Context: an optimization exercise on an open-source flow, tuned for small area. The choices shown serve that exercise and are no tape-out recipe.
At most, simulation tests tie the RTL to the original design; equivalence was not proved.
The series may have gaps, and a smaller design here may also do less where the tests do not look.
For runs 3 and 5, only the layout was checked, not whether the RTL still works.
In runs 8 to 11 the design's own scripts or RTL, not TritonCTS, make the clock network.
The flow treats the clock pin as an ideal source. Dropping or thinning the clock tree relies on that and would not hold on a real chip.

run_1/registers.png
(1.5 px per um)
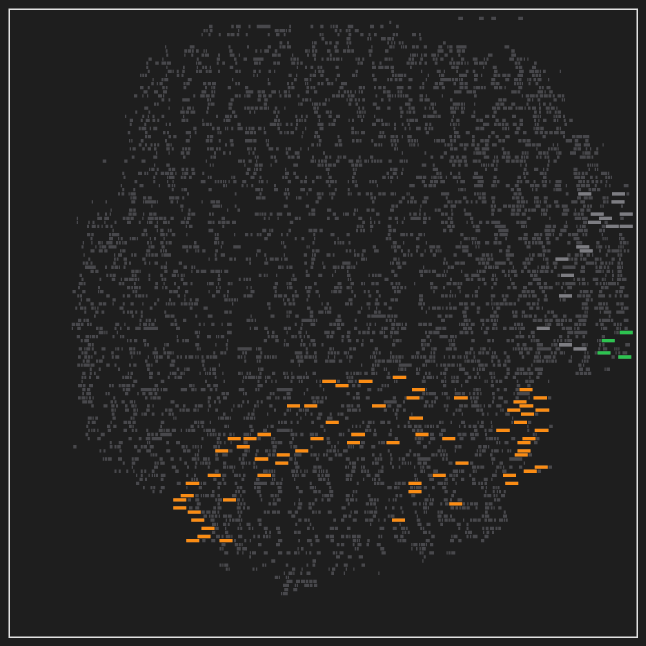
run_1/clock_map.png
(1 px per um)
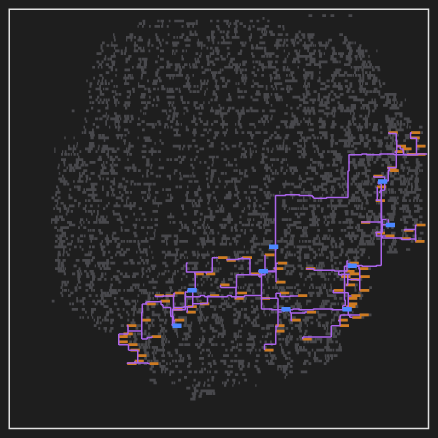
run_1/port_nets.png
(1.5 px per um)
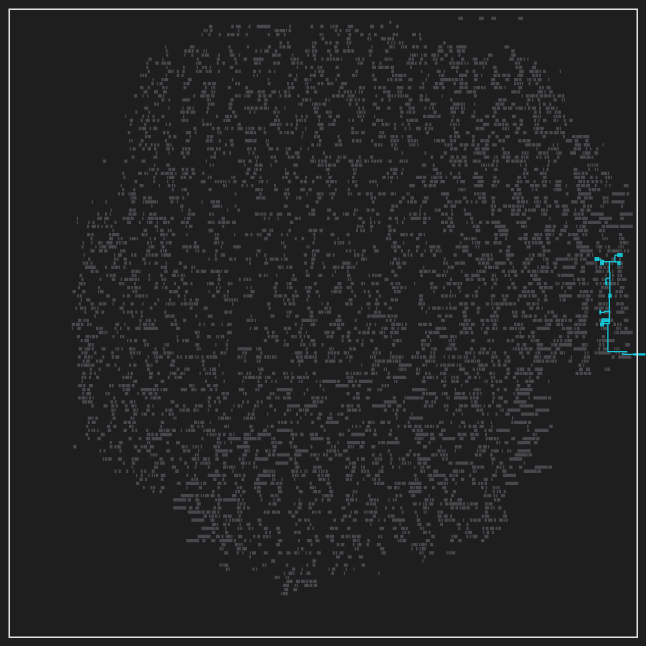
File: flow/run.sh
#!/bin/bash
# synth_recipe.tcl (not shown) runs the flow's synth.tcl, then flattens the netlist and writes it again
# the make line also repeats each setting of config.mk as NAME=value (left out here)
make -C /OpenROAD-flow-scripts/flow DESIGN_CONFIG=/design/flow/config.mk WORK_HOME=/design/flow/orfs CLKGATE_MAP_FILE= SYNTH_SCRIPT=/design/flow/synth_recipe.tcl finish
File: flow/config.mk
export PLATFORM = sky130hd
export DESIGN_NAME = data
export DESIGN_NICKNAME = data
export VERILOG_FILES = /design/flow/design.v
export SDC_FILE = /design/flow/constraint.sdc
export NUM_CORES = 8
export LEC_CHECK = 0
export CAP_MARGIN = 20
export CORE_MARGIN = 2
export CORE_UTILIZATION = 18
export PLACE_DENSITY = 0.4
export SLEW_MARGIN = 20
File: flow/constraint.sdc
create_clock -name core_clock -period 20.0 [get_ports {clk}]
set_input_delay 4.0000 -clock core_clock [delete_from_list [all_inputs] [get_ports {clk}]]
set_output_delay 4.0000 -clock core_clock [all_outputs]
set_load 0.01 [all_outputs]
File: flow/design.v
`timescale 1ns / 1ps
module data(
input clr,input clk,
input [3:0]in_data,
input up,input down,input left,input right,
output reg death,output wire [3:0]out_data
    );
assign out_data = lab[in_data];
reg [3:0]state;
parameter stop=4'b0000,
			 change1=4'b0001,change2=4'b0010,change3=4'b0100,change4=4'b1000,
			 nec1=4'b1110,nec2=4'b1101,nec3=4'b1011,nec4=4'b0111,
			 trap=4'b1111,birthset=4'b0101,birth=4'b1010;
always @(posedge clk or posedge clr) begin
	if (clr) state <= stop;
	else begin
		case (state)
		stop: if (up || down || left || right) state <= change1;
				else state <= stop;
		change1: state <= change2;
		change2: state <= change3;
		change3: state <= change4;
		change4: state <= nec1;
		nec1: state <= nec2;
		nec2: state <= nec3;
		nec3: state <= nec4;
		nec4: state <= birthset;
		birthset: state <= birth;
		birth: state <= trap;
		trap: if (up || down || left || right) state <= trap;
				else state <= stop;
		endcase
	end
end
reg [3:0]lab[0:15];
reg [3:0]num1; reg [3:0]num2; reg [3:0]num3; reg [3:0]num4;
always @(posedge clk or posedge clr) begin
	if (clr) begin
		lab[0] = 4'd1; lab[1] = 4'd1; lab[2] = 4'd1; lab[3] = 4'd1;
		lab[4] = 4'd1; lab[5] = 4'd1; lab[6] = 4'd1; lab[7] = 4'd1;
		lab[8] = 4'd1; lab[9] = 4'd1; lab[10] = 4'd1; lab[11] = 4'd1;
		lab[12] = 4'd1; lab[13] = 4'd1; lab[14] = 4'd1; lab[15] = 4'd1;
		death = 1'b0;
	end
	else if ((state == change1) || (state == change2) || (state == change3) || (state == change4))
	begin
	if (((num2 == num1 + 4'd4) && (num3 == num2 + 4'd4) && (num4 == num3 + 4'd4))
	|| ((num2 == num1 - 4'd4) && (num3 == num2 - 4'd4) && (num4 == num3 - 4'd4))
	|| ((num2 == num1 + 4'd1) && (num3 == num2 + 4'd1) && (num4 == num3 + 4'd1))
	|| ((num2 == num1 - 4'd1) && (num3 == num2 - 4'd1) && (num4 == num3 - 4'd1)))
		begin
			if ((lab[num1] == lab[num2]) || (lab[num3] == lab[num4])) begin
				if ((lab[num1] == lab[num2]) && (lab[num1] != 4'd1)) begin lab[num1] = lab[num1] + 4'd1; lab[num2] = 4'd1; end
				if ((lab[num3] == lab[num4]) && (lab[num3] != 4'd1)) begin lab[num3] = lab[num3] + 4'd1; lab[num4] = 4'd1; end
			end
			else if ((lab[num2] == lab[num3]) && (lab[num2] != 4'd1)) begin lab[num2] = lab[num2] + 4'd1; lab[num3] = 4'd1; end
			else if ((lab[num1] == lab[num3]) && (lab[num1] != 4'd1) && (lab[num2] == 4'd1)) begin lab[num1] = lab[num1] + 4'd1; lab[num3] = 4'd1; end
			else if ((lab[num2] == lab[num4]) && (lab[num2] != 4'd1) && (lab[num3] == 4'd1)) begin lab[num2] = lab[num2] + 4'd1; lab[num4] = 4'd1; end
			else if ((lab[num1] == lab[num4]) && (lab[num1] != 4'd1) && (lab[num2] == 4'd1) && (lab[num3] == 4'd1)) begin lab[num1] = lab[num1] + 4'd1; lab[num4] = 4'd1; end
		end
	end
	else if ((state == nec1) || (state == nec2) || (state == nec3) || (state == nec4))
	begin
	if (((num2 == num1 + 4'd4) && (num3 == num2 + 4'd4) && (num4 == num3 + 4'd4))
	|| ((num2 == num1 - 4'd4) && (num3 == num2 - 4'd4) && (num4 == num3 - 4'd4))
	|| ((num2 == num1 + 4'd1) && (num3 == num2 + 4'd1) && (num4 == num3 + 4'd1))
	|| ((num2 == num1 - 4'd1) && (num3 == num2 - 4'd1) && (num4 == num3 - 4'd1)))
		begin
			if (lab[num1] != 1) lab[num1] = lab[num1];
			else if (lab[num2] != 4'd1) begin lab[num1] = lab[num2]; lab[num2] = 4'd1; end
			else if (lab[num3] != 4'd1) begin lab[num1] = lab[num3]; lab[num3] = 4'd1; end
			else begin lab[num1] = lab[num4]; lab[num4] = 4'd1; end
			if (lab[num2] != 4'd1) lab[num2] = lab[num2];
			else if (lab[num3] != 4'd1) begin lab[num2] = lab[num3]; lab[num3] = 4'd1; end
			else begin lab[num2] = lab[num4]; lab[num4] = 4'd1; end
			if (lab[num3] != 4'd1) lab[num3] = lab[num3];
			else begin lab[num3] = lab[num4]; lab[num4] = 4'd1; end
		end
	end
	else if (state == birth)
	begin
	if (((num2 == num1 + 4'd4) && (num3 == num2 + 4'd4) && (num4 == num3 + 4'd4))
	|| ((num2 == num1 + 4'd1) && (num3 == num2 + 4'd1) && (num4 == num3 + 4'd1)))
		begin
			if (lab[num1] == 1) lab[num1] = lab[num1] + 4'd1;
			else if (lab[num2] == 1) lab[num2] = lab[num2] + 4'd1;
			else if (lab[num3] == 1) lab[num3] = lab[num3] + 4'd1;
			else if (lab[num4] == 1) lab[num4] = lab[num4] + 4'd1;
			else death = 1;
		end
	end
end
reg [3:0]num1_q; reg [3:0]num2_q; reg [3:0]num3_q; reg [3:0]num4_q;
always @(posedge clk or posedge clr) begin
	if (clr) begin
		num1_q <= 0; num2_q <= 0; num3_q <= 0; num4_q <= 0;
	end
	else begin
		num1_q <= num1; num2_q <= num2; num3_q <= num3; num4_q <= num4;
	end
end
always @(*) begin
		num1 <= num1_q; num2 <= num2_q; num3 <= num3_q; num4 <= num4_q;
		case (state)
		stop: begin num1 <= 0; num2 <= 0; num3 <= 0; num4 <= 0; end
		change1: begin
			if (up) begin num1 <= 0; num2 <= 4; num3 <= 8; num4 <= 12; end
			else if (down) begin num1 <= 12; num2 <= 8; num3 <= 4; num4 <= 0; end
			else if (left) begin num1 <= 0; num2 <= 1; num3 <= 2; num4 <= 3; end
			else if (right) begin num1 <= 3; num2 <= 2; num3 <= 1; num4 <= 0; end
		end
		change2: begin
			if (up) begin num1 <= 1; num2 <= 5; num3 <= 9; num4 <= 13; end
			else if (down) begin num1 <= 13; num2 <= 9; num3 <= 5; num4 <= 1; end
			else if (left) begin num1 <= 4; num2 <= 5; num3 <= 6; num4 <= 7; end
			else if (right) begin num1 <= 7; num2 <= 6; num3 <= 5; num4 <= 4; end
		end
		change3: begin
			if (up) begin num1 <= 2; num2 <= 6; num3 <= 10; num4 <= 14; end
			else if (down) begin num1 <= 14; num2 <= 10; num3 <= 6; num4 <= 2; end
			else if (left) begin num1 <= 8; num2 <= 9; num3 <= 10; num4 <= 11; end
			else if (right) begin num1 <= 11; num2 <= 10; num3 <= 9; num4 <= 8; end
		end
		change4: begin
			if (up) begin num1 <= 3; num2 <= 7; num3 <= 11; num4 <= 15; end
			else if (down) begin num1 <= 15; num2 <= 11; num3 <= 7; num4 <= 3; end
			else if (left) begin num1 <= 12; num2 <= 13; num3 <= 14; num4 <= 15; end
			else if (right) begin num1 <= 15; num2 <= 14; num3 <= 13; num4 <= 12; end
		end
		nec1: begin
			if (up) begin num1 <= 0; num2 <= 4; num3 <= 8; num4 <= 12; end
			else if (down) begin num1 <= 12; num2 <= 8; num3 <= 4; num4 <= 0; end
			else if (left) begin num1 <= 0; num2 <= 1; num3 <= 2; num4 <= 3; end
			else if (right) begin num1 <= 3; num2 <= 2; num3 <= 1; num4 <= 0; end
		end
		nec2: begin
			if (up) begin num1 <= 1; num2 <= 5; num3 <= 9; num4 <= 13; end
			else if (down) begin num1 <= 13; num2 <= 9; num3 <= 5; num4 <= 1; end
			else if (left) begin num1 <= 4; num2 <= 5; num3 <= 6; num4 <= 7; end
			else if (right) begin num1 <= 7; num2 <= 6; num3 <= 5; num4 <= 4; end
		end
		nec3: begin
			if (up) begin num1 <= 2; num2 <= 6; num3 <= 10; num4 <= 14; end
			else if (down) begin num1 <= 14; num2 <= 10; num3 <= 6; num4 <= 2; end
			else if (left) begin num1 <= 8; num2 <= 9; num3 <= 10; num4 <= 11; end
			else if (right) begin num1 <= 11; num2 <= 10; num3 <= 9; num4 <= 8; end
		end
		nec4: begin
			if (up) begin num1 <= 3; num2 <= 7; num3 <= 11; num4 <= 15; end
			else if (down) begin num1 <= 15; num2 <= 11; num3 <= 7; num4 <= 3; end
			else if (left) begin num1 <= 12; num2 <= 13; num3 <= 14; num4 <= 15; end
			else if (right) begin num1 <= 15; num2 <= 14; num3 <= 13; num4 <= 12; end
		end
		birthset: begin
			if (up) begin num1 <= 12; num2 <= 13; num3 <= 14; num4 <= 15; end
			else if (down) begin num1 <= 0; num2 <= 1; num3 <= 2; num4 <= 3; end
			else if (left) begin num1 <= 3; num2 <= 7; num3 <= 11; num4 <= 15; end
			else if (right) begin num1 <= 0; num2 <= 4; num3 <= 8; num4 <= 12; end
		end
		default: begin
			num1 <= num1_q; num2 <= num2_q; num3 <= num3_q; num4 <= num4_q;
		end
		endcase
end
endmodule
==> results.txt, run 1 <==
Remaining Overflow, GRT=0; Largest register FFs=64; Synth top area share=6.76%; Hold Crit Class=reg -> reg; mapped cell area=0.0308 sq mm; CTS Hold Bufs=0; Logic inverters=78; clkbuf count=9; outcome=no timing/DRC/antenna violations; most used cell, CP=nand3_1; Seq Cell Count=85; top-count cell post-synth=nand2_1; Die X=418 um; Mapped Cells=4894; clock buffer count from CTS=9; top cells by count, synth=nand2_1 (487), clkbuf_1 (439), nor2_1 (431); Inserted Diodes=75; routability cong.=1.16; Met1 Wirelength=127000 um; Area growth syn-to-layout=14.8%; Synth Area in Compound Gates=52.1%; Yosys Warn Count=2; largest net degree at the start of global routing=88; crit path to=lab[14][3]$_DFFE_PP0P_; Post-synth EDFFs=0; Synth Area in XOR/XNOR=1.73%; CTS root buf=clkbuf_16; Final Hold Vio Count=0; first-pass GRT wire length=462000 um; buffer share of cell area=9.23%; commonest non-fill, non-tap cell in the layout=nand2_1; Post-Synth Adder-Cell Area=1.38%; design area=0.0353 sq mm; R2R depth=38; Post-CTS Setup Inserts=0; Die Ht=418 um; CP bufs+invs=7; CTS resizes=0; DR pass1 iterations=9; Least-Margin Pin Slew=1.40 ns; critical path's top delay family=simple AND/OR/NAND/NOR gates; leading area contributor after synthesis=o21ai_0; multi-input combinational area share=74.6%; crit-path max cell delay=0.99 ns; synth unique cells=130; minimum period implied by the final worst setup slack=18.50 ns; top sig layer=met5; Die Footprint=0.174 sq mm; Routed WL=360000 um; clock buffer depth=2; unrepaired setup endpoints after global routing=no; kind of end point of the critical path=register; DRC=0; # rows=151; R2R setup slack=4.64 ns; setup violators final=0; Final HPWL DP=260000 um; Avg WL per Cell=51.2 um; CTS H-tree depth=3; multiplexer share of the synthesized area=1.99%
## Picture notes: registers.png
color	signal	placed flops
green	state	4
orange	lab	64
not colored	17
Seq area share: 6.07%
Finished Core Util: 20.8%

## Picture notes: clock_map.png
[purple] clock wires | length: 2070 um
[orange] flip-flops | count: 85
[blue] cells driving clock nets | count: 9
routed clock nets	10
Worst Skew: 0.0179 ns
Skew-Pair Late Insertion Delay: 0.42 ns

## Picture notes: port_nets.png
color	port	bits	direction	end cells	buffers	wire
cyan	right	1	input	10	1	132 um
IO Pins: 15
IO Port Bufs: 14

run_1/final_worst_path.png
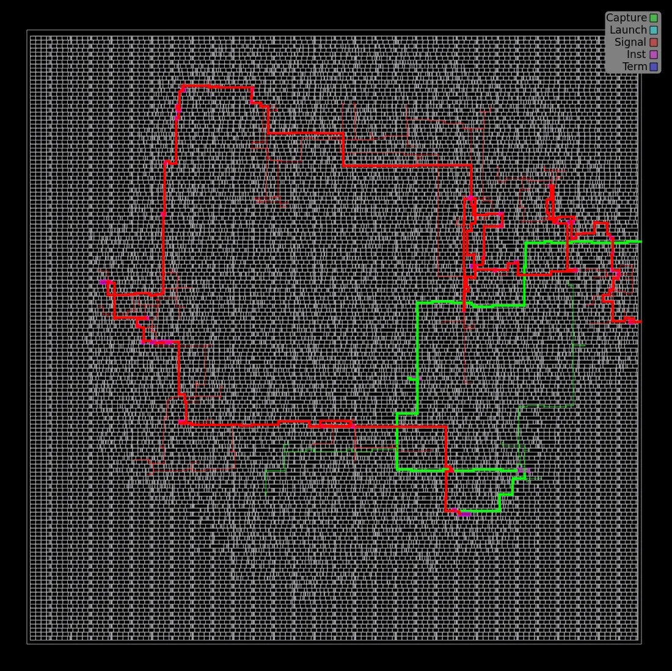

==> run 1 -> run 2 <==
==> flow/design.v (replaced) <==
module data(
input clr,input clk,
input [3:0]in_data,
input up,input down,input left,input right,
output reg death,output wire [3:0]out_data
    );
reg [3:0] state;
localparam STOP = 4'b1011, BIRTHSET = 4'b1000, BIRTH = 4'b1001, TRAP = 4'b1010;
wire any = up | down | left | right;
always @(posedge clk or posedge clr) begin
	if (clr) state <= STOP;
	else if (state == STOP) begin
		if (any) state <= 4'b0000;
	end
	else if (state == TRAP) begin
		if (!any) state <= STOP;
	end
	else state <= state + 4'd1;
end
reg       v_q, col_q, rev_q;
reg [1:0] idx_q;
reg       v, col, rev;
reg [1:0] idx;
wire d_col = up | down;
wire d_rev = up ? 1'b0 : down ? 1'b1 : left ? 1'b0 : 1'b1;
always @(*) begin
	v = v_q; col = col_q; rev = rev_q; idx = idx_q;
	if (state == STOP) v = 1'b0;
	else if (!state[3]) begin
		if (any) begin v = 1'b1; col = d_col; rev = d_rev; idx = state[1:0]; end
	end
	else if (state == BIRTHSET) begin
		if (any) begin
			v = 1'b1; rev = 1'b0;
			col = ~up & ~down;
			idx = {2{up | (~down & left)}};
		end
	end
end
always @(posedge clk) begin
	v_q <= v; col_q <= col; rev_q <= rev; idx_q <= idx;
end
reg [3:0] lab [0:15];
assign out_data = lab[in_data];
reg [3:0] x0, x1, x2, x3;
always @(*) begin
	if (col) begin
		x0 = lab[{2'd0, idx}]; x1 = lab[{2'd1, idx}]; x2 = lab[{2'd2, idx}]; x3 = lab[{2'd3, idx}];
	end else begin
		x0 = lab[{idx, 2'd0}]; x1 = lab[{idx, 2'd1}]; x2 = lab[{idx, 2'd2}]; x3 = lab[{idx, 2'd3}];
	end
end
wire [3:0] a = rev ? x3 : x0;
wire [3:0] b = rev ? x2 : x1;
wire [3:0] c = rev ? x1 : x2;
wire [3:0] d = rev ? x0 : x3;
reg [3:0] ma, mb, mc, md;	 
always @(*) begin
	ma = a; mb = b; mc = c; md = d;
	if ((a == b) || (c == d)) begin
		if ((a == b) && (a != 4'd1)) begin ma = a + 4'd1; mb = 4'd1; end
		if ((c == d) && (c != 4'd1)) begin mc = c + 4'd1; md = 4'd1; end
	end
	else if ((b == c) && (b != 4'd1)) begin mb = b + 4'd1; mc = 4'd1; end
	else if ((a == c) && (a != 4'd1) && (b == 4'd1)) begin ma = a + 4'd1; mc = 4'd1; end
	else if ((b == d) && (b != 4'd1) && (c == 4'd1)) begin mb = b + 4'd1; md = 4'd1; end
	else if ((a == d) && (a != 4'd1) && (b == 4'd1) && (c == 4'd1)) begin ma = a + 4'd1; md = 4'd1; end
end
reg [3:0] sa, sb, sc, sd;	 
always @(*) begin
	sa = a; sb = b; sc = c; sd = d;
	if (sa != 4'd1) ;
	else if (sb != 4'd1) begin sa = sb; sb = 4'd1; end
	else if (sc != 4'd1) begin sa = sc; sc = 4'd1; end
	else begin sa = sd; sd = 4'd1; end
	if (sb != 4'd1) ;
	else if (sc != 4'd1) begin sb = sc; sc = 4'd1; end
	else begin sb = sd; sd = 4'd1; end
	if (sc != 4'd1) ;
	else begin sc = sd; sd = 4'd1; end
end
reg [3:0] ba, bb, bc, bd;	 
reg full;
always @(*) begin
	ba = a; bb = b; bc = c; bd = d; full = 1'b0;
	if (a == 4'd1) ba = 4'd2;
	else if (b == 4'd1) bb = 4'd2;
	else if (c == 4'd1) bc = 4'd2;
	else if (d == 4'd1) bd = 4'd2;
	else full = 1'b1;
end
wire do_merge = v & (state[3:2] == 2'b00);
wire do_slide = v & (state[3:2] == 2'b01);
wire do_birth = v & ~rev & (state == BIRTH);
wire act = do_merge | do_slide | do_birth;
reg [3:0] ya, yb, yc, yd;
always @(*) begin
	if (do_merge) begin ya = ma; yb = mb; yc = mc; yd = md; end
	else if (do_slide) begin ya = sa; yb = sb; yc = sc; yd = sd; end
	else begin ya = ba; yb = bb; yc = bc; yd = bd; end
end
wire [3:0] y0 = rev ? yd : ya;
wire [3:0] y1 = rev ? yc : yb;
wire [3:0] y2 = rev ? yb : yc;
wire [3:0] y3 = rev ? ya : yd;
wire [3:0] yp [0:3];
assign yp[0] = y0; assign yp[1] = y1; assign yp[2] = y2; assign yp[3] = y3;
integer i;
always @(posedge clk or posedge clr) begin
	if (clr) begin
		for (i = 0; i < 16; i = i + 1) lab[i] <= 4'd1;
		death <= 1'b0;
	end
	else begin
		for (i = 0; i < 16; i = i + 1) begin
			if (act & ~col & (idx == i[3:2])) lab[i] <= yp[i[1:0]];
			else if (act & col & (idx == i[1:0])) lab[i] <= yp[i[3:2]];
		end
		if (do_birth & full) death <= 1'b1;
	end
end
endmodule
--- a/flow/config.mk
+++ b/flow/config.mk
@@ -7,2 +7,3 @@
 export LEC_CHECK = 0
+export ABC_AREA = 1
 export CAP_MARGIN = 20
run_2/final_worst_path.png
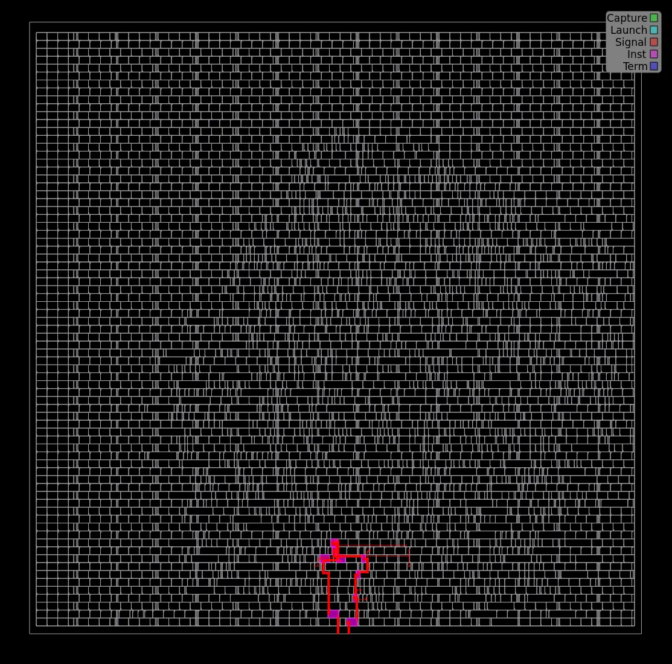
Finished Layout Cells: 1764
final worst slack: 9.92 ns
Finished Core Util: 20.5%
minimum period implied by the final worst setup slack: 10.08 ns

run_2/registers.png
(3 px per um)
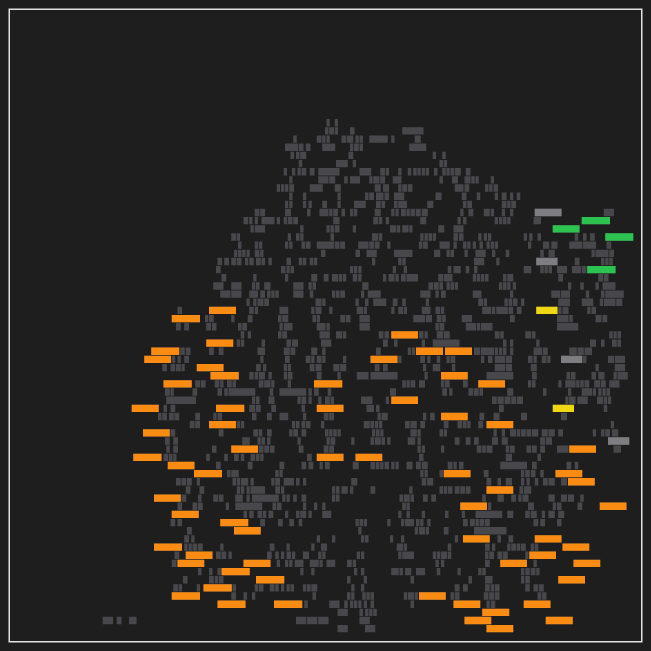
color	signal	placed flops
yellow	idx_q	2
orange	lab	64
green	state	4
sequential cell area: 0.00185 sq mm
Seq area share: 21.6%

run_2/final_congestion.png
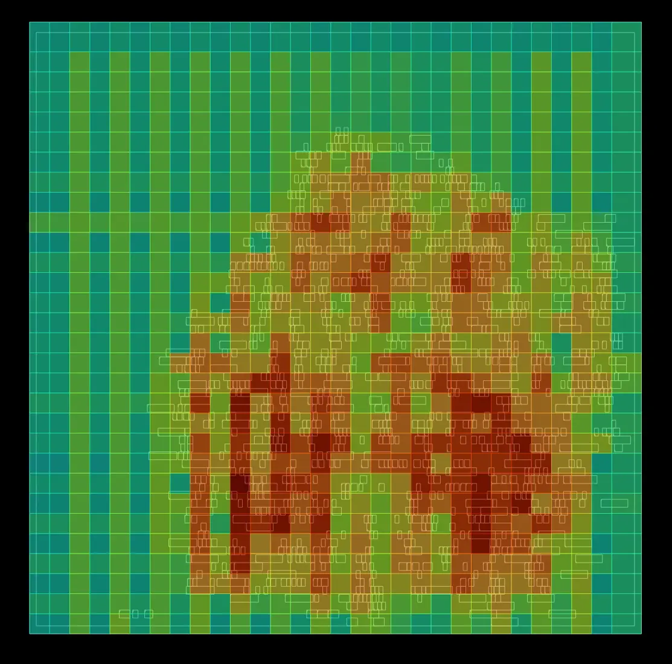
GRT Util Overall: 16.5%
met2 Usage GRT: 26.2%

run_2/port_nets.png
(3 px per um)
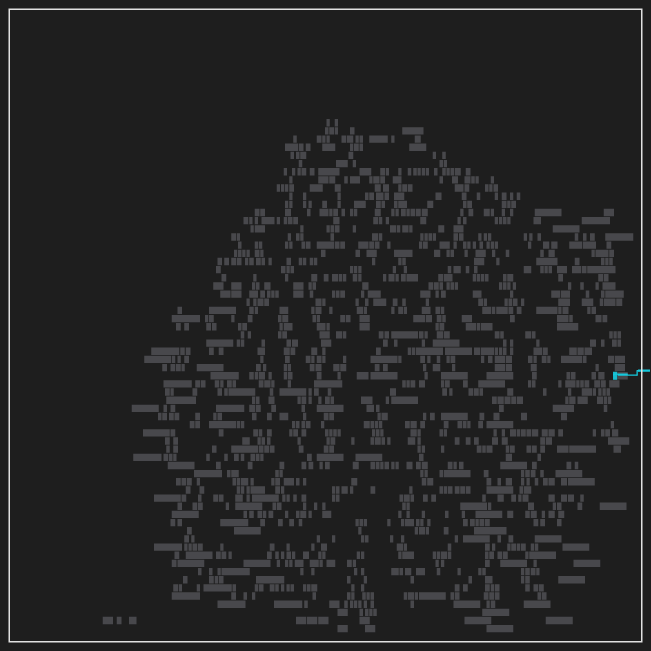
color	port	bits	direction	end cells	buffers	wire
cyan	right	1	input	1	1	13.7 um

==> results.txt, run 2 <==
IO Pins=15 (unchanged); Largest register FFs=64 (unchanged); clock buffer count from CTS=9 (unchanged); Routed WL=36600 um (-90%); CTS Hold Bufs=0 (unchanged); Post-Synth Adder-Cell Area=1.63% (+0.25 points); commonest non-fill, non-tap cell in the layout=nand2_1; Synth Area in XOR/XNOR=1.13% (-0.60 points); Peak Freq=99.2 MHz; Hold Crit Class=reg -> reg; DR pass1 iterations=5 (-4); Least-Margin Pin Slew=1.13 ns (-0.266 ns); Yosys Warn Count=2 (unchanged); vias in the first global route=8339; synth unique cells=48 (-63%); Avg WL per Cell=20.7 um (-59%); Mapped Cells=1228 (-75%); outcome=no timing/DRC/antenna violations; DRC=0 (unchanged); Skew-Pair Late Insertion Delay=0.36 ns (-0.06 ns); top cells by count, synth=nand2_1 (437), nand3_1 (273), nor2_1 (69); CTS root buf=clkbuf_16; multi-input combinational area share=60.8% (-14 points); mapped cell area=0.00766 sq mm (-75%); multiplexer share of the synthesized area=0.131% (-1.9 points); Final HPWL DP=27300 um (-89%); Area growth syn-to-layout=12.1%; first-pass GRT wire length=55000 um (-88%); top sig layer=met4; CTS H-tree depth=3 (unchanged); Die Ht=210 um (-50%); leading area contributor after synthesis=nand2_1; CTS resizes=0 (unchanged); dpl cell area=0.00826 sq mm; met1 Use GR=22.5%; R2R setup slack=14.27 ns (+9.63 ns); Post-CTS Setup Inserts=0 (unchanged); Inserted Diodes=0 (-100%); R2R depth=29 (-24%); Seq Cell Count=74 (-13%); setup violators final=0 (unchanged); crit-path max cell delay=0.56 ns (-0.43 ns); Worst Skew=0.0147 ns (-0.00320 ns); crit path DAT=6.08 ns; # rows=75 (-50%); Synth top area share=21.4% (+15 points); largest net degree at the start of global routing=70 (-20%); CP bufs+invs=4 (-3); Die X=210 um (-50%); unrepaired setup endpoints after global routing=no; buffer share of cell area=2.83% (-6.4 points); top-count cell post-synth=nand2_1; clkbuf count=10 (+1); Post-synth EDFFs=0 (unchanged); Logic inverters=77 (-1.3%); critical path's top delay family=buffers and inverters; routability cong.=0.899 (-23%); crit path to=out_data[1]; Met1 Wirelength=16500 um (-87%); Synth Area in Compound Gates=6.11% (-46 points); IO Port Bufs=14 (unchanged); Required @ worst endpoint=16.00 ns; clock buffer depth=2 (unchanged); Remaining Overflow, GRT=0 (unchanged); design area=0.00859 sq mm (-76%); kind of end point of the critical path=output port; Die Footprint=0.0442 sq mm (-75%)
run_2/clock_map.png
(2 px per um)
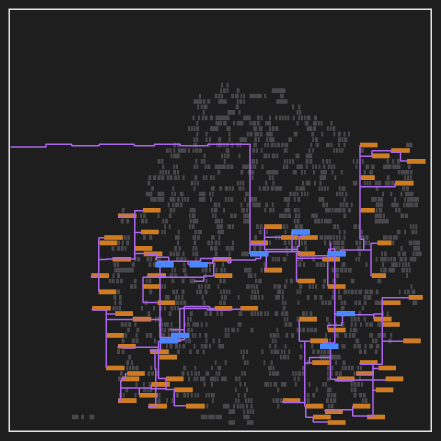

==> run 3: a larger rewrite; changed files in full <==
removed: flow/run.sh
==> flow/design.v <==
module data(
input clr,input clk,
input [3:0]in_data,
input up,input down,input left,input right,
output reg death,output wire [3:0]out_data
    );
reg [3:0] state;
localparam STOP = 4'b1011, BIRTHSET = 4'b1000, BIRTH = 4'b1001, TRAP = 4'b1010;
wire any = up | down | left | right;
always @(posedge clk or posedge clr) begin
	if (clr) state <= STOP;
	else if (state == STOP) begin
		if (any) state <= 4'b0000;
	end
	else if (state == TRAP) begin
		if (!any) state <= STOP;
	end
	else state <= state + 4'd1;
end
reg       v_q, col_q, rev_q;
reg [1:0] idx_q;
reg       v, col, rev;
reg [1:0] idx;
wire d_col = up | down;
wire d_rev = up ? 1'b0 : down ? 1'b1 : left ? 1'b0 : 1'b1;
always @(*) begin
	v = v_q; col = col_q; rev = rev_q; idx = idx_q;
	if (state == STOP) v = 1'b0;
	else if (!state[3]) begin
		if (any) begin v = 1'b1; col = d_col; rev = d_rev; idx = state[1:0]; end
	end
	else if (state == BIRTHSET) begin
		if (any) begin
			v = 1'b1; rev = 1'b0;
			col = ~up & ~down;
			idx = {2{up | (~down & left)}};
		end
	end
end
always @(posedge clk) begin
	v_q <= v; col_q <= col; rev_q <= rev; idx_q <= idx;
end
reg [3:0] lab [0:15];
wire [3:0] cell_out = lab[in_data];
assign out_data = clr ? 4'd1 : cell_out;
wire mm = v & (state[3:2] == 2'b00);		 
wire ms = v & (state[3:2] == 2'b01);		 
wire mb = v & ~rev & (state == BIRTH);		 
wire act = mm | ms | mb;
wire [3:0] rs, cs;	 
genvar g;
generate for (g = 0; g < 4; g = g + 1) begin : S
	assign rs[g] = ~col & (idx == g);
	assign cs[g] = col & (idx == g);
end endgenerate
wire [15:0] sel;	 
generate for (g = 0; g < 16; g = g + 1) begin : SL
	assign sel[g] = rs[g/4] | cs[g%4];
end endgenerate
wire [1:0] key = idx ^ {2{rev}};
wire [3:0] rb [0:3];
generate for (g = 0; g < 4; g = g + 1) begin : RB
	assign rb[g] = ({4{sel[0*4+(0^g)]}} & lab[0*4+(0^g)]) | ({4{sel[1*4+(1^g)]}} & lab[1*4+(1^g)])
	             | ({4{sel[2*4+(2^g)]}} & lab[2*4+(2^g)]) | ({4{sel[3*4+(3^g)]}} & lab[3*4+(3^g)]);
end endgenerate
wire [3:0] a = rb[key];
wire [3:0] b = rb[key ^ 2'd1];
wire [3:0] c = rb[key ^ 2'd2];
wire [3:0] d = rb[key ^ 2'd3];
wire [3:0] ya, yb, yc, yd;
wire full;
op u_op (.a(a), .b(b), .c(c), .d(d), .mm(mm), .ms(ms), .mb(mb),
	.ya(ya), .yb(yb), .yc(yc), .yd(yd), .full(full));
wire [3:0] yq [0:3];
assign yq[0] = ya; assign yq[1] = yb; assign yq[2] = yc; assign yq[3] = yd;
wire [3:0] wb [0:3];
generate for (g = 0; g < 4; g = g + 1) begin : WB
	assign wb[g] = yq[g ^ key];
end endgenerate
generate for (g = 0; g < 16; g = g + 1) begin : W
	wire en = (act & sel[g]) | clr;
	wire [3:0] nv = clr ? 4'd1 : wb[(g/4) ^ (g%4)];
	always @(posedge clk)
		if (en) lab[g] <= nv;
end endgenerate
always @(posedge clk or posedge clr)
	if (clr) death <= 1'b0;
	else if (mb & full) death <= 1'b1;
endmodule
module op(input [3:0] a, b, c, d, input mm, ms, mb,
	output [3:0] ya, yb, yc, yd, output full);
wire a1 = a == 4'd1, b1 = b == 4'd1, c1 = c == 4'd1, d1 = d == 4'd1;
wire eab = a == b, ecd = c == d;
wire [3:0] x = c1 ? d : c;
wire [3:0] y = b1 ? a : b;
wire m_ab = mm & eab & ~a1;
wire m_cd = mm & ecd & ~c1;
wire m_yx = mm & ~eab & ~ecd & (y == x);
assign full = ~a1 & ~b1 & ~c1 & ~d1;
wire inc_a = m_ab | (m_yx & b1) | (mb & a1);
wire inc_b = (m_yx & ~b1) | (mb & ~a1 & b1);
wire inc_c = m_cd | (mb & ~a1 & ~b1 & c1);
wire inc_d = mb & ~a1 & ~b1 & ~c1 & d1;
wire one_b = m_ab;
wire one_c = m_yx & ~c1;
wire one_d = m_cd | (m_yx & c1);
reg [3:0] s0, s1, s2, s3;
always @(*) begin
	s0 = a; s1 = b; s2 = c; s3 = d;
	if (s0 != 4'd1) ;
	else if (s1 != 4'd1) begin s0 = s1; s1 = 4'd1; end
	else if (s2 != 4'd1) begin s0 = s2; s2 = 4'd1; end
	else begin s0 = s3; s3 = 4'd1; end
	if (s1 != 4'd1) ;
	else if (s2 != 4'd1) begin s1 = s2; s2 = 4'd1; end
	else begin s1 = s3; s3 = 4'd1; end
	if (s2 != 4'd1) ;
	else begin s2 = s3; s3 = 4'd1; end
end
assign ya = inc_a ? a + 4'd1 : ms ? s0 : a;
assign yb = inc_b ? b + 4'd1 : one_b ? 4'd1 : ms ? s1 : b;
assign yc = inc_c ? c + 4'd1 : one_c ? 4'd1 : ms ? s2 : c;
assign yd = inc_d ? 4'd2 : one_d ? 4'd1 : ms ? s3 : d;
endmodule
==> flow/flow/run.sh <==
#!/bin/bash
# Layout: the standard flow (standard.sh) with an area-oriented ABC script
# for synthesis, no adder cells (ABC maps the adders), small clock buffers
# without dummy loads and buf_1 port buffers. Each make step logs to
# orfs/logs as usual; make's own output goes to flow_make.log.
set -euo pipefail
W=$(pwd)
rm -rf "$W/scripts_local"
cp -r "$FLOW_HOME/scripts" "$W/scripts_local"
cp "$W/flow/abc_area.script" "$W/scripts_local/abc_area.script"
export SCRIPTS_DIR="$W/scripts_local"
bash "$W/standard.sh" \
  "ADDER_MAP_FILE=" \
  "CTS_ARGS=-sink_clustering_enable -repair_clock_nets -dont_use_dummy_load -buf_list {sky130_fd_sc_hd__clkbuf_4}" \
  "BUFFER_PORTS_ARGS=-buffer_cell sky130_fd_sc_hd__buf_1" \
  finish > "$W/flow_make.log" 2>&1
==> flow/flow/abc_area.script <==
strash
&get -n
&st
&deepsyn -T 120
&put
dch -f
amap
==> flow/standard.sh <==
#!/bin/bash
# synth_recipe.tcl (not shown) runs the flow's synth.tcl, then flattens the netlist and writes it again
# the make line also repeats each setting of config.mk as NAME=value (left out here)
make -C /OpenROAD-flow-scripts/flow DESIGN_CONFIG=/design/flow/config.mk WORK_HOME=/design/flow/orfs CLKGATE_MAP_FILE= SYNTH_SCRIPT=/design/flow/synth_recipe.tcl "${@:-finish}"
==> flow/config.mk <==
export PLATFORM = sky130hd
export DESIGN_NAME = data
export DESIGN_NICKNAME = data
export VERILOG_FILES = /design/flow/design.v
export SDC_FILE = /design/flow/constraint.sdc
export NUM_CORES = 8
export LEC_CHECK = 0
export ABC_AREA = 1
export CAP_MARGIN = 20
export CORE_MARGIN = 2
export CORE_UTILIZATION = 40
export PLACE_DENSITY = 0.6
export SLEW_MARGIN = 20
run_3/clock_map.png
(3 px per um)
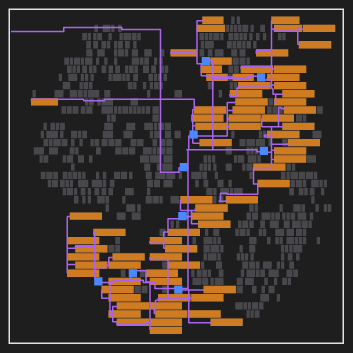
[purple] clock wires | length: 817 um
[orange] flip-flops | count: 74
[blue] cells driving clock nets | count: 9
routed clock nets	10
Worst Skew: 0.0389 ns

run_3/final_congestion.png
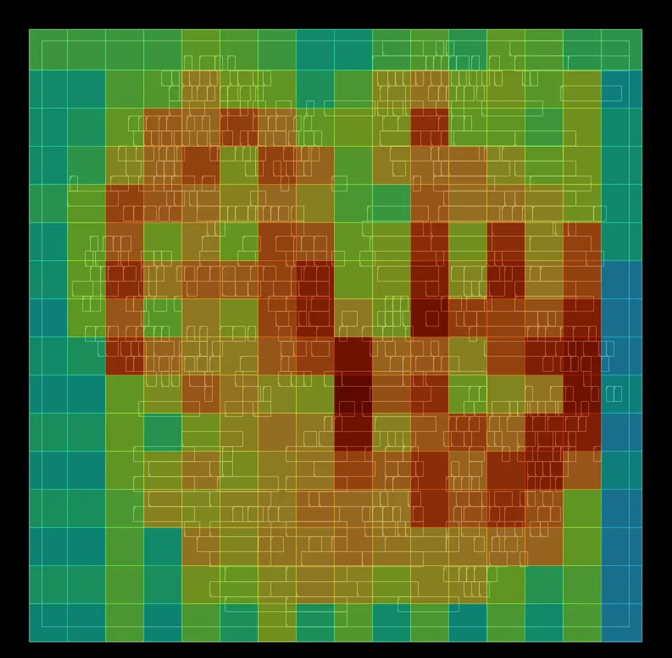
Finished Core Util: 43.3%
met2 Usage GRT: 39.6%
GRT Util Overall: 25.3%
busiest grt layer: met2
M3 GR Usage: 3.61%

==> results.txt, run 3 <==
Seq area share=44.1% (+23 points); slowest CP cell=nor2_1; post-synthesis async set-or-reset flop share=6.76%; Die Footprint=0.0123 sq mm (-72%); Remaining Overflow, GRT=0 (unchanged); DR pass1 iterations=7 (+2); clock-cell share of area=1.38%; Die Ht=111 um (-47%); commonest non-fill, non-tap cell in the layout=nor2_1; vias in the first global route=4163 (-50%); kind of end point of the critical path=register; post-synthesis sequential area ratio=47.1%; R2R depth=35 (+21%); crit path DAT=13.05 ns (+6.97 ns); most frequent cells in the layout=nor2_1 (88), clkinv_1 (70), edfxtp_1 (64); Required @ worst endpoint=20.10 ns (+4.10 ns); biggest regs=lab: 64 flops, state: 4 flops, idx_q: 2 flops; largest net degree at the start of global routing=31 (-56%); CTS H-tree depth=3 (unchanged); initial antenna violation count=0; Yosys Warn Count=3 (+1); Inserted Diodes=0 (unchanged); Peak Freq=77.2 MHz (-22%); Final HPWL DP=12600 um (-54%); Die X=111 um (-47%); Area growth syn-to-layout=6.87%; multi-input combinational area share=44.1% (-17 points); Post-Synth Simple-Gate Area=16.6%; outcome=no timing/DRC/antenna violations; Initial Util=40.5%; sequential cell area=0.00215 sq mm (+16%); pre-CTS setup slack=6.96 ns; Avg WL per Cell=22.2 um (+7.4%); placed cells=691; # rows=39 (-48%); setup violators final=0 (unchanged); CTS resizes=0 (unchanged); multiplexer share of the synthesized area=0% (-0.13 points); startpoint class of the critical path=input pin; Skew-Pair Late Insertion Delay=0.42 ns (+0.06 ns); fin nets=569; design area=0.00488 sq mm (-43%); R2R setup slack=10.27 ns (-4.00 ns); Hold Crit Class=reg -> reg; Top class by area=multi-input gates; hold path depth=1; Syn Area/Cell=8.59 sq um; synth unique cells=43 (-10%); top cells by count, synth=nor2_1 (88), clkinv_1 (70), edfxtp_1 (64); IO Pins=15 (unchanged); buffer share of cell area=1.38% (-1.4 points); main combinational cell family by area after synthesis=compound AO/OA/AOI/OAI gates; first-pass GRT wire length=23800 um (-57%); Max Cap Viol=0; Post-CTS Setup Inserts=0 (unchanged); Synth Area in Compound Gates=30.6% (+24 points); layout filler cell count=1099; top sig layer=met4; CP bufs+invs=9 (+5); Met1 Wirelength=6300 um (-62%); leading area contributor after synthesis=edfxtp_1; count of multi-input gates=388; CTS tree=built; Largest register FFs=64 (unchanged); top-count cell post-synth=nor2_1; clock buffer depth=2 (unchanged); Logic inverters=70 (-9.1%); Synth top area share=42.1% (+21 points); Final Hold Vio Count=0; Clock transition at path regs=0.12 ns; clock buffer count from CTS=9 (unchanged); routability cong.=0.963 (+7.1%); crit path to=lab[15][3]$_DFFE_PP_; Fin Hold WS=0.486 ns; Post-Synth Adder-Cell Area=0% (-1.6 points); critical path's top delay family=simple AND/OR/NAND/NOR gates; mapped cell area=0.00457 sq mm (-40%); Post-synth EDFFs=64 (+64); CTS Hold Bufs=0 (unchanged); Multi-input gate area=0.00215 sq mm; clkbuf count=9 (-1); Max Slew Vio Count=0; Synth Flop Type=edfxtp_1; dpl cell area=0.00481 sq mm (-42%); DRC=0 (unchanged); Core ar.=0.0113 sq mm; Seq Cell Count=74 (unchanged); met1 Use GR=35.4% (+13 points); CTS root buf=clkbuf_4; unrepaired setup endpoints after global routing=no; Buffers, non-clock=16; Synth Area in XOR/XNOR=0% (-1.1 points); Mapped Cells=532 (-57%); Least-Margin Pin Slew=1.10 ns (-0.0240 ns); Final period util=64.7%; IO Port Bufs=14 (unchanged); crit-path max cell delay=0.78 ns (+0.22 ns)
run_3/final_worst_path.png
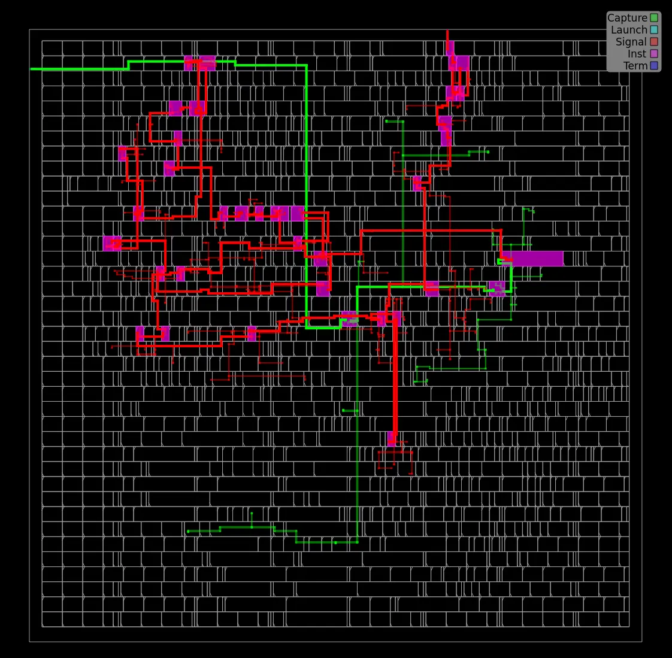
final worst slack: 7.05 ns
setup tns final: 0 ns
minimum period implied by the final worst setup slack: 12.95 ns
Finished Layout Cells: 700

run_3/met2.png
(4 px per um)
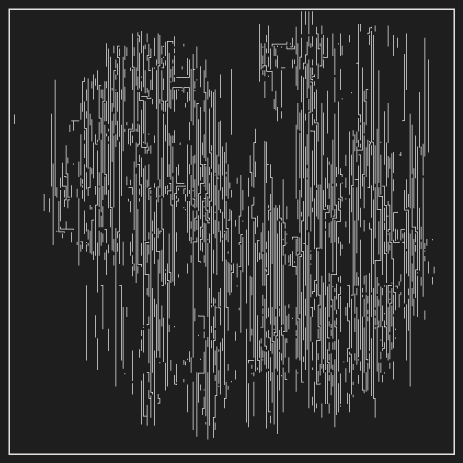
share of all routed wire	45%
wire length on this layer	7000 um
Routed WL: 15600 um
Via Count: 4587

run_3/port_nets.png
(6 px per um)
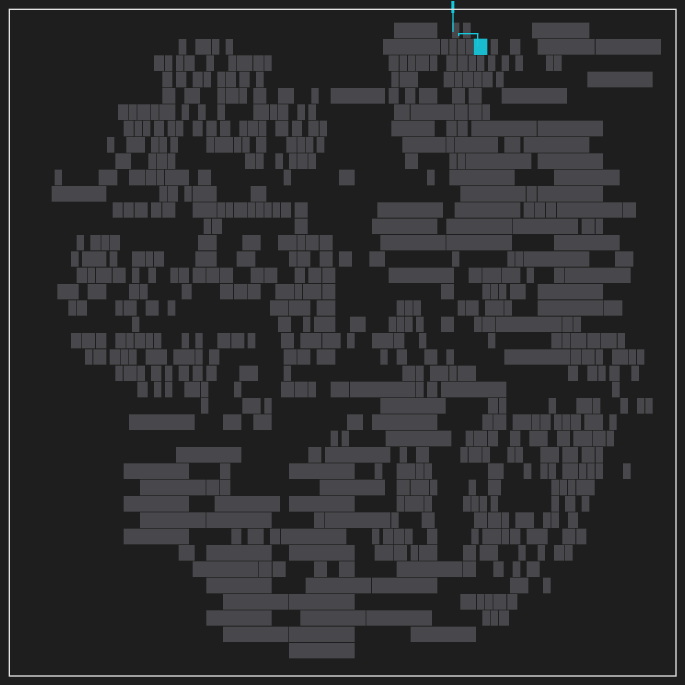

==> run 3 -> run 4 <==
--- a/flow/design.v
+++ b/flow/design.v
@@ -43,4 +43,8 @@
 reg [3:0] lab [0:15];
+reg fresh;
+always @(posedge clk or posedge clr)
+	if (clr) fresh <= 1'b1;
+	else fresh <= 1'b0;
 wire [3:0] cell_out = lab[in_data];
-assign out_data = clr ? 4'd1 : cell_out;
+assign out_data = fresh ? 4'd1 : cell_out;
 wire mm = v & (state[3:2] == 2'b00);		 
@@ -80,6 +84,5 @@
 generate for (g = 0; g < 16; g = g + 1) begin : W
-	wire en = (act & sel[g]) | clr;
-	wire [3:0] nv = clr ? 4'd1 : wb[(g/4) ^ (g%4)];
 	always @(posedge clk)
-		if (en) lab[g] <= nv;
+		if (fresh) lab[g] <= 4'd1;
+		else if (act & sel[g]) lab[g] <= wb[(g/4) ^ (g%4)];
 end endgenerate
--- a/flow/flow/run.sh
+++ b/flow/flow/run.sh
@@ -13,3 +13,3 @@
   "ADDER_MAP_FILE=" \
-  "CTS_ARGS=-sink_clustering_enable -repair_clock_nets -dont_use_dummy_load -buf_list {sky130_fd_sc_hd__clkbuf_4}" \
+  "CTS_ARGS=-sink_clustering_enable -repair_clock_nets -dont_use_dummy_load -buf_list {sky130_fd_sc_hd__clkbuf_4 sky130_fd_sc_hd__clkbuf_8}" \
   "BUFFER_PORTS_ARGS=-buffer_cell sky130_fd_sc_hd__buf_1" \
run_4/port_nets.png
(6 px per um)
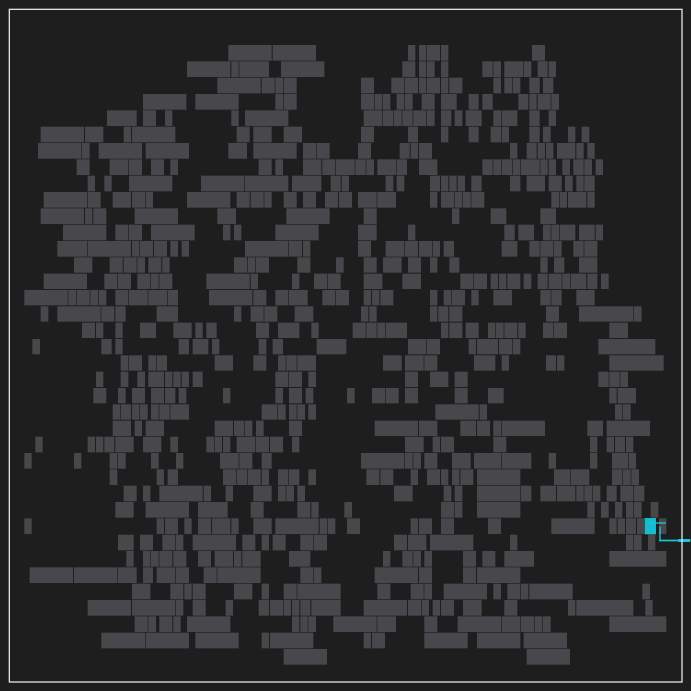
color	port	bits	direction	end cells	buffers	wire
cyan	right	1	input	1	1	8.10 um

run_4/clock_map.png
(3 px per um)
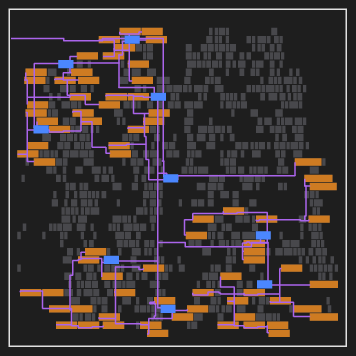
[purple] clock wires | length: 1050 um
[blue] cells driving clock nets | count: 9
[orange] flip-flops | count: 75
flops lie	spread over the die
routed clock nets	10
Worst Skew: 0.0279 ns

run_4/met2.png
(4 px per um)
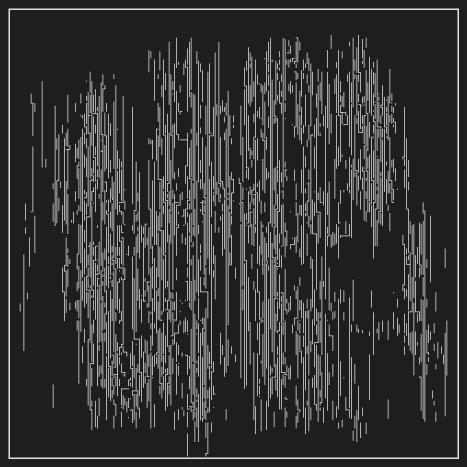
nets with wire on the layer	615
main direction	vertical
wire length on this layer	7690 um
longest straight run	60.9 um
share of all routed wire	45%
met2 Usage GRT: 42.9%
Routed WL: 16900 um
Via Count: 5345

run_4/final_worst_path.png
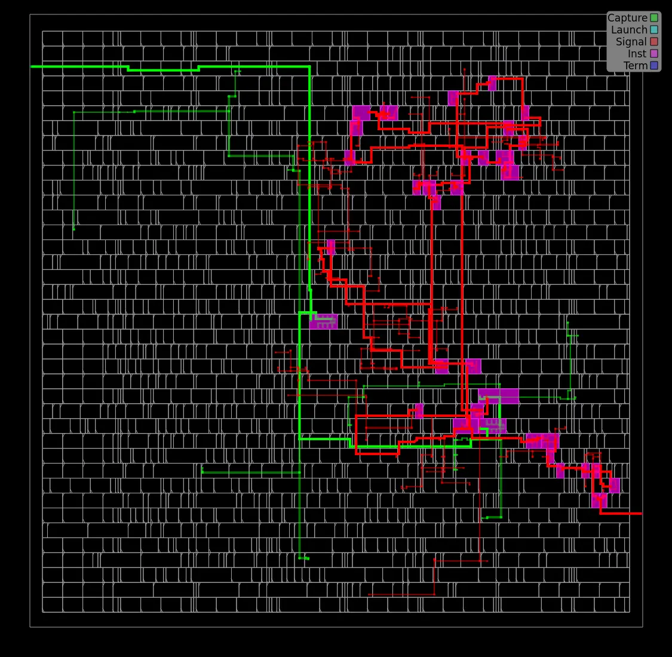
final worst slack: 7.53 ns
minimum period implied by the final worst setup slack: 12.47 ns

==> results.txt, run 4 <==
CTS H-tree depth=3 (unchanged); post-synthesis async set-or-reset flop share=8.00% (+1.2 points); Max Slew Vio Count=0 (unchanged); Final Hold Vio Count=0 (unchanged); R2R setup slack=10.96 ns (+0.69 ns); outcome=no timing/DRC/antenna violations; setup violators final=0 (unchanged); Synth Flop Type=dfxtp_1; Top class by area=multi-input gates; Synth top area share=29.7% (-12 points); dpl cell area=0.00492 sq mm (+2.2%); CTS Hold Bufs=0 (unchanged); main combinational cell family by area after synthesis=compound AO/OA/AOI/OAI gates; IO Pins=15 (unchanged); layout filler cell count=1194 (+8.6%); CTS resizes=0 (unchanged); clock buffer count from CTS=9 (unchanged); DRC=0 (unchanged); startpoint class of the critical path=input pin; Final period util=62.4% (-2.4 points); Post-synth EDFFs=0 (-100%); count of multi-input gates=460 (+19%); fin nets=692 (+22%); met1 Use GR=35.1% (-0.25 points); crit path DAT=12.69 ns (-0.36 ns); Buffers, non-clock=18 (+2); IO Port Bufs=14 (unchanged); top sig layer=met4; mapped cell area=0.00465 sq mm (+1.9%); busiest grt layer=met2; Die X=112 um (+0.91%); Met1 Wirelength=7140 um (+13%); Synth Area in Compound Gates=38.3% (+7.8 points); Final HPWL DP=13600 um (+7.8%); crit path to=lab[15][1]$_SDFFE_PP0P_; synth unique cells=37 (-14%); top-count cell post-synth=clkinv_1; first-pass GRT wire length=26400 um (+11%); Core ar.=0.0114 sq mm (+0.87%); placed cells=814 (+18%); Seq area share=30.4% (-14 points); Post-CTS Setup Inserts=0 (unchanged); crit-path max cell delay=0.73 ns (-0.05 ns); GRT Util Overall=27.1% (+1.8 points); slowest CP cell=o21ai_0; Yosys Warn Count=3 (unchanged); clkbuf count=9 (unchanged); multi-input combinational area share=53.1% (+9.0 points); Mapped Cells=653 (+23%); DR pass1 iterations=6 (-1); M3 GR Usage=4.84% (+1.2 points); buffer share of cell area=1.64% (+0.25 points); Hold Crit Class=reg -> reg; Avg WL per Cell=20.6 um (-7.6%); clock buffer depth=2 (unchanged); biggest regs=lab: 64 flops, state: 4 flops, idx_q: 2 flops; Area growth syn-to-layout=8.41%; most frequent cells in the layout=clkinv_1 (118), o22ai_1 (113), nor2_1 (105); top cells by count, synth=clkinv_1 (118), o22ai_1 (114), nor2_1 (105); Least-Margin Pin Slew=0.900 ns (-0.204 ns); Post-Synth Simple-Gate Area=18.9% (+2.3 points); Max Cap Viol=0 (unchanged); CTS root buf=clkbuf_8; initial antenna violation count=0 (unchanged); Peak Freq=80.2 MHz (+3.8%); Die Footprint=0.0125 sq mm (+1.8%); Finished Core Util=44.4% (+1.1 points); Skew-Pair Late Insertion Delay=0.38 ns (-0.04 ns); post-synthesis sequential area ratio=33.0% (-14 points); critical path's top delay family=compound AO/OA/AOI/OAI gates; Fin Hold WS=0.468 ns (-0.0179 ns); Multi-input gate area=0.00268 sq mm (+24%); Inserted Diodes=0 (unchanged); unrepaired setup endpoints after global routing=no
run_4/final_congestion.png
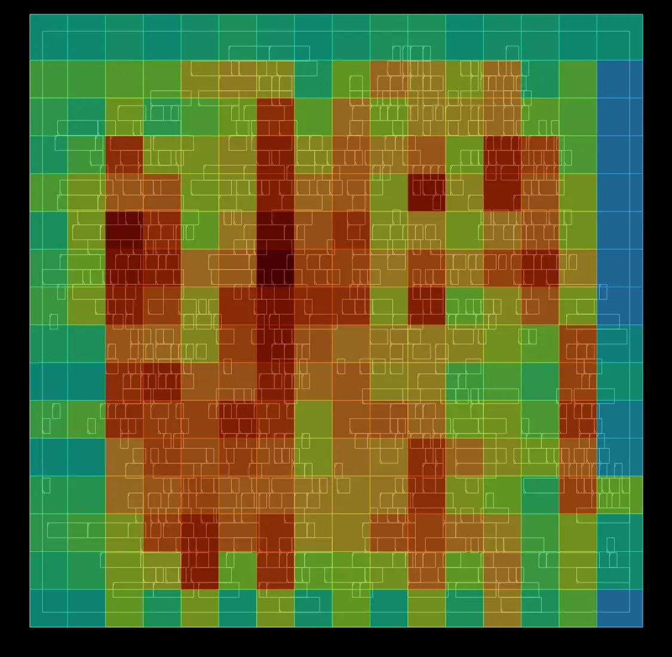

==> run 4 -> run 5 <==
--- a/flow/design.v
+++ b/flow/design.v
@@ -84,5 +84,6 @@
 generate for (g = 0; g < 16; g = g + 1) begin : W
+	wire en = (act & sel[g]) | fresh;
+	wire [3:0] nv = fresh ? 4'd1 : wb[(g/4) ^ (g%4)];
 	always @(posedge clk)
-		if (fresh) lab[g] <= 4'd1;
-		else if (act & sel[g]) lab[g] <= wb[(g/4) ^ (g%4)];
+		if (en) lab[g] <= nv;
 end endgenerate
run_5/final_congestion.png
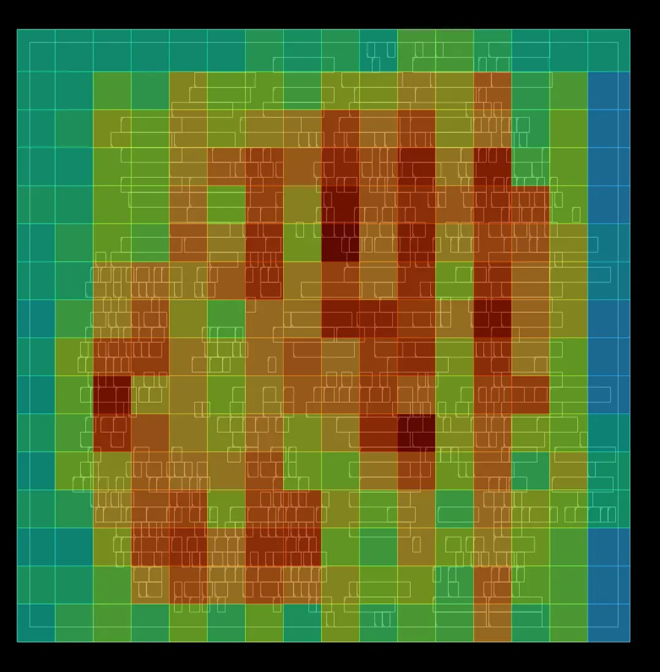
GRT Util Overall: 25.7%
Finished Core Util: 44.1%

run_5/registers.png
(4 px per um)
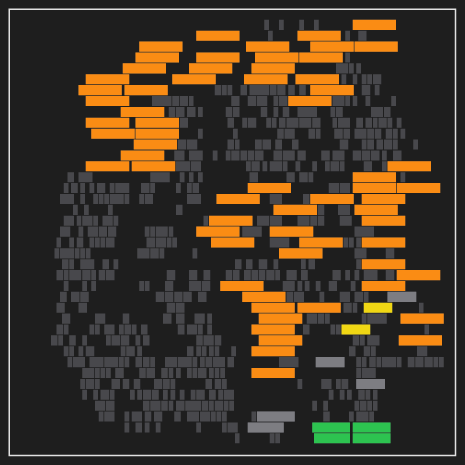
color	signal	placed flops
orange	lab	64
green	state	4
yellow	idx_q	2
Seq area share: 43.6%
sequential cell area: 0.00218 sq mm

==> results.txt, run 5 <==
outcome=no timing/DRC/antenna violations; clock buffer count from CTS=9 (unchanged); Final Hold Vio Count=0 (unchanged); biggest regs=lab: 64 flops, state: 4 flops, idx_q: 2 flops; most frequent cells in the layout=nor2_1 (99), clkinv_1 (66), edfxtp_1 (64); post-synthesis async set-or-reset flop share=8.00% (unchanged); IO Pins=15 (unchanged); Yosys Warn Count=3 (unchanged); synth unique cells=42 (+14%); placed cells=698 (-14%); initial antenna violation count=0 (unchanged); Final HPWL DP=12500 um (-8.0%); worst flop-to-flop path endpoint=lab[7][1]$_DFFE_PP_; fin nets=576 (-17%); CTS Hold Bufs=0 (unchanged); clock-cell share of area=2.48%; Worst Skew=0.0172 ns (-0.0107 ns); top-count cell post-synth=nor2_1; Post-Synth Simple-Gate Area=18.3% (-0.57 points); Die Footprint=0.0124 sq mm (-1.3%); Area growth syn-to-layout=8.61%; vias in the first global route=4195; layout filler cell count=1113 (-6.8%); pre-CTS setup slack=7.62 ns; Core ar.=0.0113 sq mm (-0.43%); crit path to=lab[7][1]$_DFFE_PP_; DR pass1 iterations=6 (unchanged); Hold Crit Class=reg -> reg; crit-path max cell delay=0.68 ns (-0.05 ns); Fin Hold WS=0.492 ns (+0.0241 ns); leading area contributor after synthesis=edfxtp_1; first-pass GRT wire length=24300 um (-8.1%); count of multi-input gates=395 (-14%); final worst slack=8.14 ns (+0.616 ns); DRC=0 (unchanged); multi-input combinational area share=43.5% (-9.6 points); Synth top area share=41.8% (+12 points); routability cong.=1.05; Syn Area/Cell=8.57 sq um; Inserted Diodes=0 (unchanged); M3 GR Usage=5.47% (+0.62 points); synth top area cells=edfxtp_1 (42%), nor2_1 (8.2%), o22ai_1 (7.1%), o21ai_0 (5.6%), clkinv_1 (5.4%); Die X=111 um (-0.63%); top sig layer=met4; Multi-input gate area=0.00217 sq mm (-19%); crit path DAT=11.91 ns (-0.78 ns); minimum period implied by the final worst setup slack=11.86 ns (-0.616 ns); Met1 Wirelength=6610 um (-7.5%); Post-synth EDFFs=64 (+64); buffer share of cell area=1.81% (+0.17 points); CP bufs+invs=8; slowest CP cell=o22ai_1; setup violators final=0 (unchanged); mapped cell area=0.00459 sq mm (-1.3%); critical path's top delay family=simple AND/OR/NAND/NOR gates; top cells by count, synth=nor2_1 (100), clkinv_1 (66), edfxtp_1 (64); met1 Use GR=37.0% (+1.8 points); Peak Freq=84.3 MHz (+5.2%); Buffers, non-clock=19 (+1); Logic inverters=66; busiest grt layer=met2; clock buffer depth=2 (unchanged); kind of end point of the critical path=register; post-synthesis sequential area ratio=47.4% (+14 points); min-delay src=death$_DFFE_PP0P_; unrepaired setup endpoints after global routing=no; clkbuf count=9 (unchanged); Post-Synth Adder-Cell Area=0%; R2R setup slack=11.52 ns (+0.56 ns); Final period util=59.3% (-3.1 points); Mapped Cells=536 (-18%); CTS root buf=clkbuf_8; Synth Area in Compound Gates=28.6% (-9.7 points); Synth Flop Type=edfxtp_1; IO Port Bufs=14 (unchanged); startpoint class of the critical path=input pin; Top class by area=sequential cells; Skew-Pair Late Insertion Delay=0.35 ns (-0.03 ns); Max Cap Viol=0 (unchanged); most used cell, CP=clkinv_1; Least-Margin Pin Slew=1.04 ns (+0.136 ns); CTS resizes=0 (unchanged); CTS H-tree depth=3 (unchanged); main combinational cell family by area after synthesis=compound AO/OA/AOI/OAI gates; dpl cell area=0.00486 sq mm (-1.2%); Post-CTS Setup Inserts=0 (unchanged); vias per inst=6.52; Avg WL per Cell=22.2 um (+7.8%); Max Slew Vio Count=0 (unchanged)
run_5/port_nets.png
(6 px per um)
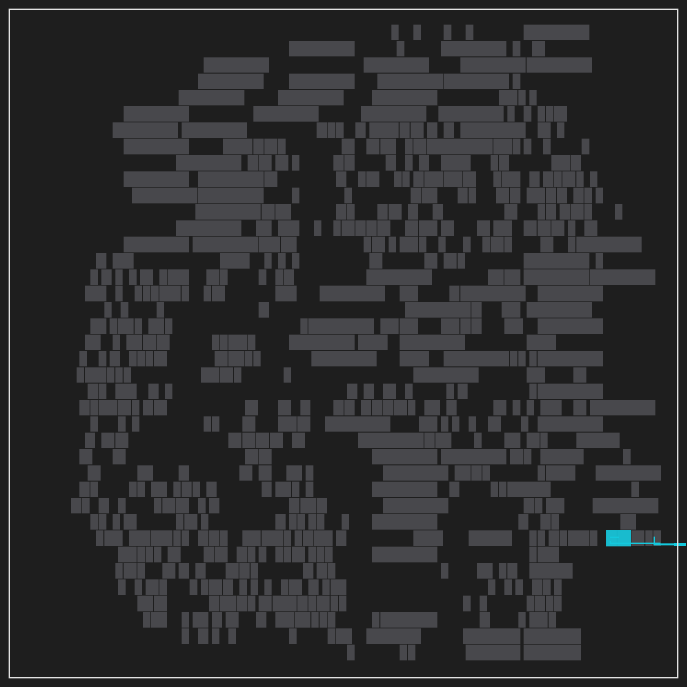
color	port	bits	direction	end cells	buffers	wire
cyan	right	1	input	2	1	14.6 um

run_5/met2.png
(4 px per um)
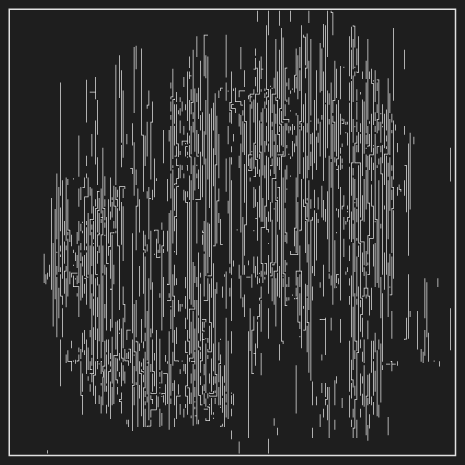
longest straight run	46.2 um
nets with wire on the layer	517
wire length on this layer	7050 um
Routed WL: 15700 um
met2 Usage GRT: 39.1%
Via Count: 4613

run_5/final_worst_path.png
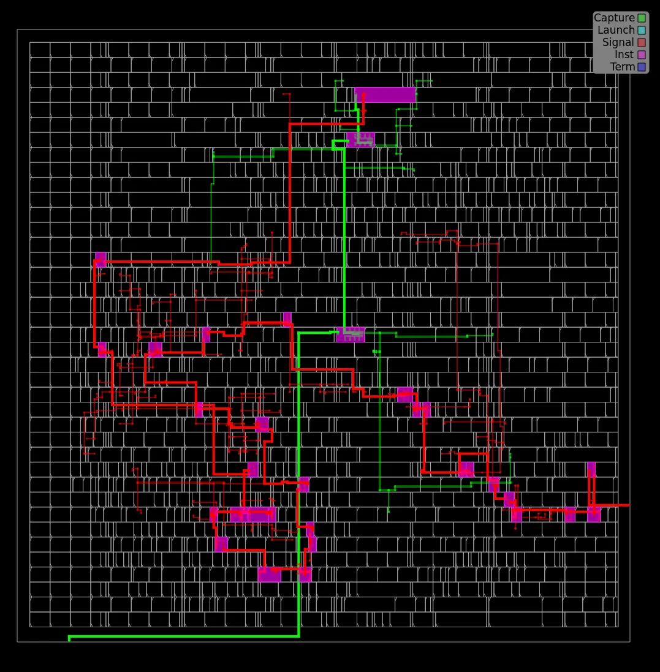

==> run 5 -> run 6 <==
--- a/flow/design.v
+++ b/flow/design.v
@@ -43,8 +43,3 @@
 reg [3:0] lab [0:15];
-reg fresh;
-always @(posedge clk or posedge clr)
-	if (clr) fresh <= 1'b1;
-	else fresh <= 1'b0;
-wire [3:0] cell_out = lab[in_data];
-assign out_data = fresh ? 4'd1 : cell_out;
+assign out_data = lab[in_data];
 wire mm = v & (state[3:2] == 2'b00);		 
@@ -59,3 +54,4 @@
 end endgenerate
-wire [15:0] sel;	 
+wire [1:0] key = idx ^ {2{rev}};
+wire [15:0] sel;
 generate for (g = 0; g < 16; g = g + 1) begin : SL
@@ -63,3 +59,2 @@
 end endgenerate
-wire [1:0] key = idx ^ {2{rev}};
 wire [3:0] rb [0:3];
@@ -84,6 +79,5 @@
 generate for (g = 0; g < 16; g = g + 1) begin : W
-	wire en = (act & sel[g]) | fresh;
-	wire [3:0] nv = fresh ? 4'd1 : wb[(g/4) ^ (g%4)];
-	always @(posedge clk)
-		if (en) lab[g] <= nv;
+	wire en = act & sel[g];
+	always @(posedge clk or posedge clr)
+		if (clr) lab[g] <= 4'd1; else if (en) lab[g] <= wb[(g/4) ^ (g%4)];
 end endgenerate
run_6/final_worst_path.png
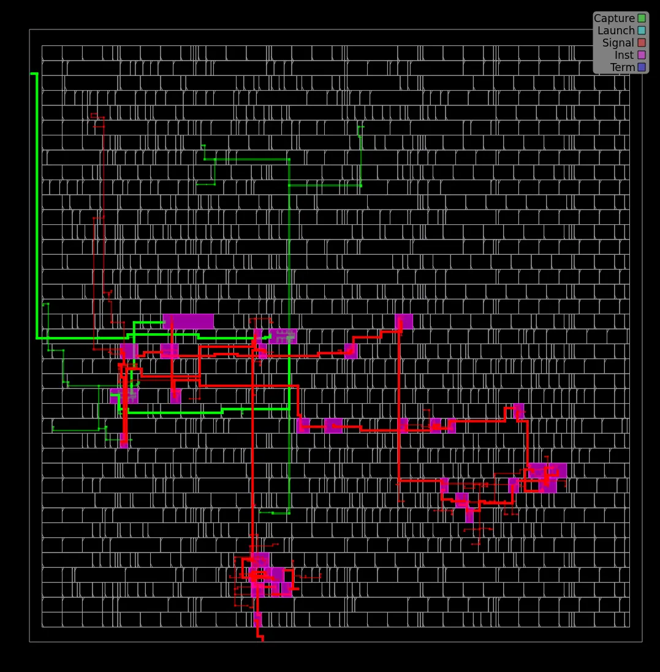
final worst slack: 7.37 ns
Finished Layout Cells: 751
minimum period implied by the final worst setup slack: 12.63 ns
Finished Core Util: 44.4%

run_6/port_nets.png
(6 px per um)
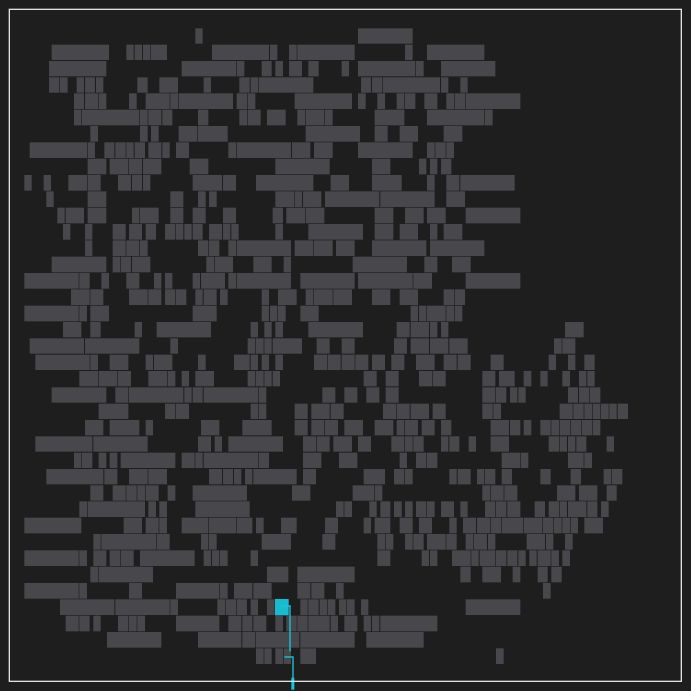
color	port	bits	direction	end cells	buffers	wire
cyan	right	1	input	1	1	13.8 um

run_6/registers.png
(4 px per um)
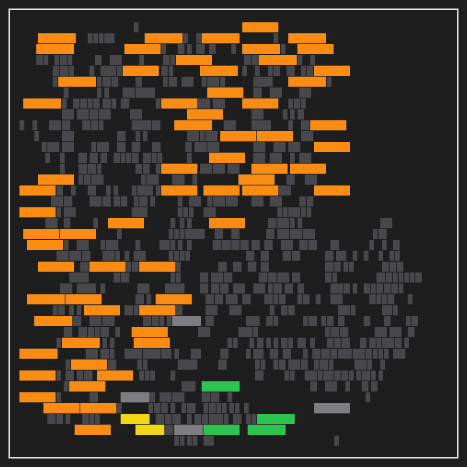
color	signal	placed flops
yellow	idx_q	2
green	state	4
orange	lab	64
not colored	4
sequential cell area: 0.00185 sq mm
Seq area share: 36.7%

run_6/clock_map.png
(3 px per um)
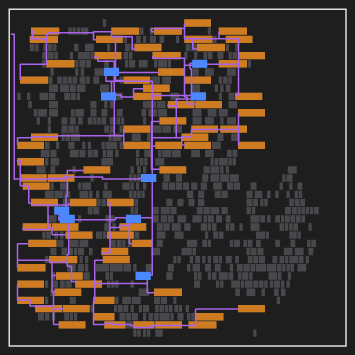
[blue] cells driving clock nets | count: 9
[orange] flip-flops | count: 74
[purple] clock wires | length: 989 um
routed clock nets	10
Worst Skew: 0.0312 ns
Skew-Pair Late Insertion Delay: 0.35 ns

==> results.txt, run 6 <==
DRC=0 (unchanged); most frequent cells in the layout=nor2_1 (100), o22ai_1 (82), clkinv_1 (81); IO Pins=15 (unchanged); Die Footprint=0.0125 sq mm (+1.1%); buffer share of cell area=1.64% (-0.17 points); top sig layer=met4; Logic inverters=82 (+24%); count of multi-input gates=425 (+7.6%); DR pass1 iterations=7 (+1); pre-CTS setup slack=7.42 ns (-0.201 ns); Final period util=63.1% (+3.9 points); Syn Area/Cell=8.00 sq um (-6.7%); Area growth syn-to-layout=8.56% (about the same); Max Cap Viol=0 (unchanged); CTS H-tree depth=3 (unchanged); Max Slew Vio Count=0 (unchanged); GRT Util Overall=25.0% (-0.67 points); met1 Use GR=35.3% (-1.7 points); Via Count=4958 (+7.5%); clock buffer count from CTS=9 (unchanged); placed cells=742 (+6.3%); unrepaired setup endpoints after global routing=no; met2 Usage GRT=38.9% (-0.12 points); Synth Flop Type=dfrtp_1; CP bufs+invs=5 (-3); Routed WL=15600 um (-0.22%); Peak Freq=79.2 MHz (-6.1%); post-synthesis async set-or-reset flop share=93.2% (+85 points); Hold Crit Class=reg -> reg; Final HPWL DP=12100 um (-3.7%); IO Port Bufs=14 (unchanged); Met1 Wirelength=6910 um (+4.5%); clock buffer depth=2 (unchanged); slowest CP cell=a2111oi_0; Least-Margin Pin Slew=0.983 ns (-0.0542 ns); worst flop-to-flop path endpoint=lab[14][3]$_DFFE_PP0P_; outcome=no timing/DRC/antenna violations; kind of end point of the critical path=register; Synth top area share=26.9% (-15 points); Fin Hold WS=0.479 ns (-0.0130 ns); Yosys Warn Count=3 (unchanged); CTS resizes=0 (unchanged); setup violators final=0 (unchanged); Die X=112 um (+0.55%); Post-CTS Setup Inserts=0 (unchanged); main combinational cell family by area after synthesis=compound AO/OA/AOI/OAI gates; Multi-input gate area=0.00250 sq mm (+15%); routability cong.=0.999 (-4.9%); CTS root buf=clkbuf_8; startpoint class of the critical path=input pin; crit path to=lab[14][3]$_DFFE_PP0P_
run_6/met2.png
(4 px per um)
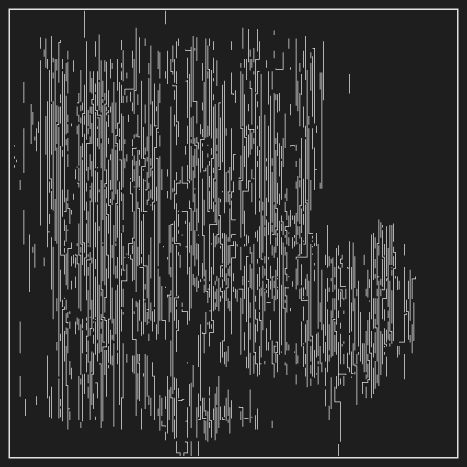

==> run 6 -> run 7 <==
--- a/flow/design.v
+++ b/flow/design.v
@@ -43,3 +43,8 @@
 reg [3:0] lab [0:15];
-assign out_data = lab[in_data];
+reg fresh;
+always @(posedge clk or posedge clr)
+	if (clr) fresh <= 1'b1;
+	else fresh <= 1'b0;
+wire [3:0] cell_out = lab[in_data];
+assign out_data = fresh ? 4'd1 : cell_out;
 wire mm = v & (state[3:2] == 2'b00);		 
@@ -54,4 +59,3 @@
 end endgenerate
-wire [1:0] key = idx ^ {2{rev}};
-wire [15:0] sel;
+wire [15:0] sel;	 
 generate for (g = 0; g < 16; g = g + 1) begin : SL
@@ -59,2 +63,3 @@
 end endgenerate
+wire [1:0] key = idx ^ {2{rev}};
 wire [3:0] rb [0:3];
@@ -79,5 +84,5 @@
 generate for (g = 0; g < 16; g = g + 1) begin : W
-	wire en = act & sel[g];
-	always @(posedge clk or posedge clr)
-		if (clr) lab[g] <= 4'd1; else if (en) lab[g] <= wb[(g/4) ^ (g%4)];
+	always @(posedge clk)
+		if (fresh) lab[g] <= 4'd1;
+		else if (act & sel[g]) lab[g] <= wb[(g/4) ^ (g%4)];
 end endgenerate
==> flow/flow/run.sh (replaced) <==
#!/bin/bash
# Layout: the standard flow (standard.sh) with two changes to synthesis
# and two to the layout steps:
# - synthesis maps the logic with ABC several times (multi_abc.tcl, area
#   oriented, seeds fixed) and keeps the smallest result; registers are
#   mapped as in the standard synthesis and keep their names;
# - no adder cells (ABC maps the adders with the rest of the logic);
# - small clock buffers and no dummy loads in clock tree synthesis;
# - buf_1 port buffers.
# Each make step logs to orfs/logs as usual; make's own output goes to
# flow_make.log.
set -euo pipefail
W=$(pwd)
rm -rf "$W/scripts_local"
cp -r "$FLOW_HOME/scripts" "$W/scripts_local"
cp "$W/flow/multi_abc.tcl" "$W/scripts_local/multi_abc.tcl"
grep -q '^  log_cmd abc {\*}\$abc_args$' "$W/scripts_local/synth.tcl"
sed -i 's/^  log_cmd abc {\*}\$abc_args$/  source $::env(SCRIPTS_DIR)\/multi_abc.tcl/' "$W/scripts_local/synth.tcl"
export SCRIPTS_DIR="$W/scripts_local"
bash "$W/standard.sh" \
  "ADDER_MAP_FILE=" \
  "CTS_ARGS=-sink_clustering_enable -repair_clock_nets -dont_use_dummy_load -buf_list {sky130_fd_sc_hd__clkbuf_4 sky130_fd_sc_hd__clkbuf_8}" \
  "BUFFER_PORTS_ARGS=-buffer_cell sky130_fd_sc_hd__buf_1" \
  finish > "$W/flow_make.log" 2>&1
==> flow/flow/multi_abc.tcl (new file) <==
# Sourced by synth.tcl in place of its single abc call. Maps the logic with
# ABC several times from the same starting netlist, each run with its own
# random seeds for &deepsyn, and keeps the run with the smallest cell area.
# The registers are already mapped and ABC does not touch them.
design -save multi_abc_start
set multi_abc_best -1
foreach multi_abc_seed {1 3 5 7 9 11 13 15} {
  design -load multi_abc_start
  set script $::env(OBJECTS_DIR)/abc_area_s$multi_abc_seed.script
  set fh [open $script w]
  puts $fh "strash"
  puts $fh "&get -n"
  puts $fh "&st"
  puts $fh "&deepsyn -T 30 -S $multi_abc_seed"
  puts $fh "&deepsyn -T 30 -S [expr {$multi_abc_seed + 1}]"
  puts $fh "&put"
  puts $fh "dch -f -x"
  puts $fh "amap -F 4 -A 10"
  close $fh
  log_cmd abc {*}[lreplace $abc_args 1 1 $script]
  set st [tee -q -s result.string stat {*}$lib_args]
  if {![regexp {Chip area for module '[^']*': ([0-9.eE+]+)} $st -> area]} { error "multi_abc: no area in stat" }
  puts "multi_abc: seed $multi_abc_seed area $area"
  if {$multi_abc_best < 0 || $area < $multi_abc_best} {
    set multi_abc_best $area
    design -save multi_abc_best
  }
}
design -load multi_abc_best
puts "multi_abc: kept area $multi_abc_best"
removed: flow/flow/abc_area.script
run_7/met2.png
(4 px per um)
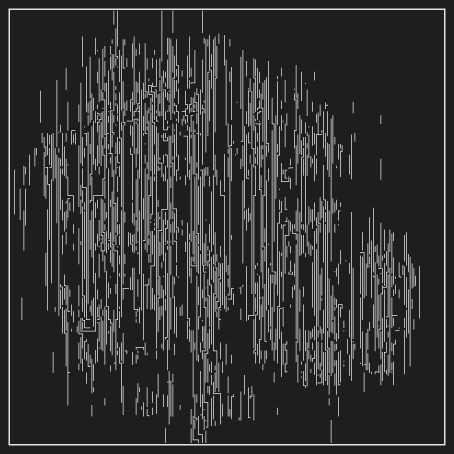
share of all routed wire	44%
longest straight run	55.4 um
main direction	vertical
met2 Usage GRT: 40.8%
Routed WL: 15300 um
Via Count: 4892

run_7/registers.png
(6 px per um)
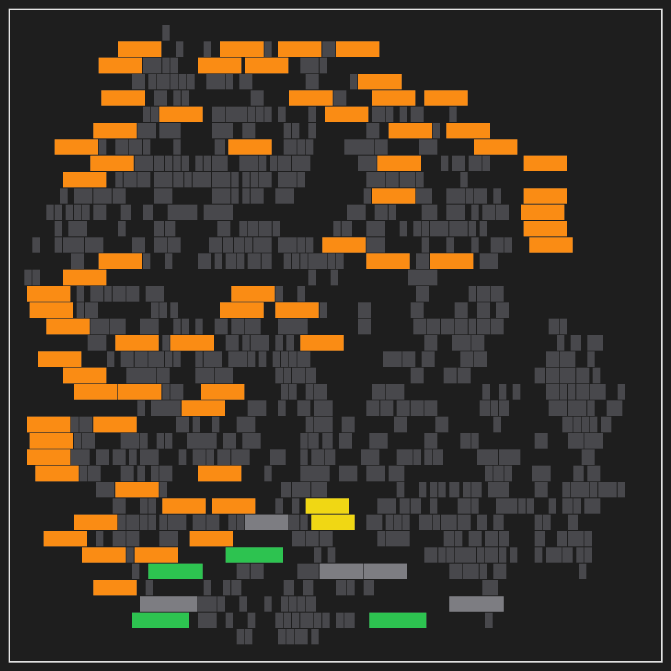
color	signal	placed flops
green	state	4
yellow	idx_q	2
orange	lab	64
not colored	5
Seq area share: 32.4%
Finished Core Util: 44.2%
sequential cell area: 0.00154 sq mm

==> results.txt, run 7 <==
crit path to=lab[8][1]$_SDFFE_PP0P_; setup violators final=0 (unchanged); main combinational cell family by area after synthesis=compound AO/OA/AOI/OAI gates; Logic inverters=119 (+45%); CTS H-tree depth=3 (unchanged); Final period util=60.7% (-2.5 points); Synth top area share=31.6% (+4.7 points); placed cells=748 (+0.81%); clock buffer depth=2 (unchanged); Met1 Wirelength=6530 um (-5.4%); Die Footprint=0.0118 sq mm (-5.7%); Peak Freq=82.4 MHz (+4.0%); outcome=no timing/DRC/antenna violations; CTS resizes=0 (unchanged); kind of end point of the critical path=register; CTS root buf=clkbuf_8; buffer share of cell area=1.58% (-0.056 points); Die X=109 um (-2.9%); IO Port Bufs=14 (unchanged); startpoint class of the critical path=input pin; DR pass1 iterations=10 (+3); final worst slack=7.86 ns (+0.491 ns); most frequent cells in the layout=clkinv_1 (119), o22ai_1 (116), dfxtp_1 (69); clock buffer count from CTS=9 (unchanged); post-synthesis async set-or-reset flop share=8.00% (-85 points); unrepaired setup endpoints after global routing=no; count of multi-input gates=397 (-6.6%); Worst Skew=0.0202 ns (-0.0109 ns); Finished Layout Cells=757 (+0.80%); Fin Hold WS=0.477 ns (-0.00229 ns); routability cong.=1.03 (+3.0%); Final HPWL DP=12200 um (+1.4%); pre-CTS setup slack=7.82 ns (+0.404 ns); IO Pins=15 (unchanged)
run_7/final_congestion.png
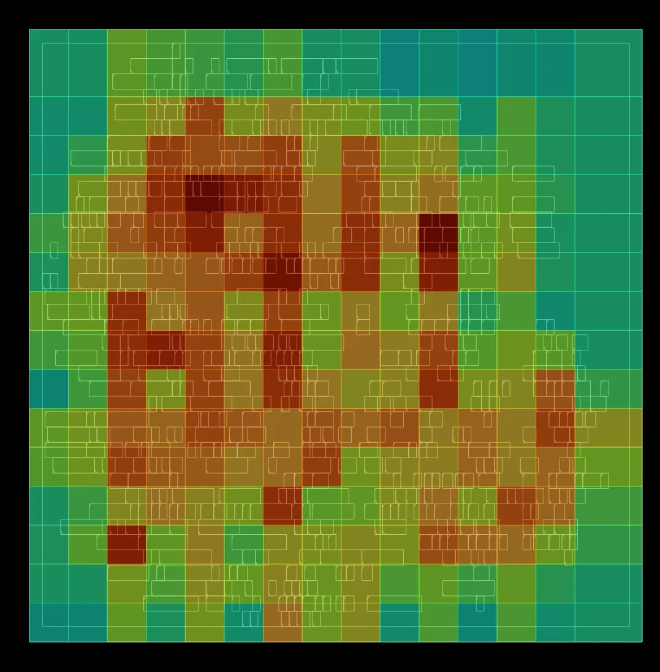
GRT Util Overall: 26.8%
met1 Use GR: 36.7%
Avg WL per Cell: 20.2 um
M3 GR Usage: 6.81%

run_7/port_nets.png
(6 px per um)
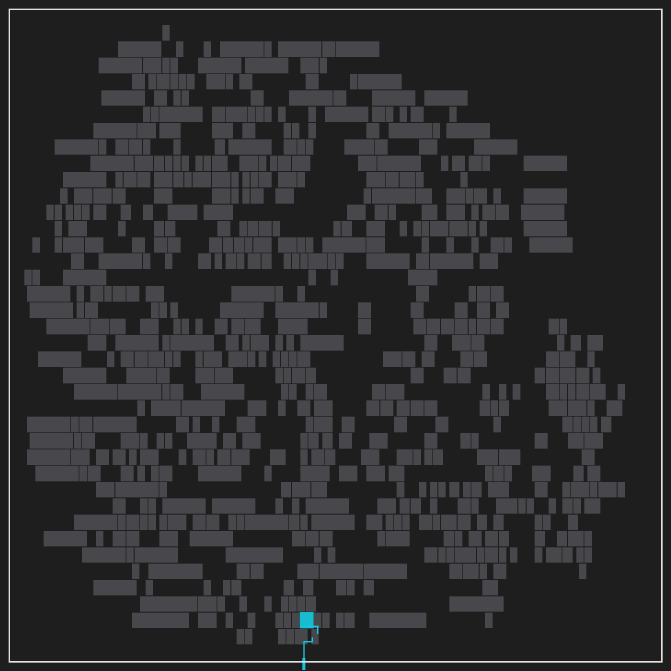
color	port	bits	direction	end cells	buffers	wire
cyan	right	1	input	1	1	8.60 um

run_7/final_worst_path.png
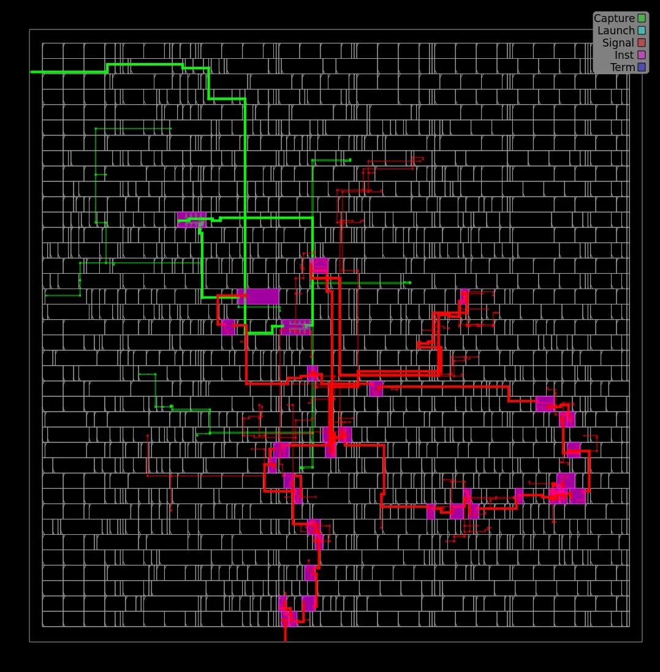

==> run 7 -> run 8 <==
==> flow/flow/run.sh (replaced) <==
#!/bin/bash
# Layout: the standard flow (standard.sh) with these changes:
# - synthesis maps the logic with ABC several times (multi_abc.tcl, area
#   oriented, seeds fixed) and keeps the smallest result; registers are
#   mapped as in the standard synthesis and keep their names;
# - no adder cells (ABC maps the adders with the rest of the logic);
# - clock tree: one level of clkbuf_16, one per group of flip-flops
#   (clock_tree.tcl) instead of clock_tree_synthesis;
# - buf_1 port buffers.
# Each make step logs to orfs/logs as usual; make's own output goes to
# flow_make.log.
set -euo pipefail
W=$(pwd)
rm -rf "$W/scripts_local"
cp -r "$FLOW_HOME/scripts" "$W/scripts_local"
cp "$W/flow/multi_abc.tcl" "$W/flow/clock_tree.tcl" "$W/scripts_local/"
grep -q '^  log_cmd abc {\*}\$abc_args$' "$W/scripts_local/synth.tcl"
sed -i 's/^  log_cmd abc {\*}\$abc_args$/  source $::env(SCRIPTS_DIR)\/multi_abc.tcl/' "$W/scripts_local/synth.tcl"
grep -q '^log_cmd clock_tree_synthesis {\*}\$cts_args$' "$W/scripts_local/cts.tcl"
sed -i 's/^log_cmd clock_tree_synthesis {\*}\$cts_args$/source $::env(SCRIPTS_DIR)\/clock_tree.tcl/' "$W/scripts_local/cts.tcl"
export SCRIPTS_DIR="$W/scripts_local"
export CLOCK_TREE_PORT=clk CLOCK_TREE_BUF=sky130_fd_sc_hd__clkbuf_16 CLOCK_TREE_GROUPS=3
bash "$W/standard.sh" \
  "ADDER_MAP_FILE=" \
  "BUFFER_PORTS_ARGS=-buffer_cell sky130_fd_sc_hd__buf_1" \
  finish > "$W/flow_make.log" 2>&1
==> flow/flow/clock_tree.tcl (new file) <==
# Sourced by cts.tcl in place of clock_tree_synthesis. A one-level clock
# tree: the flip-flops are split into CLOCK_TREE_GROUPS groups of equal size
# by location (balanced k-means), and each group gets one clock buffer at its centre, driven by
# the clock port. Every buffer is the same cell, so the clock reaches all
# groups through the same kind of stage.
set ct_block [ord::get_db_block]
set ct_groups $::env(CLOCK_TREE_GROUPS)
set ct_master [[ord::get_db] findMaster $::env(CLOCK_TREE_BUF)]
set ct_clk_net [[$ct_block findBTerm $::env(CLOCK_TREE_PORT)] getNet]
set ct_sinks {}
foreach it [$ct_clk_net getITerms] {
  if {[$it isInputSignal] || [[$it getMTerm] getSigType] eq "CLOCK"} { lappend ct_sinks $it }
}
set ct_pts {}
foreach it $ct_sinks {
  set bb [[$it getInst] getBBox]
  lappend ct_pts [list [expr {([$bb xMin] + [$bb xMax]) / 2.0}] [expr {([$bb yMin] + [$bb yMax]) / 2.0}]]
}
set n [llength $ct_pts]
# start from points spread along x+y
set order [lsort -real -indices [lmap p $ct_pts {expr {[lindex $p 0] + [lindex $p 1]}}]]
set cents {}
for {set k 0} {$k < $ct_groups} {incr k} {
  lappend cents [lindex $ct_pts [lindex $order [expr {int(($k + 0.5) * $n / $ct_groups)}]]]
}
# balanced k-means: each group takes at most ceil(n / groups) flip-flops
set cap [expr {($n + $ct_groups - 1) / $ct_groups}]
for {set iter 0} {$iter < 50} {incr iter} {
  set pairs {}
  set i 0
  foreach p $ct_pts {
    for {set k 0} {$k < $ct_groups} {incr k} {
      set c [lindex $cents $k]
      lappend pairs [list [expr {abs([lindex $p 0] - [lindex $c 0]) + abs([lindex $p 1] - [lindex $c 1])}] $i $k]
    }
    incr i
  }
  set assign [lrepeat $n -1]
  set fill [lrepeat $ct_groups 0]
  foreach pr [lsort -real -index 0 $pairs] {
    lassign $pr d i k
    if {[lindex $assign $i] >= 0 || [lindex $fill $k] >= $cap} continue
    lset assign $i $k
    lset fill $k [expr {[lindex $fill $k] + 1}]
  }
  set new {}
  for {set k 0} {$k < $ct_groups} {incr k} {
    set sx 0.0; set sy 0.0; set m 0
    foreach p $ct_pts a $assign { if {$a == $k} { set sx [expr {$sx + [lindex $p 0]}]; set sy [expr {$sy + [lindex $p 1]}]; incr m } }
    if {$m > 0} { lappend new [list [expr {$sx / $m}] [expr {$sy / $m}]] } else { lappend new [lindex $cents $k] }
  }
  if {$new eq $cents} break
  set cents $new
}
for {set k 0} {$k < $ct_groups} {incr k} {
  set c [lindex $cents $k]
  set buf [odb::dbInst_create $ct_block $ct_master "clkbuf_leaf_$k"]
  $buf setLocation [expr {int([lindex $c 0]) - [$ct_master getWidth] / 2}] [expr {int([lindex $c 1])}]
  $buf setPlacementStatus PLACED
  set net [odb::dbNet_create $ct_block "clknet_leaf_$k"]
  $net setSigType CLOCK
  [$buf findITerm A] connect $ct_clk_net
  [$buf findITerm X] connect $net
  set m 0
  foreach it $ct_sinks a $assign {
    if {$a == $k} { $it disconnect; $it connect $net; incr m }
  }
  puts "clock_tree: buffer $k at [lindex $c 0] [lindex $c 1] drives $m flip-flops"
}
global_connect
run_8/final_worst_path.png
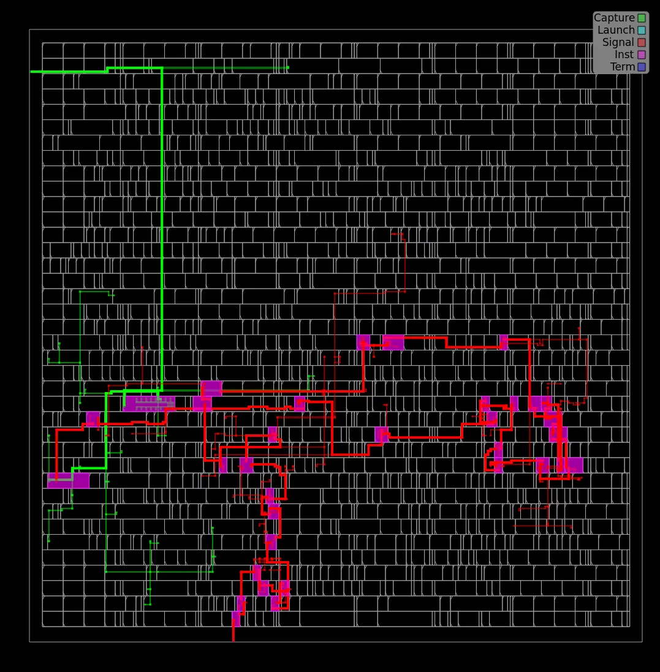
minimum period implied by the final worst setup slack: 12.82 ns
Finished Core Util: 43.7%
final worst slack: 7.18 ns

run_8/met2.png
(4 px per um)
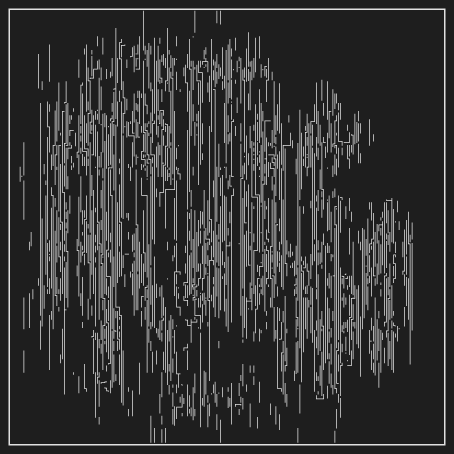
longest straight run	56.8 um
main direction	vertical
Routed WL: 15700 um
met2 Usage GRT: 42.1%
Via Count: 4849

==> results.txt, run 8 <==
Post-synth EDFFs=0; R2R depth=30; Synth Area in XOR/XNOR=0.201%; Logic inverters=115 (-3.4%); vias per inst=6.42; vias in the first global route=4303; Final Hold Vio Count=0; Area growth syn-to-layout=7.54%; min-delay src=lab[14][2]$_SDFFE_PP0P_; Die Footprint=0.0118 sq mm (about the same); placed cells=752 (+0.53%); Max Cap Viol=0; main combinational cell family by area after synthesis=compound AO/OA/AOI/OAI gates; Final period util=64.1% (+3.4 points); Syn Area/Cell=7.34 sq um; unrepaired setup endpoints after global routing=no; Yosys Warn Count=3; Synth top area share=31.6% (about the same); # Taps=140; sequential cell area=0.00154 sq mm (unchanged); #FFs+latches synth=75; Finished Layout Cells=755 (-0.26%); Post-Synth Adder-Cell Area=0%; multiplexer share of the synthesized area=0%; initial antenna violation count=0; CTS resizes=0 (unchanged); M3 GR Usage=2.35% (-4.5 points); Mapped Nets=605; share of cells above drive strength 1=1.79%; routability cong.=0.983 (-4.4%); Clock transition at path regs=0.09 ns; Fin Hold WS=0.502 ns (+0.0253 ns); met2 routed WL=6910 um; count of multi-input gates=405 (+2.0%); met1 Use GR=38.8% (+2.2 points); setup violators final=0 (unchanged); Max Slew Vio Count=0; IO Pins=15 (unchanged); outcome=no timing/DRC/antenna violations; R2R setup slack=10.86 ns; dpl cell area=0.00462 sq mm; Top class by area=multi-input gates; Synth Area in Compound Gates=40.9%; Die X=108 um (about the same); Multi-input gate area=0.00240 sq mm; kind of end point of the critical path=register; CP Depth=32; top cells by count, synth=clkinv_1 (115), o22ai_1 (105), nor2_1 (71); critical path's top delay family=compound AO/OA/AOI/OAI gates; hold path depth=2; CTS Hold Bufs=0; GRT Util Overall=26.6% (-0.16 points); post-synthesis async set-or-reset flop share=8.00% (unchanged); DRT iter0 DRCs=631; # rows=38; commonest non-fill, non-tap cell in the layout=clkinv_1; crit path to=lab[8][2]$_SDFFE_PP0P_; startpoint class of the critical path=input pin; most frequent cells in the layout=clkinv_1 (115), o22ai_1 (105), nor2_1 (71); Inserted Diodes=0; DR pass1 iterations=6 (-4); Post-Synth Simple-Gate Area=13.7%; IO Port Bufs=14 (unchanged); Seq Cell Count=75; Peak Freq=78.0 MHz (-5.3%); crit-path max cell delay=0.82 ns; Final HPWL DP=12600 um (+3.5%); Avg WL per Cell=20.8 um (+2.9%); fin nets=627; Met1 Wirelength=7040 um (+7.8%); pre-CTS setup slack=7.36 ns (-0.463 ns)
run_8/clock_map.png
(3 px per um)
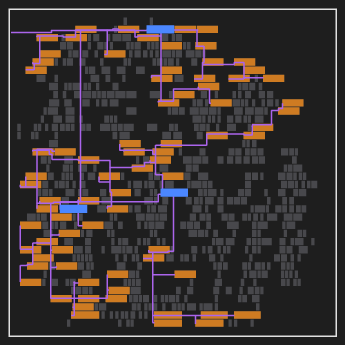
[blue] cells driving clock nets | count: 3
[purple] clock wires | length: 769 um
[orange] flip-flops | count: 75
flops lie	spread over the die
routed clock nets	4
Worst Skew: 0.0136 ns
Skew-Pair Late Insertion Delay: 0.16 ns

run_8/registers.png
(6 px per um)
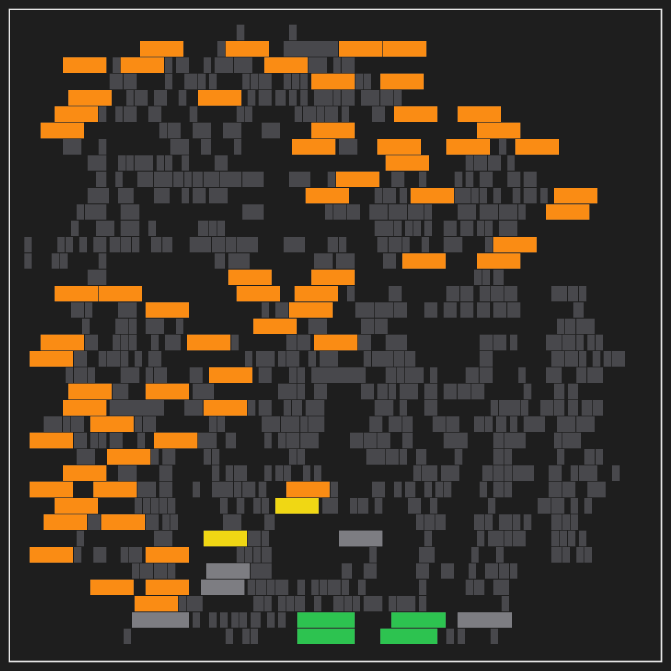
color	signal	placed flops
green	state	4
orange	lab	64
yellow	idx_q	2
Seq area share: 32.7%

==> run 8 -> run 9 <==
--- a/flow/flow/run.sh
+++ b/flow/flow/run.sh
@@ -2,5 +2,5 @@
 # Layout: the standard flow (standard.sh) with these changes:
-# - synthesis maps the logic with ABC several times (multi_abc.tcl, area
-#   oriented, seeds fixed) and keeps the smallest result; registers are
-#   mapped as in the standard synthesis and keep their names;
+# - synthesis maps the logic with ABC 24 times in parallel (multi_abc.tcl,
+#   abc_par.sh; area oriented, seeds fixed) and keeps the smallest result;
+#   registers are mapped as in the standard synthesis and keep their names;
 # - no adder cells (ABC maps the adders with the rest of the logic);
@@ -15,3 +15,3 @@
 cp -r "$FLOW_HOME/scripts" "$W/scripts_local"
-cp "$W/flow/multi_abc.tcl" "$W/flow/clock_tree.tcl" "$W/scripts_local/"
+cp "$W/flow/multi_abc.tcl" "$W/flow/abc_par.sh" "$W/flow/clock_tree.tcl" "$W/scripts_local/"
 grep -q '^  log_cmd abc {\*}\$abc_args$' "$W/scripts_local/synth.tcl"
==> flow/flow/abc_par.sh (new file) <==
#!/bin/bash
# abc_par.sh ABC IN_BLIF OUT_DIR JOBS PREAMBLE SCRIPT...
# Runs each SCRIPT (a string of ABC commands) on IN_BLIF after PREAMBLE (the
# library commands), JOBS at a time; run i writes OUT_DIR/out_i.blif and its
# full log OUT_DIR/log_i.txt. Prints "i area" for each run that finished.
abc=$1; in=$2; out=$3; jobs=$4; pre=$5; shift 5
i=0
for s in "$@"; do
  i=$((i + 1))
  ( "$abc" -c "read_blif $in; $pre; $s; write_blif $out/out_$i.blif; print_stats" > "$out/log_$i.txt" 2>&1 ) &
  while [ "$(jobs -rp | wc -l)" -ge "$jobs" ]; do sleep 0.5; done
done
wait
for j in $(seq 1 $i); do
  a=$(grep -o 'area *= *[0-9.]*' "$out/log_$j.txt" | tail -1 | grep -o '[0-9.]*$')
  if [ -n "$a" ] && [ -s "$out/out_$j.blif" ]; then echo "$j $a"; fi
done
==> flow/flow/multi_abc.tcl (replaced) <==
# Sourced by synth.tcl in place of its single abc call. Maps the logic with
# ABC several times from the same starting netlist, each run with its own
# random seeds for &deepsyn (area oriented), and keeps the run with the
# smallest cell area. The runs go in parallel (abc_par.sh, NUM_CORES at a
# time) on the netlist yosys hands to ABC; the chosen mapping is then read
# back through yosys's abc pass. The registers are already mapped and ABC
# does not touch them.
set ma_dir $::env(OBJECTS_DIR)/multi_abc
file delete -force $ma_dir
file mkdir $ma_dir
proc ma_script {path lines} {
  set fh [open $path w]
  foreach l $lines { puts $fh $l }
  close $fh
}
# the netlist yosys gives ABC, and the library commands it uses
design -save multi_abc_start
ma_script $ma_dir/dump.script [list "write_blif $ma_dir/in.blif" "strash" "map"]
log_cmd abc {*}[lreplace $abc_args 1 1 $ma_dir/dump.script]
design -load multi_abc_start
set ma_lib {}
set ma_x {}
foreach {k v} [lrange $abc_args 2 end] {
  if {$k eq "-liberty"} { lappend ma_lib $v }
  if {$k eq "-dont_use"} { append ma_x " -X $v" }
}
set ma_pre ""
foreach l $ma_lib { append ma_pre "read_lib$ma_x -w $l; " }
set ma_runs {}
foreach s {1 3 5 7 9 11 13 15 17 19 21 23 25 27 29 31 33 35 37 39 41 43 45 47} {
  lappend ma_runs "strash; &get -n; &st; &deepsyn -T 30 -S $s; &deepsyn -T 30 -S [expr {$s + 1}]; &put; dch -f -x; amap -F 4 -A 10"
}
set ma_abc [file join [file dirname $::env(YOSYS_EXE)] yosys-abc]
set ma_best -1
set ma_area -1
if {[catch {exec bash $::env(SCRIPTS_DIR)/abc_par.sh $ma_abc $ma_dir/in.blif $ma_dir $::env(NUM_CORES) $ma_pre {*}$ma_runs 2>@1} ma_res]} {
  puts "multi_abc: parallel runs failed: $ma_res"
  set ma_res ""
}
foreach l [split $ma_res "\n"] {
  if {[scan $l "%d %f" i a] == 2} {
    puts "multi_abc: run $i area $a"
    if {$ma_area < 0 || $a < $ma_area} { set ma_area $a; set ma_best $i }
  }
}
if {$ma_best < 0} {
  # fall back to the first script, run by yosys's abc pass itself
  puts "multi_abc: no parallel result; running the first script directly"
  ma_script $ma_dir/first.script [split [lindex $ma_runs 0] ";"]
  log_cmd abc {*}[lreplace $abc_args 1 1 $ma_dir/first.script]
} else {
  puts "multi_abc: keeping run $ma_best (logic area $ma_area)"
  ma_script $ma_dir/load.script [list "read_blif $ma_dir/out_$ma_best.blif"]
  log_cmd abc {*}[lreplace $abc_args 1 1 $ma_dir/load.script]
}
run_9/port_nets.png
(6 px per um)
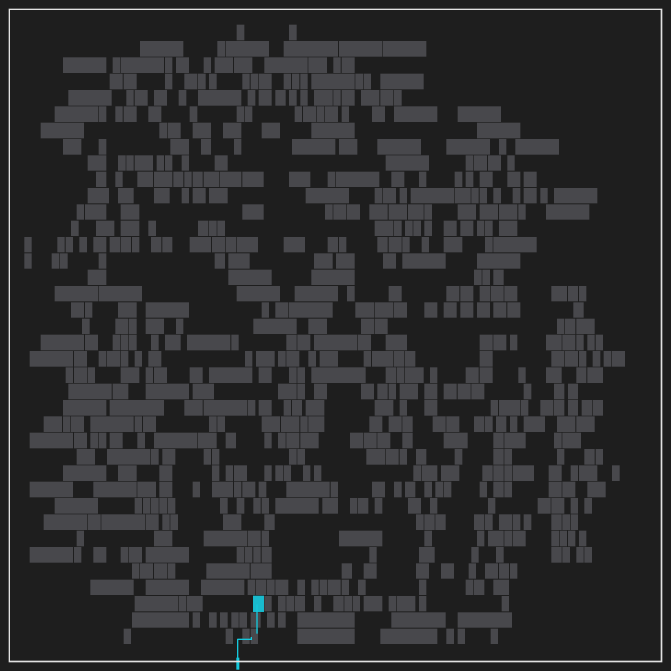
color	port	bits	direction	end cells	buffers	wire
cyan	right	1	input	1	1	10.6 um

==> results.txt, run 9 <==
hold path depth=2 (unchanged); #FFs+latches synth=75 (unchanged); commonest non-fill, non-tap cell in the layout=clkinv_1; Worst Skew=0.0136 ns (unchanged); top cells by count, synth=clkinv_1 (115), o22ai_1 (105), nor2_1 (71); Die Footprint=0.0118 sq mm (unchanged); pre-CTS setup slack=7.36 ns (unchanged); main combinational cell family by area after synthesis=compound AO/OA/AOI/OAI gates; Met1 Wirelength=7040 um (unchanged); Synth Area in Compound Gates=40.9% (unchanged); Post-Synth Adder-Cell Area=0% (unchanged); outcome=no timing/DRC/antenna violations; setup violators final=0 (unchanged); Synth Area in XOR/XNOR=0.201% (unchanged); Synth top area share=31.6% (unchanged); Max Slew Vio Count=0 (unchanged); sequential cell area=0.00154 sq mm (unchanged); Top class by area=multi-input gates; Finished Layout Cells=755 (unchanged); Seq Cell Count=75 (unchanged); Finished Core Util=43.7% (unchanged); vias in the first global route=4303 (unchanged); Post-synth EDFFs=0 (unchanged); CP Depth=32 (unchanged); Multi-input gate area=0.00240 sq mm (unchanged); final worst slack=7.18 ns (unchanged); Mapped Nets=605 (unchanged); # Taps=140 (unchanged); # rows=38 (unchanged); R2R setup slack=10.86 ns (about the same); kind of end point of the critical path=register; initial antenna violation count=0 (unchanged); CTS Hold Bufs=0 (unchanged); Syn Area/Cell=7.34 sq um (unchanged); Logic inverters=115 (unchanged); Peak Freq=78.0 MHz (unchanged); Via Count=4849 (unchanged); DRT iter0 DRCs=631 (unchanged); Die X=108 um (unchanged); routability cong.=0.983 (unchanged); critical path's top delay family=compound AO/OA/AOI/OAI gates; Inserted Diodes=0 (unchanged); Skew-Pair Late Insertion Delay=0.16 ns (about the same); Seq area share=32.7% (unchanged); minimum period implied by the final worst setup slack=12.82 ns (unchanged); Fin Hold WS=0.502 ns (unchanged); vias per inst=6.42 (unchanged); Yosys Warn Count=3 (unchanged); count of multi-input gates=405 (unchanged); Post-Synth Simple-Gate Area=13.7% (unchanged); Final period util=64.1% (unchanged)
run_9/final_congestion.png
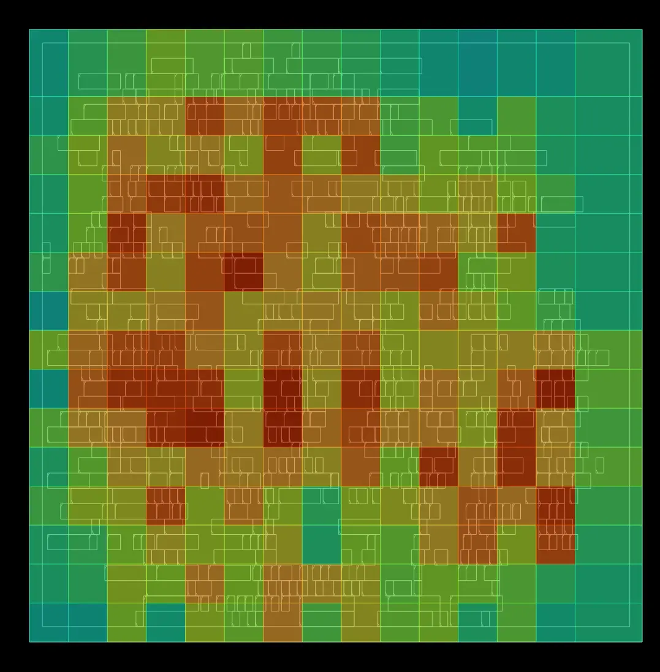
M3 GR Usage: 2.35%
met1 Use GR: 38.8%
Avg WL per Cell: 20.8 um
GRT Util Overall: 26.6%

==> run 9 -> run 10 <==
--- a/flow/config.mk
+++ b/flow/config.mk
@@ -10,4 +10,4 @@
 export CORE_MARGIN = 2
-export CORE_UTILIZATION = 40
-export PLACE_DENSITY = 0.6
+export CORE_UTILIZATION = 65
+export PLACE_DENSITY = 0.75
 export SLEW_MARGIN = 20
run_10/registers.png
(6 px per um)
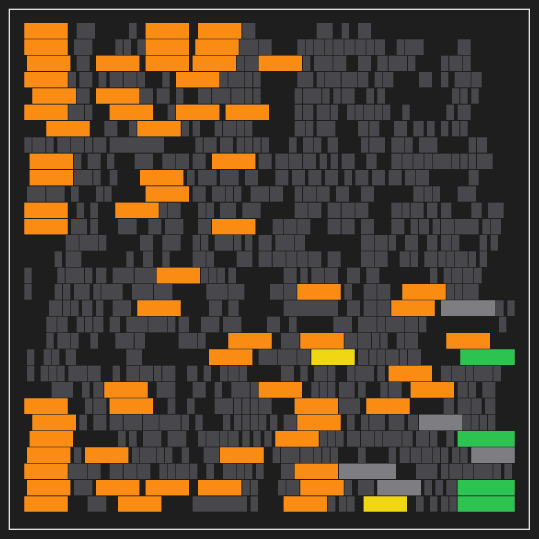
color	signal	placed flops
yellow	idx_q	2
green	state	4
orange	lab	64
Finished Core Util: 70.0%
Seq area share: 32.9%

run_10/clock_map.png
(4 px per um)
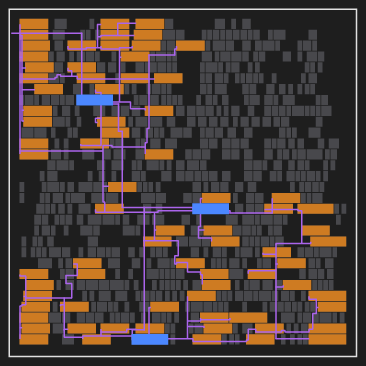
[blue] cells driving clock nets | count: 3
[purple] clock wires | length: 759 um
[orange] flip-flops | count: 75
routed clock nets	4
Worst Skew: 0.0223 ns
Skew-Pair Late Insertion Delay: 0.17 ns

==> results.txt, run 10 <==
Final Hold Vio Count=0; IO Pins=15; Yosys Warn Count=3 (unchanged); Mapped Cells=614; Synth top area share=31.3% (-0.36 points); #FFs+latches synth=75 (unchanged); Finished Layout Cells=715 (-5.3%); count of multi-input gates=412 (+1.7%); commonest non-fill, non-tap cell in the layout=clkinv_1; top-count cell post-synth=clkinv_1; Final HPWL DP=11700 um; Post-CTS Setup Inserts=0; Least-Margin Pin Slew=0.861 ns; CP Depth=36 (+13%); hold path depth=1 (-1); most frequent cells in the layout=clkinv_1 (127), o22ai_1 (124), dfxtp_1 (69); R2R depth=34; outcome=no timing/DRC/antenna violations; Post-synth EDFFs=0 (unchanged); Seq Cell Count=75 (unchanged); vias in the first global route=4513 (+4.9%); Multi-input gate area=0.00241 sq mm (+0.21%); CP bufs+invs=8; multiplexer share of the synthesized area=0%; Routed WL=14700 um; crit path to=lab[1][3]$_SDFFE_PP0P_; Inserted Diodes=0 (unchanged); share of cells above drive strength 1=1.89%; main combinational cell family by area after synthesis=compound AO/OA/AOI/OAI gates; CP Max Fanout=26; Final period util=60.4% (-3.7 points); Die Footprint=0.00747 sq mm (-37%); crit path DAT=12.10 ns; initial antenna violation count=0 (unchanged); # rows=30 (-21%); RR Startpoint=state[0]$_DFFE_PP1P_; Clock transition at path regs=0.11 ns; pre-CTS setup slack=8.07 ns (+0.711 ns); Syn Area/Cell=7.19 sq um (-2.0%); Die X=86.4 um (-20%); Die Ht=86.4 um; Peak Freq=82.8 MHz (+6.2%); leading area contributor after synthesis=dfxtp_1; metal3 WL=1660 um; vias per inst=7.07 (+10%); Logic inverters=127 (+10%); met2 routed WL=6630 um; first-pass GRT wire length=22900 um; ANT nets after route=0; Max Slew Vio Count=0 (unchanged); Fin Hold WS=0.484 ns (-0.0186 ns); largest net degree at the start of global routing=36; Required @ worst endpoint=20.03 ns; startpoint class of the critical path=input pin; unrepaired setup endpoints after global routing=no; Initial Util=66.1%; Post-Synth Adder-Cell Area=0% (unchanged); Top class by area=multi-input gates; top cells by count, synth=clkinv_1 (127), o22ai_1 (124), dfxtp_1 (69); setup tns final=0 ns; synth unique cells=35; kind of end point of the critical path=register; Crit Path Category=in -> reg; Synth Area in Compound Gates=41.0% (+0.075 points); routability cong.=1.05 (+6.7%); Met1 Wirelength=5670 um (-19%); post-synthesis async set-or-reset flop share=8.00%; GRT Util Overall=38.8% (+12 points); Post-Synth Simple-Gate Area=13.3% (-0.38 points); mapped cell area=0.00442 sq mm; Worst Setup SP=down; Synth Area in XOR/XNOR=0% (-0.20 points); DRT iter0 DRCs=795 (+26%); Via Count=5056 (+4.3%); Core ar.=0.00668 sq mm; critical path's top delay family=compound AO/OA/AOI/OAI gates; design area=0.00468 sq mm; dpl cell area=0.00460 sq mm; Mapped Nets=624 (+3.1%); sequential cell area=0.00154 sq mm (unchanged); # Taps=80 (-43%); CTS Hold Bufs=0 (unchanged); Synth Flop Type=dfxtp_1; setup violators final=0 (unchanged); DRC=0; synth top area cells=dfxtp_1 (31%), o22ai_1 (18%), clkinv_1 (11%), nor2_1 (5.5%), o22a_1 (4.4%); R2R setup slack=11.67 ns (+0.81 ns); multi-input combinational area share=51.4%; Area growth syn-to-layout=5.92%
run_10/final_worst_path.png
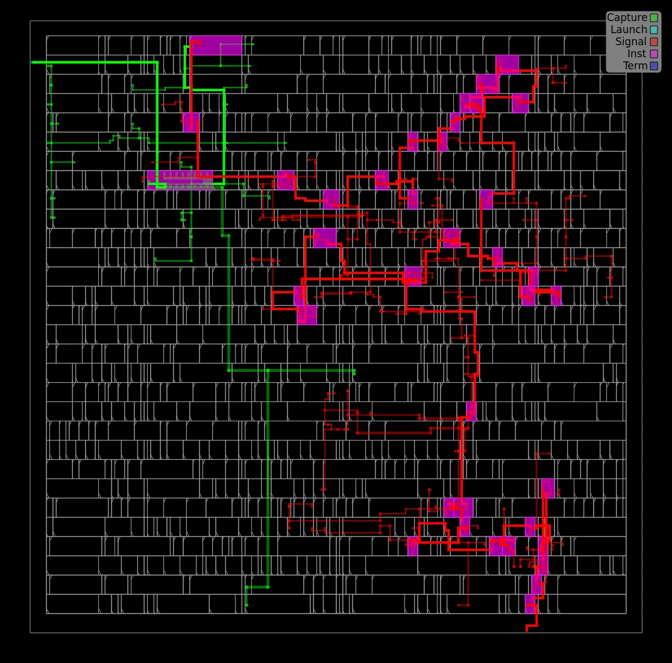
minimum period implied by the final worst setup slack: 12.07 ns
final worst slack: 7.93 ns

run_10/final_congestion.png
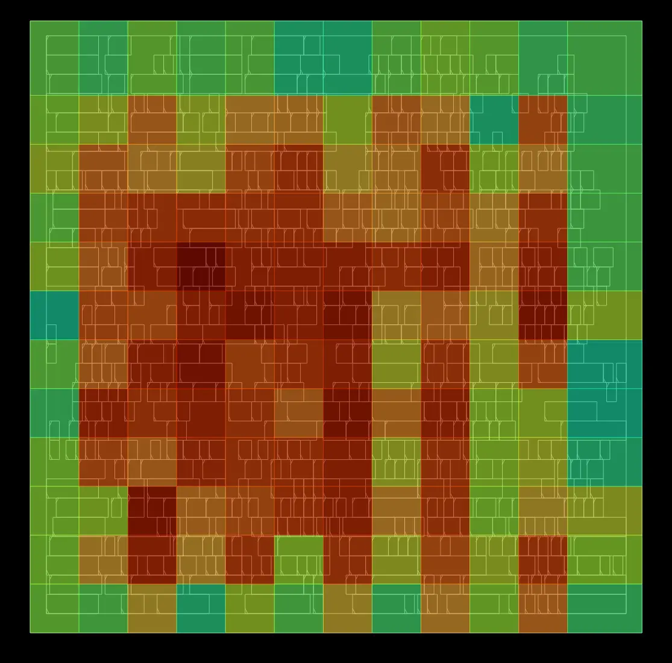
M3 GR Usage: 5.43%
met2 Usage GRT: 64.3%
met1 Use GR: 50.8%
Avg WL per Cell: 20.6 um

run_10/port_nets.png
(8 px per um)
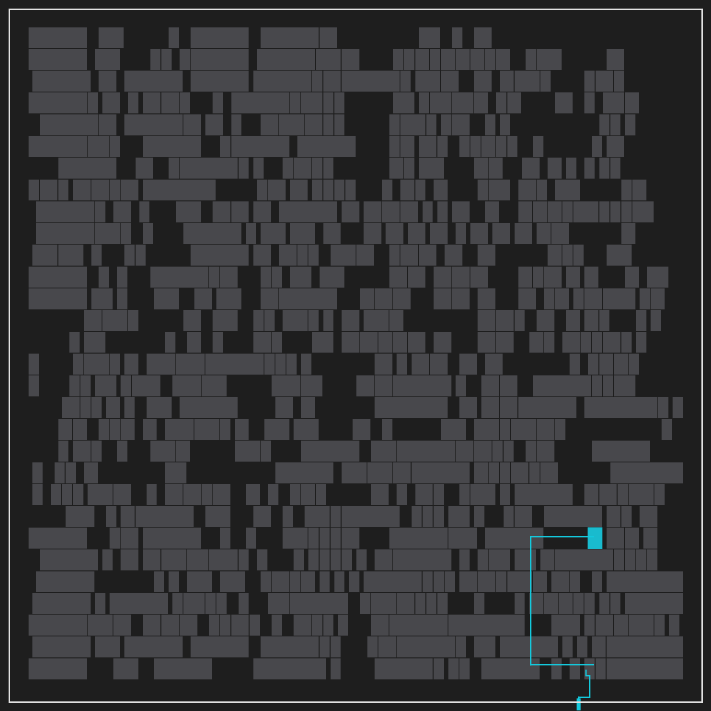

==> run 10 -> run 11 <==
--- a/flow/design.v
+++ b/flow/design.v
@@ -42,3 +42,2 @@
 end
-reg [3:0] lab [0:15];
 reg fresh;
@@ -47,4 +46,6 @@
 	else fresh <= 1'b0;
-wire [3:0] cell_out = lab[in_data];
-assign out_data = fresh ? 4'd1 : cell_out;
+reg [63:0] lab;
+wire [63:0] lab_d;
+always @(posedge clk) lab <= lab_d;
+board_out u_out (.lab(lab), .in_data(in_data), .fresh(fresh), .out_data(out_data));
 wire mm = v & (state[3:2] == 2'b00);		 
@@ -64,15 +65,31 @@
 wire [1:0] key = idx ^ {2{rev}};
-wire [3:0] rb [0:3];
-generate for (g = 0; g < 4; g = g + 1) begin : RB
-	assign rb[g] = ({4{sel[0*4+(0^g)]}} & lab[0*4+(0^g)]) | ({4{sel[1*4+(1^g)]}} & lab[1*4+(1^g)])
-	             | ({4{sel[2*4+(2^g)]}} & lab[2*4+(2^g)]) | ({4{sel[3*4+(3^g)]}} & lab[3*4+(3^g)]);
-end endgenerate
-wire [3:0] a = rb[key];
-wire [3:0] b = rb[key ^ 2'd1];
-wire [3:0] c = rb[key ^ 2'd2];
-wire [3:0] d = rb[key ^ 2'd3];
-wire [3:0] ya, yb, yc, yd;
+wire [3:0] a, b, c, d, ya, yb, yc, yd;
 wire full;
+line_read u_read (.lab(lab), .sel(sel), .key(key), .a(a), .b(b), .c(c), .d(d));
 op u_op (.a(a), .b(b), .c(c), .d(d), .mm(mm), .ms(ms), .mb(mb),
 	.ya(ya), .yb(yb), .yc(yc), .yd(yd), .full(full));
+line_write u_write (.lab(lab), .sel(sel), .key(key), .act(act), .fresh(fresh),
+	.ya(ya), .yb(yb), .yc(yc), .yd(yd), .lab_d(lab_d));
+always @(posedge clk or posedge clr)
+	if (clr) death <= 1'b0;
+	else if (mb & full) death <= 1'b1;
+endmodule
+module board_out(input [63:0] lab, input [3:0] in_data, input fresh, output [3:0] out_data);
+wire [3:0] cv = lab[{in_data, 2'b00} +: 4];
+assign out_data = fresh ? 4'd1 : cv;
+endmodule
+module line_read(input [63:0] lab, input [15:0] sel, input [1:0] key, output [3:0] a, b, c, d);
+wire [3:0] rb [0:3];
+genvar g;
+generate for (g = 0; g < 4; g = g + 1) begin : RB
+	assign rb[g] = ({4{sel[0*4+(0^g)]}} & lab[4*(0*4+(0^g)) +: 4]) | ({4{sel[1*4+(1^g)]}} & lab[4*(1*4+(1^g)) +: 4])
+	             | ({4{sel[2*4+(2^g)]}} & lab[4*(2*4+(2^g)) +: 4]) | ({4{sel[3*4+(3^g)]}} & lab[4*(3*4+(3^g)) +: 4]);
+end endgenerate
+assign a = rb[key];
+assign b = rb[key ^ 2'd1];
+assign c = rb[key ^ 2'd2];
+assign d = rb[key ^ 2'd3];
+endmodule
+module line_write(input [63:0] lab, input [15:0] sel, input [1:0] key, input act, fresh,
+	input [3:0] ya, yb, yc, yd, output [63:0] lab_d);
 wire [3:0] yq [0:3];
@@ -80,13 +97,10 @@
 wire [3:0] wb [0:3];
+genvar g;
 generate for (g = 0; g < 4; g = g + 1) begin : WB
-	assign wb[g] = yq[g ^ key];
+	assign wb[g] = fresh ? 4'd1 : yq[g ^ key];
 end endgenerate
 generate for (g = 0; g < 16; g = g + 1) begin : W
-	always @(posedge clk)
-		if (fresh) lab[g] <= 4'd1;
-		else if (act & sel[g]) lab[g] <= wb[(g/4) ^ (g%4)];
+	wire en = (act & sel[g]) | fresh;
+	assign lab_d[4*g +: 4] = ({4{en}} & wb[(g/4) ^ (g%4)]) | ({4{~en}} & lab[4*g +: 4]);
 end endgenerate
-always @(posedge clk or posedge clr)
-	if (clr) death <= 1'b0;
-	else if (mb & full) death <= 1'b1;
 endmodule
--- a/flow/flow/run.sh
+++ b/flow/flow/run.sh
@@ -2,5 +2,7 @@
 # Layout: the standard flow (standard.sh) with these changes:
-# - synthesis maps the logic with ABC 24 times in parallel (multi_abc.tcl,
-#   abc_par.sh; area oriented, seeds fixed) and keeps the smallest result;
-#   registers are mapped as in the standard synthesis and keep their names;
+# - synthesis keeps the hierarchy (SYNTH_HIERARCHICAL 1) and maps each
+#   module with ABC 24 times in parallel (multi_abc.tcl, abc_par.sh; area
+#   oriented, seeds fixed), keeping the smallest result for each; the
+#   registers are all in the top module, mapped as in the standard synthesis
+#   and keep their names; synth_recipe.tcl flattens the design afterwards;
 # - no adder cells (ABC maps the adders with the rest of the logic);
==> flow/flow/multi_abc.tcl (replaced) <==
# Sourced by synth.tcl in place of its single abc call. The design is
# synthesized with its hierarchy (SYNTH_HIERARCHICAL 1); each module's logic
# is mapped with ABC several times from the same starting netlist, each run
# with its own random seeds for &deepsyn (area oriented), and the run with
# the smallest cell area is kept for that module. The runs go in parallel (abc_par.sh, NUM_CORES at a
# time) on the netlist yosys hands to ABC; the chosen mapping is then read
# back through yosys's abc pass. The registers are already mapped and ABC
# does not touch them.
set ma_dir $::env(OBJECTS_DIR)/multi_abc
file delete -force $ma_dir
file mkdir $ma_dir
proc ma_script {path lines} {
  set fh [open $path w]
  foreach l $lines { puts $fh $l }
  close $fh
}
set ma_lib {}
set ma_x {}
foreach {k v} [lrange $abc_args 2 end] {
  if {$k eq "-liberty"} { lappend ma_lib $v }
  if {$k eq "-dont_use"} { append ma_x " -X $v" }
}
set ma_pre ""
foreach l $ma_lib { append ma_pre "read_lib$ma_x -w $l; " }
set ma_runs {}
foreach s {1 3 5 7 9 11 13 15 17 19 21 23 25 27 29 31 33 35 37 39 41 43 45 47} {
  lappend ma_runs "strash; &get -n; &st; &deepsyn -T 30 -S $s; &deepsyn -T 30 -S [expr {$s + 1}]; &put; dch -f -x; amap -F 4 -A 10"
}
set ma_abc [file join [file dirname $::env(YOSYS_EXE)] yosys-abc]
set ma_mods {}
foreach l [split [tee -q -s result.string ls] "\n"] {
  if {[regexp {^\s+(\S+)\s*$} $l -> m]} { lappend ma_mods $m }
}
foreach m $ma_mods {
  set md $ma_dir/$m
  file mkdir $md
  # the netlist yosys gives ABC for this module
  design -save multi_abc_start
  ma_script $md/dump.script [list "write_blif $md/in.blif" "strash" "map"]
  log_cmd abc {*}[lreplace $abc_args 1 1 $md/dump.script] $m
  design -load multi_abc_start
  set ma_best -1
  set ma_area -1
  if {[catch {exec bash $::env(SCRIPTS_DIR)/abc_par.sh $ma_abc $md/in.blif $md $::env(NUM_CORES) $ma_pre {*}$ma_runs 2>@1} ma_res]} {
    puts "multi_abc: $m: parallel runs failed: $ma_res"
    set ma_res ""
  }
  foreach l [split $ma_res "\n"] {
    if {[scan $l "%d %f" i a] == 2} {
      puts "multi_abc: $m: run $i area $a"
      if {$ma_area < 0 || $a < $ma_area} { set ma_area $a; set ma_best $i }
    }
  }
  if {$ma_best < 0} {
    puts "multi_abc: $m: no parallel result; running the first script directly"
    ma_script $md/first.script [split [lindex $ma_runs 0] ";"]
    log_cmd abc {*}[lreplace $abc_args 1 1 $md/first.script] $m
  } else {
    puts "multi_abc: $m: keeping run $ma_best (logic area $ma_area)"
    ma_script $md/load.script [list "read_blif $md/out_$ma_best.blif"]
    log_cmd abc {*}[lreplace $abc_args 1 1 $md/load.script] $m
  }
}
--- a/flow/config.mk
+++ b/flow/config.mk
@@ -10,4 +10,5 @@
 export CORE_MARGIN = 2
-export CORE_UTILIZATION = 65
-export PLACE_DENSITY = 0.75
+export CORE_UTILIZATION = 40
+export PLACE_DENSITY = 0.6
 export SLEW_MARGIN = 20
+export SYNTH_HIERARCHICAL = 1
run_11/port_nets.png
(6 px per um)
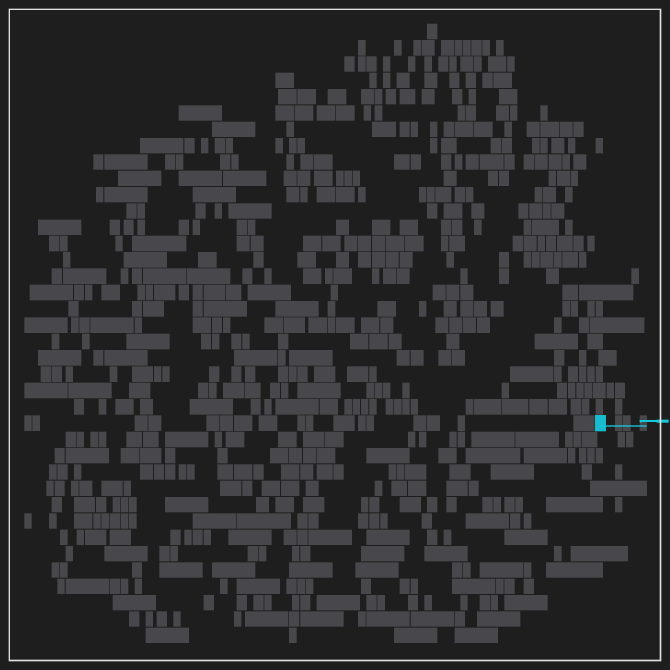
color	port	bits	direction	end cells	buffers	wire
cyan	right	1	input	1	1	11.0 um

run_11/final_congestion.png
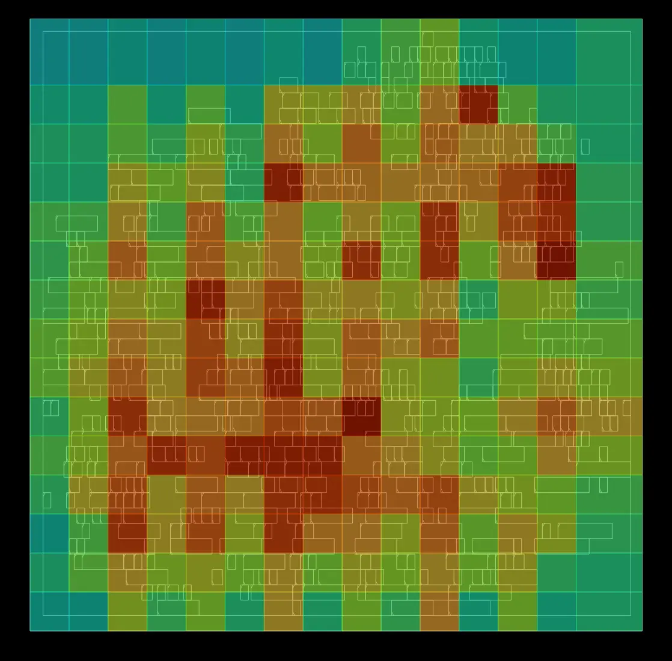
Finished Core Util: 43.5%
Avg WL per Cell: 20.0 um

run_11/met2.png
(4 px per um)
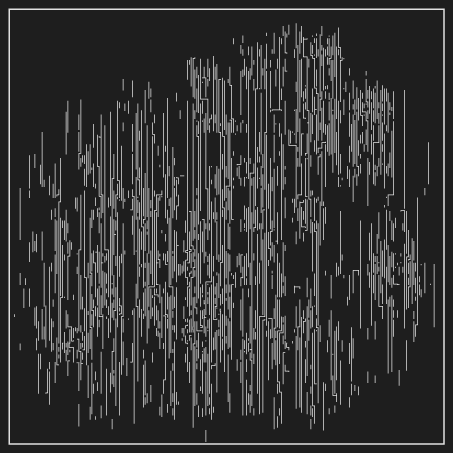
longest straight run	47.6 um
nets with wire on the layer	537
wire length on this layer	6670 um
Routed WL: 15000 um
met2 Usage GRT: 41.6%
Via Count: 4891

run_11/final_worst_path.png
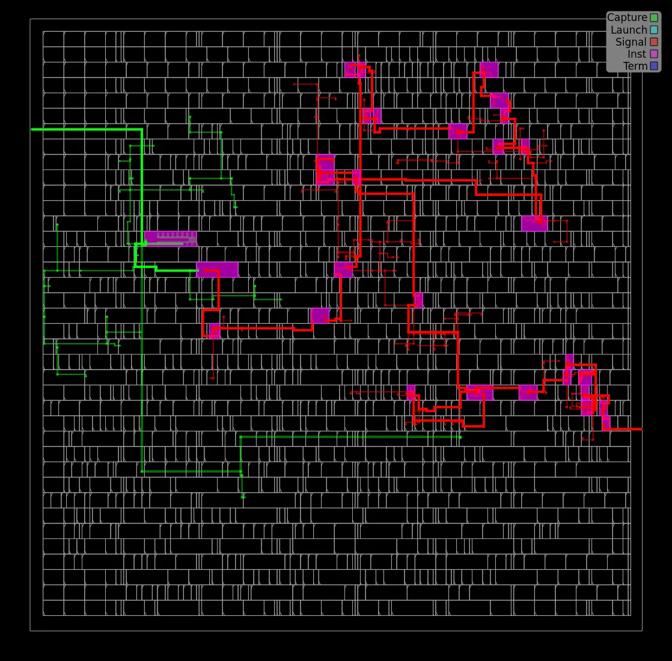
final worst slack: 7.80 ns
minimum period implied by the final worst setup slack: 12.20 ns
Finished Layout Cells: 750

==> results.txt, run 11 <==
outcome=no timing/DRC/antenna violations; Post-Synth Simple-Gate Area=16.6% (+3.2 points); setup violators final=0 (unchanged); Final HPWL DP=12100 um (+3.2%); vias per inst=6.52 (-7.8%); R2R setup slack=11.63 ns (-0.04 ns); Clock transition at path regs=0.11 ns (about the same); Die Ht=108 um (+25%); Synth Flop Type=dfxtp_1; Skew-Pair Late Insertion Delay=0.17 ns (about the same); pre-CTS setup slack=7.54 ns (-0.525 ns); startpoint class of the critical path=input pin; multi-input combinational area share=56.0% (+4.6 points); multiplexer share of the synthesized area=0% (unchanged); Met1 Wirelength=6190 um (+9.2%); first-pass GRT wire length=23600 um (+2.7%); R2R depth=24 (-29%); metal3 WL=1660 um (-0.42%); most frequent cells in the layout=nand2_1 (95), o21ai_0 (91), dfxtp_1 (69); CP Depth=28 (-22%); IO Pins=15 (unchanged); Peak Freq=82.0 MHz (-1.0%); Synth Area in Compound Gates=43.2% (+2.2 points); Core ar.=0.0107 sq mm (+61%); DRT iter0 DRCs=623 (-22%); M3 GR Usage=4.40% (-1.0 points); crit path DAT=12.27 ns (+0.17 ns); Mapped Nets=602 (-3.5%); # rows=38 (+27%); Top class by area=multi-input gates; vias in the first global route=4361 (-3.4%); CP Max Fanout=28 (+7.7%); Post-CTS Setup Inserts=0 (unchanged); Seq Cell Count=75 (unchanged); Least-Margin Pin Slew=1.00 ns (+0.143 ns); Final Hold Vio Count=0 (unchanged); Die Footprint=0.0117 sq mm (+57%); dpl cell area=0.00459 sq mm (-0.22%); sequential cell area=0.00154 sq mm (unchanged); DRC=0 (unchanged); Inserted Diodes=0 (unchanged); Worst Setup SP=down; largest net degree at the start of global routing=29 (-19%); Yosys Warn Count=10 (+7); commonest non-fill, non-tap cell in the layout=nand2_1; Max Slew Vio Count=0 (unchanged)

-- port drivers added, routing unchanged --
In the flow no input, the clock included, has a driving cell. The finished layouts below were timed again as built, in two steps.
Step 1 assumes that a clkbuf_16 drives the clock port and a buf_2 every other input.
Step 2 moves the port delays by t, midway between the first and last clock arrival at a register: inputs arrive t later, outputs are due t later. That takes back most of the time a late clock gives input paths.
Slacks: ideal / step 1 / step 2; pairs: ideal / step 1.
run | t (ns) | slack for setup (ns) | hold WS [ns] | worst setup path at the end | clock arrival spread, ns
run 1 | 0.483 | 1.505 / 1.555 / 1.072 | 0.501 / 0.501 / 0.501 | input to register | 0.018 / 0.018
run 2 | 0.399 | 9.922 / 9.902 / 9.902 | 0.476 / 0.476 / 0.476 | input to output | 0.015 / 0.015
run 3 | 0.432 | 7.051 / 7.066 / 6.634 | 0.486 / 0.486 / 0.486 | input to register | 0.039 / 0.039
run 4 | 0.395 | 7.525 / 7.535 / 7.139 | 0.468 / 0.468 / 0.468 | input to register | 0.027 / 0.027
run 5 | 0.377 | 8.141 / 8.149 / 7.772 | 0.492 / 0.492 / 0.492 | input to register | 0.017 / 0.017
run 6 | 0.365 | 7.370 / 7.381 / 7.016 | 0.479 / 0.479 / 0.479 | input to register | 0.031 / 0.031
run 7 | 0.372 | 7.862 / 7.876 / 7.504 | 0.477 / 0.477 / 0.477 | input to register | 0.021 / 0.020
run 8 | 0.224 | 7.185 / 7.233 / 7.009 | 0.502 / 0.502 / 0.502 | input to register | 0.014 / 0.014
run 9 | 0.224 | 7.185 / 7.233 / 7.009 | 0.502 / 0.502 / 0.502 | input to register | 0.014 / 0.014
run 10 | 0.229 | 7.929 / 7.975 / 7.746 | 0.484 / 0.484 / 0.484 | input to register | 0.023 / 0.022
run 11 | 0.233 | 7.803 / 7.852 / 7.618 | 0.476 / 0.476 / 0.476 | input to register | 0.023 / 0.023
After both steps setup and hold are still met in every run listed. For run 1, which loses most, drivers alone change the setup slack by +0.050 ns; drivers and shift together by -0.433 ns.
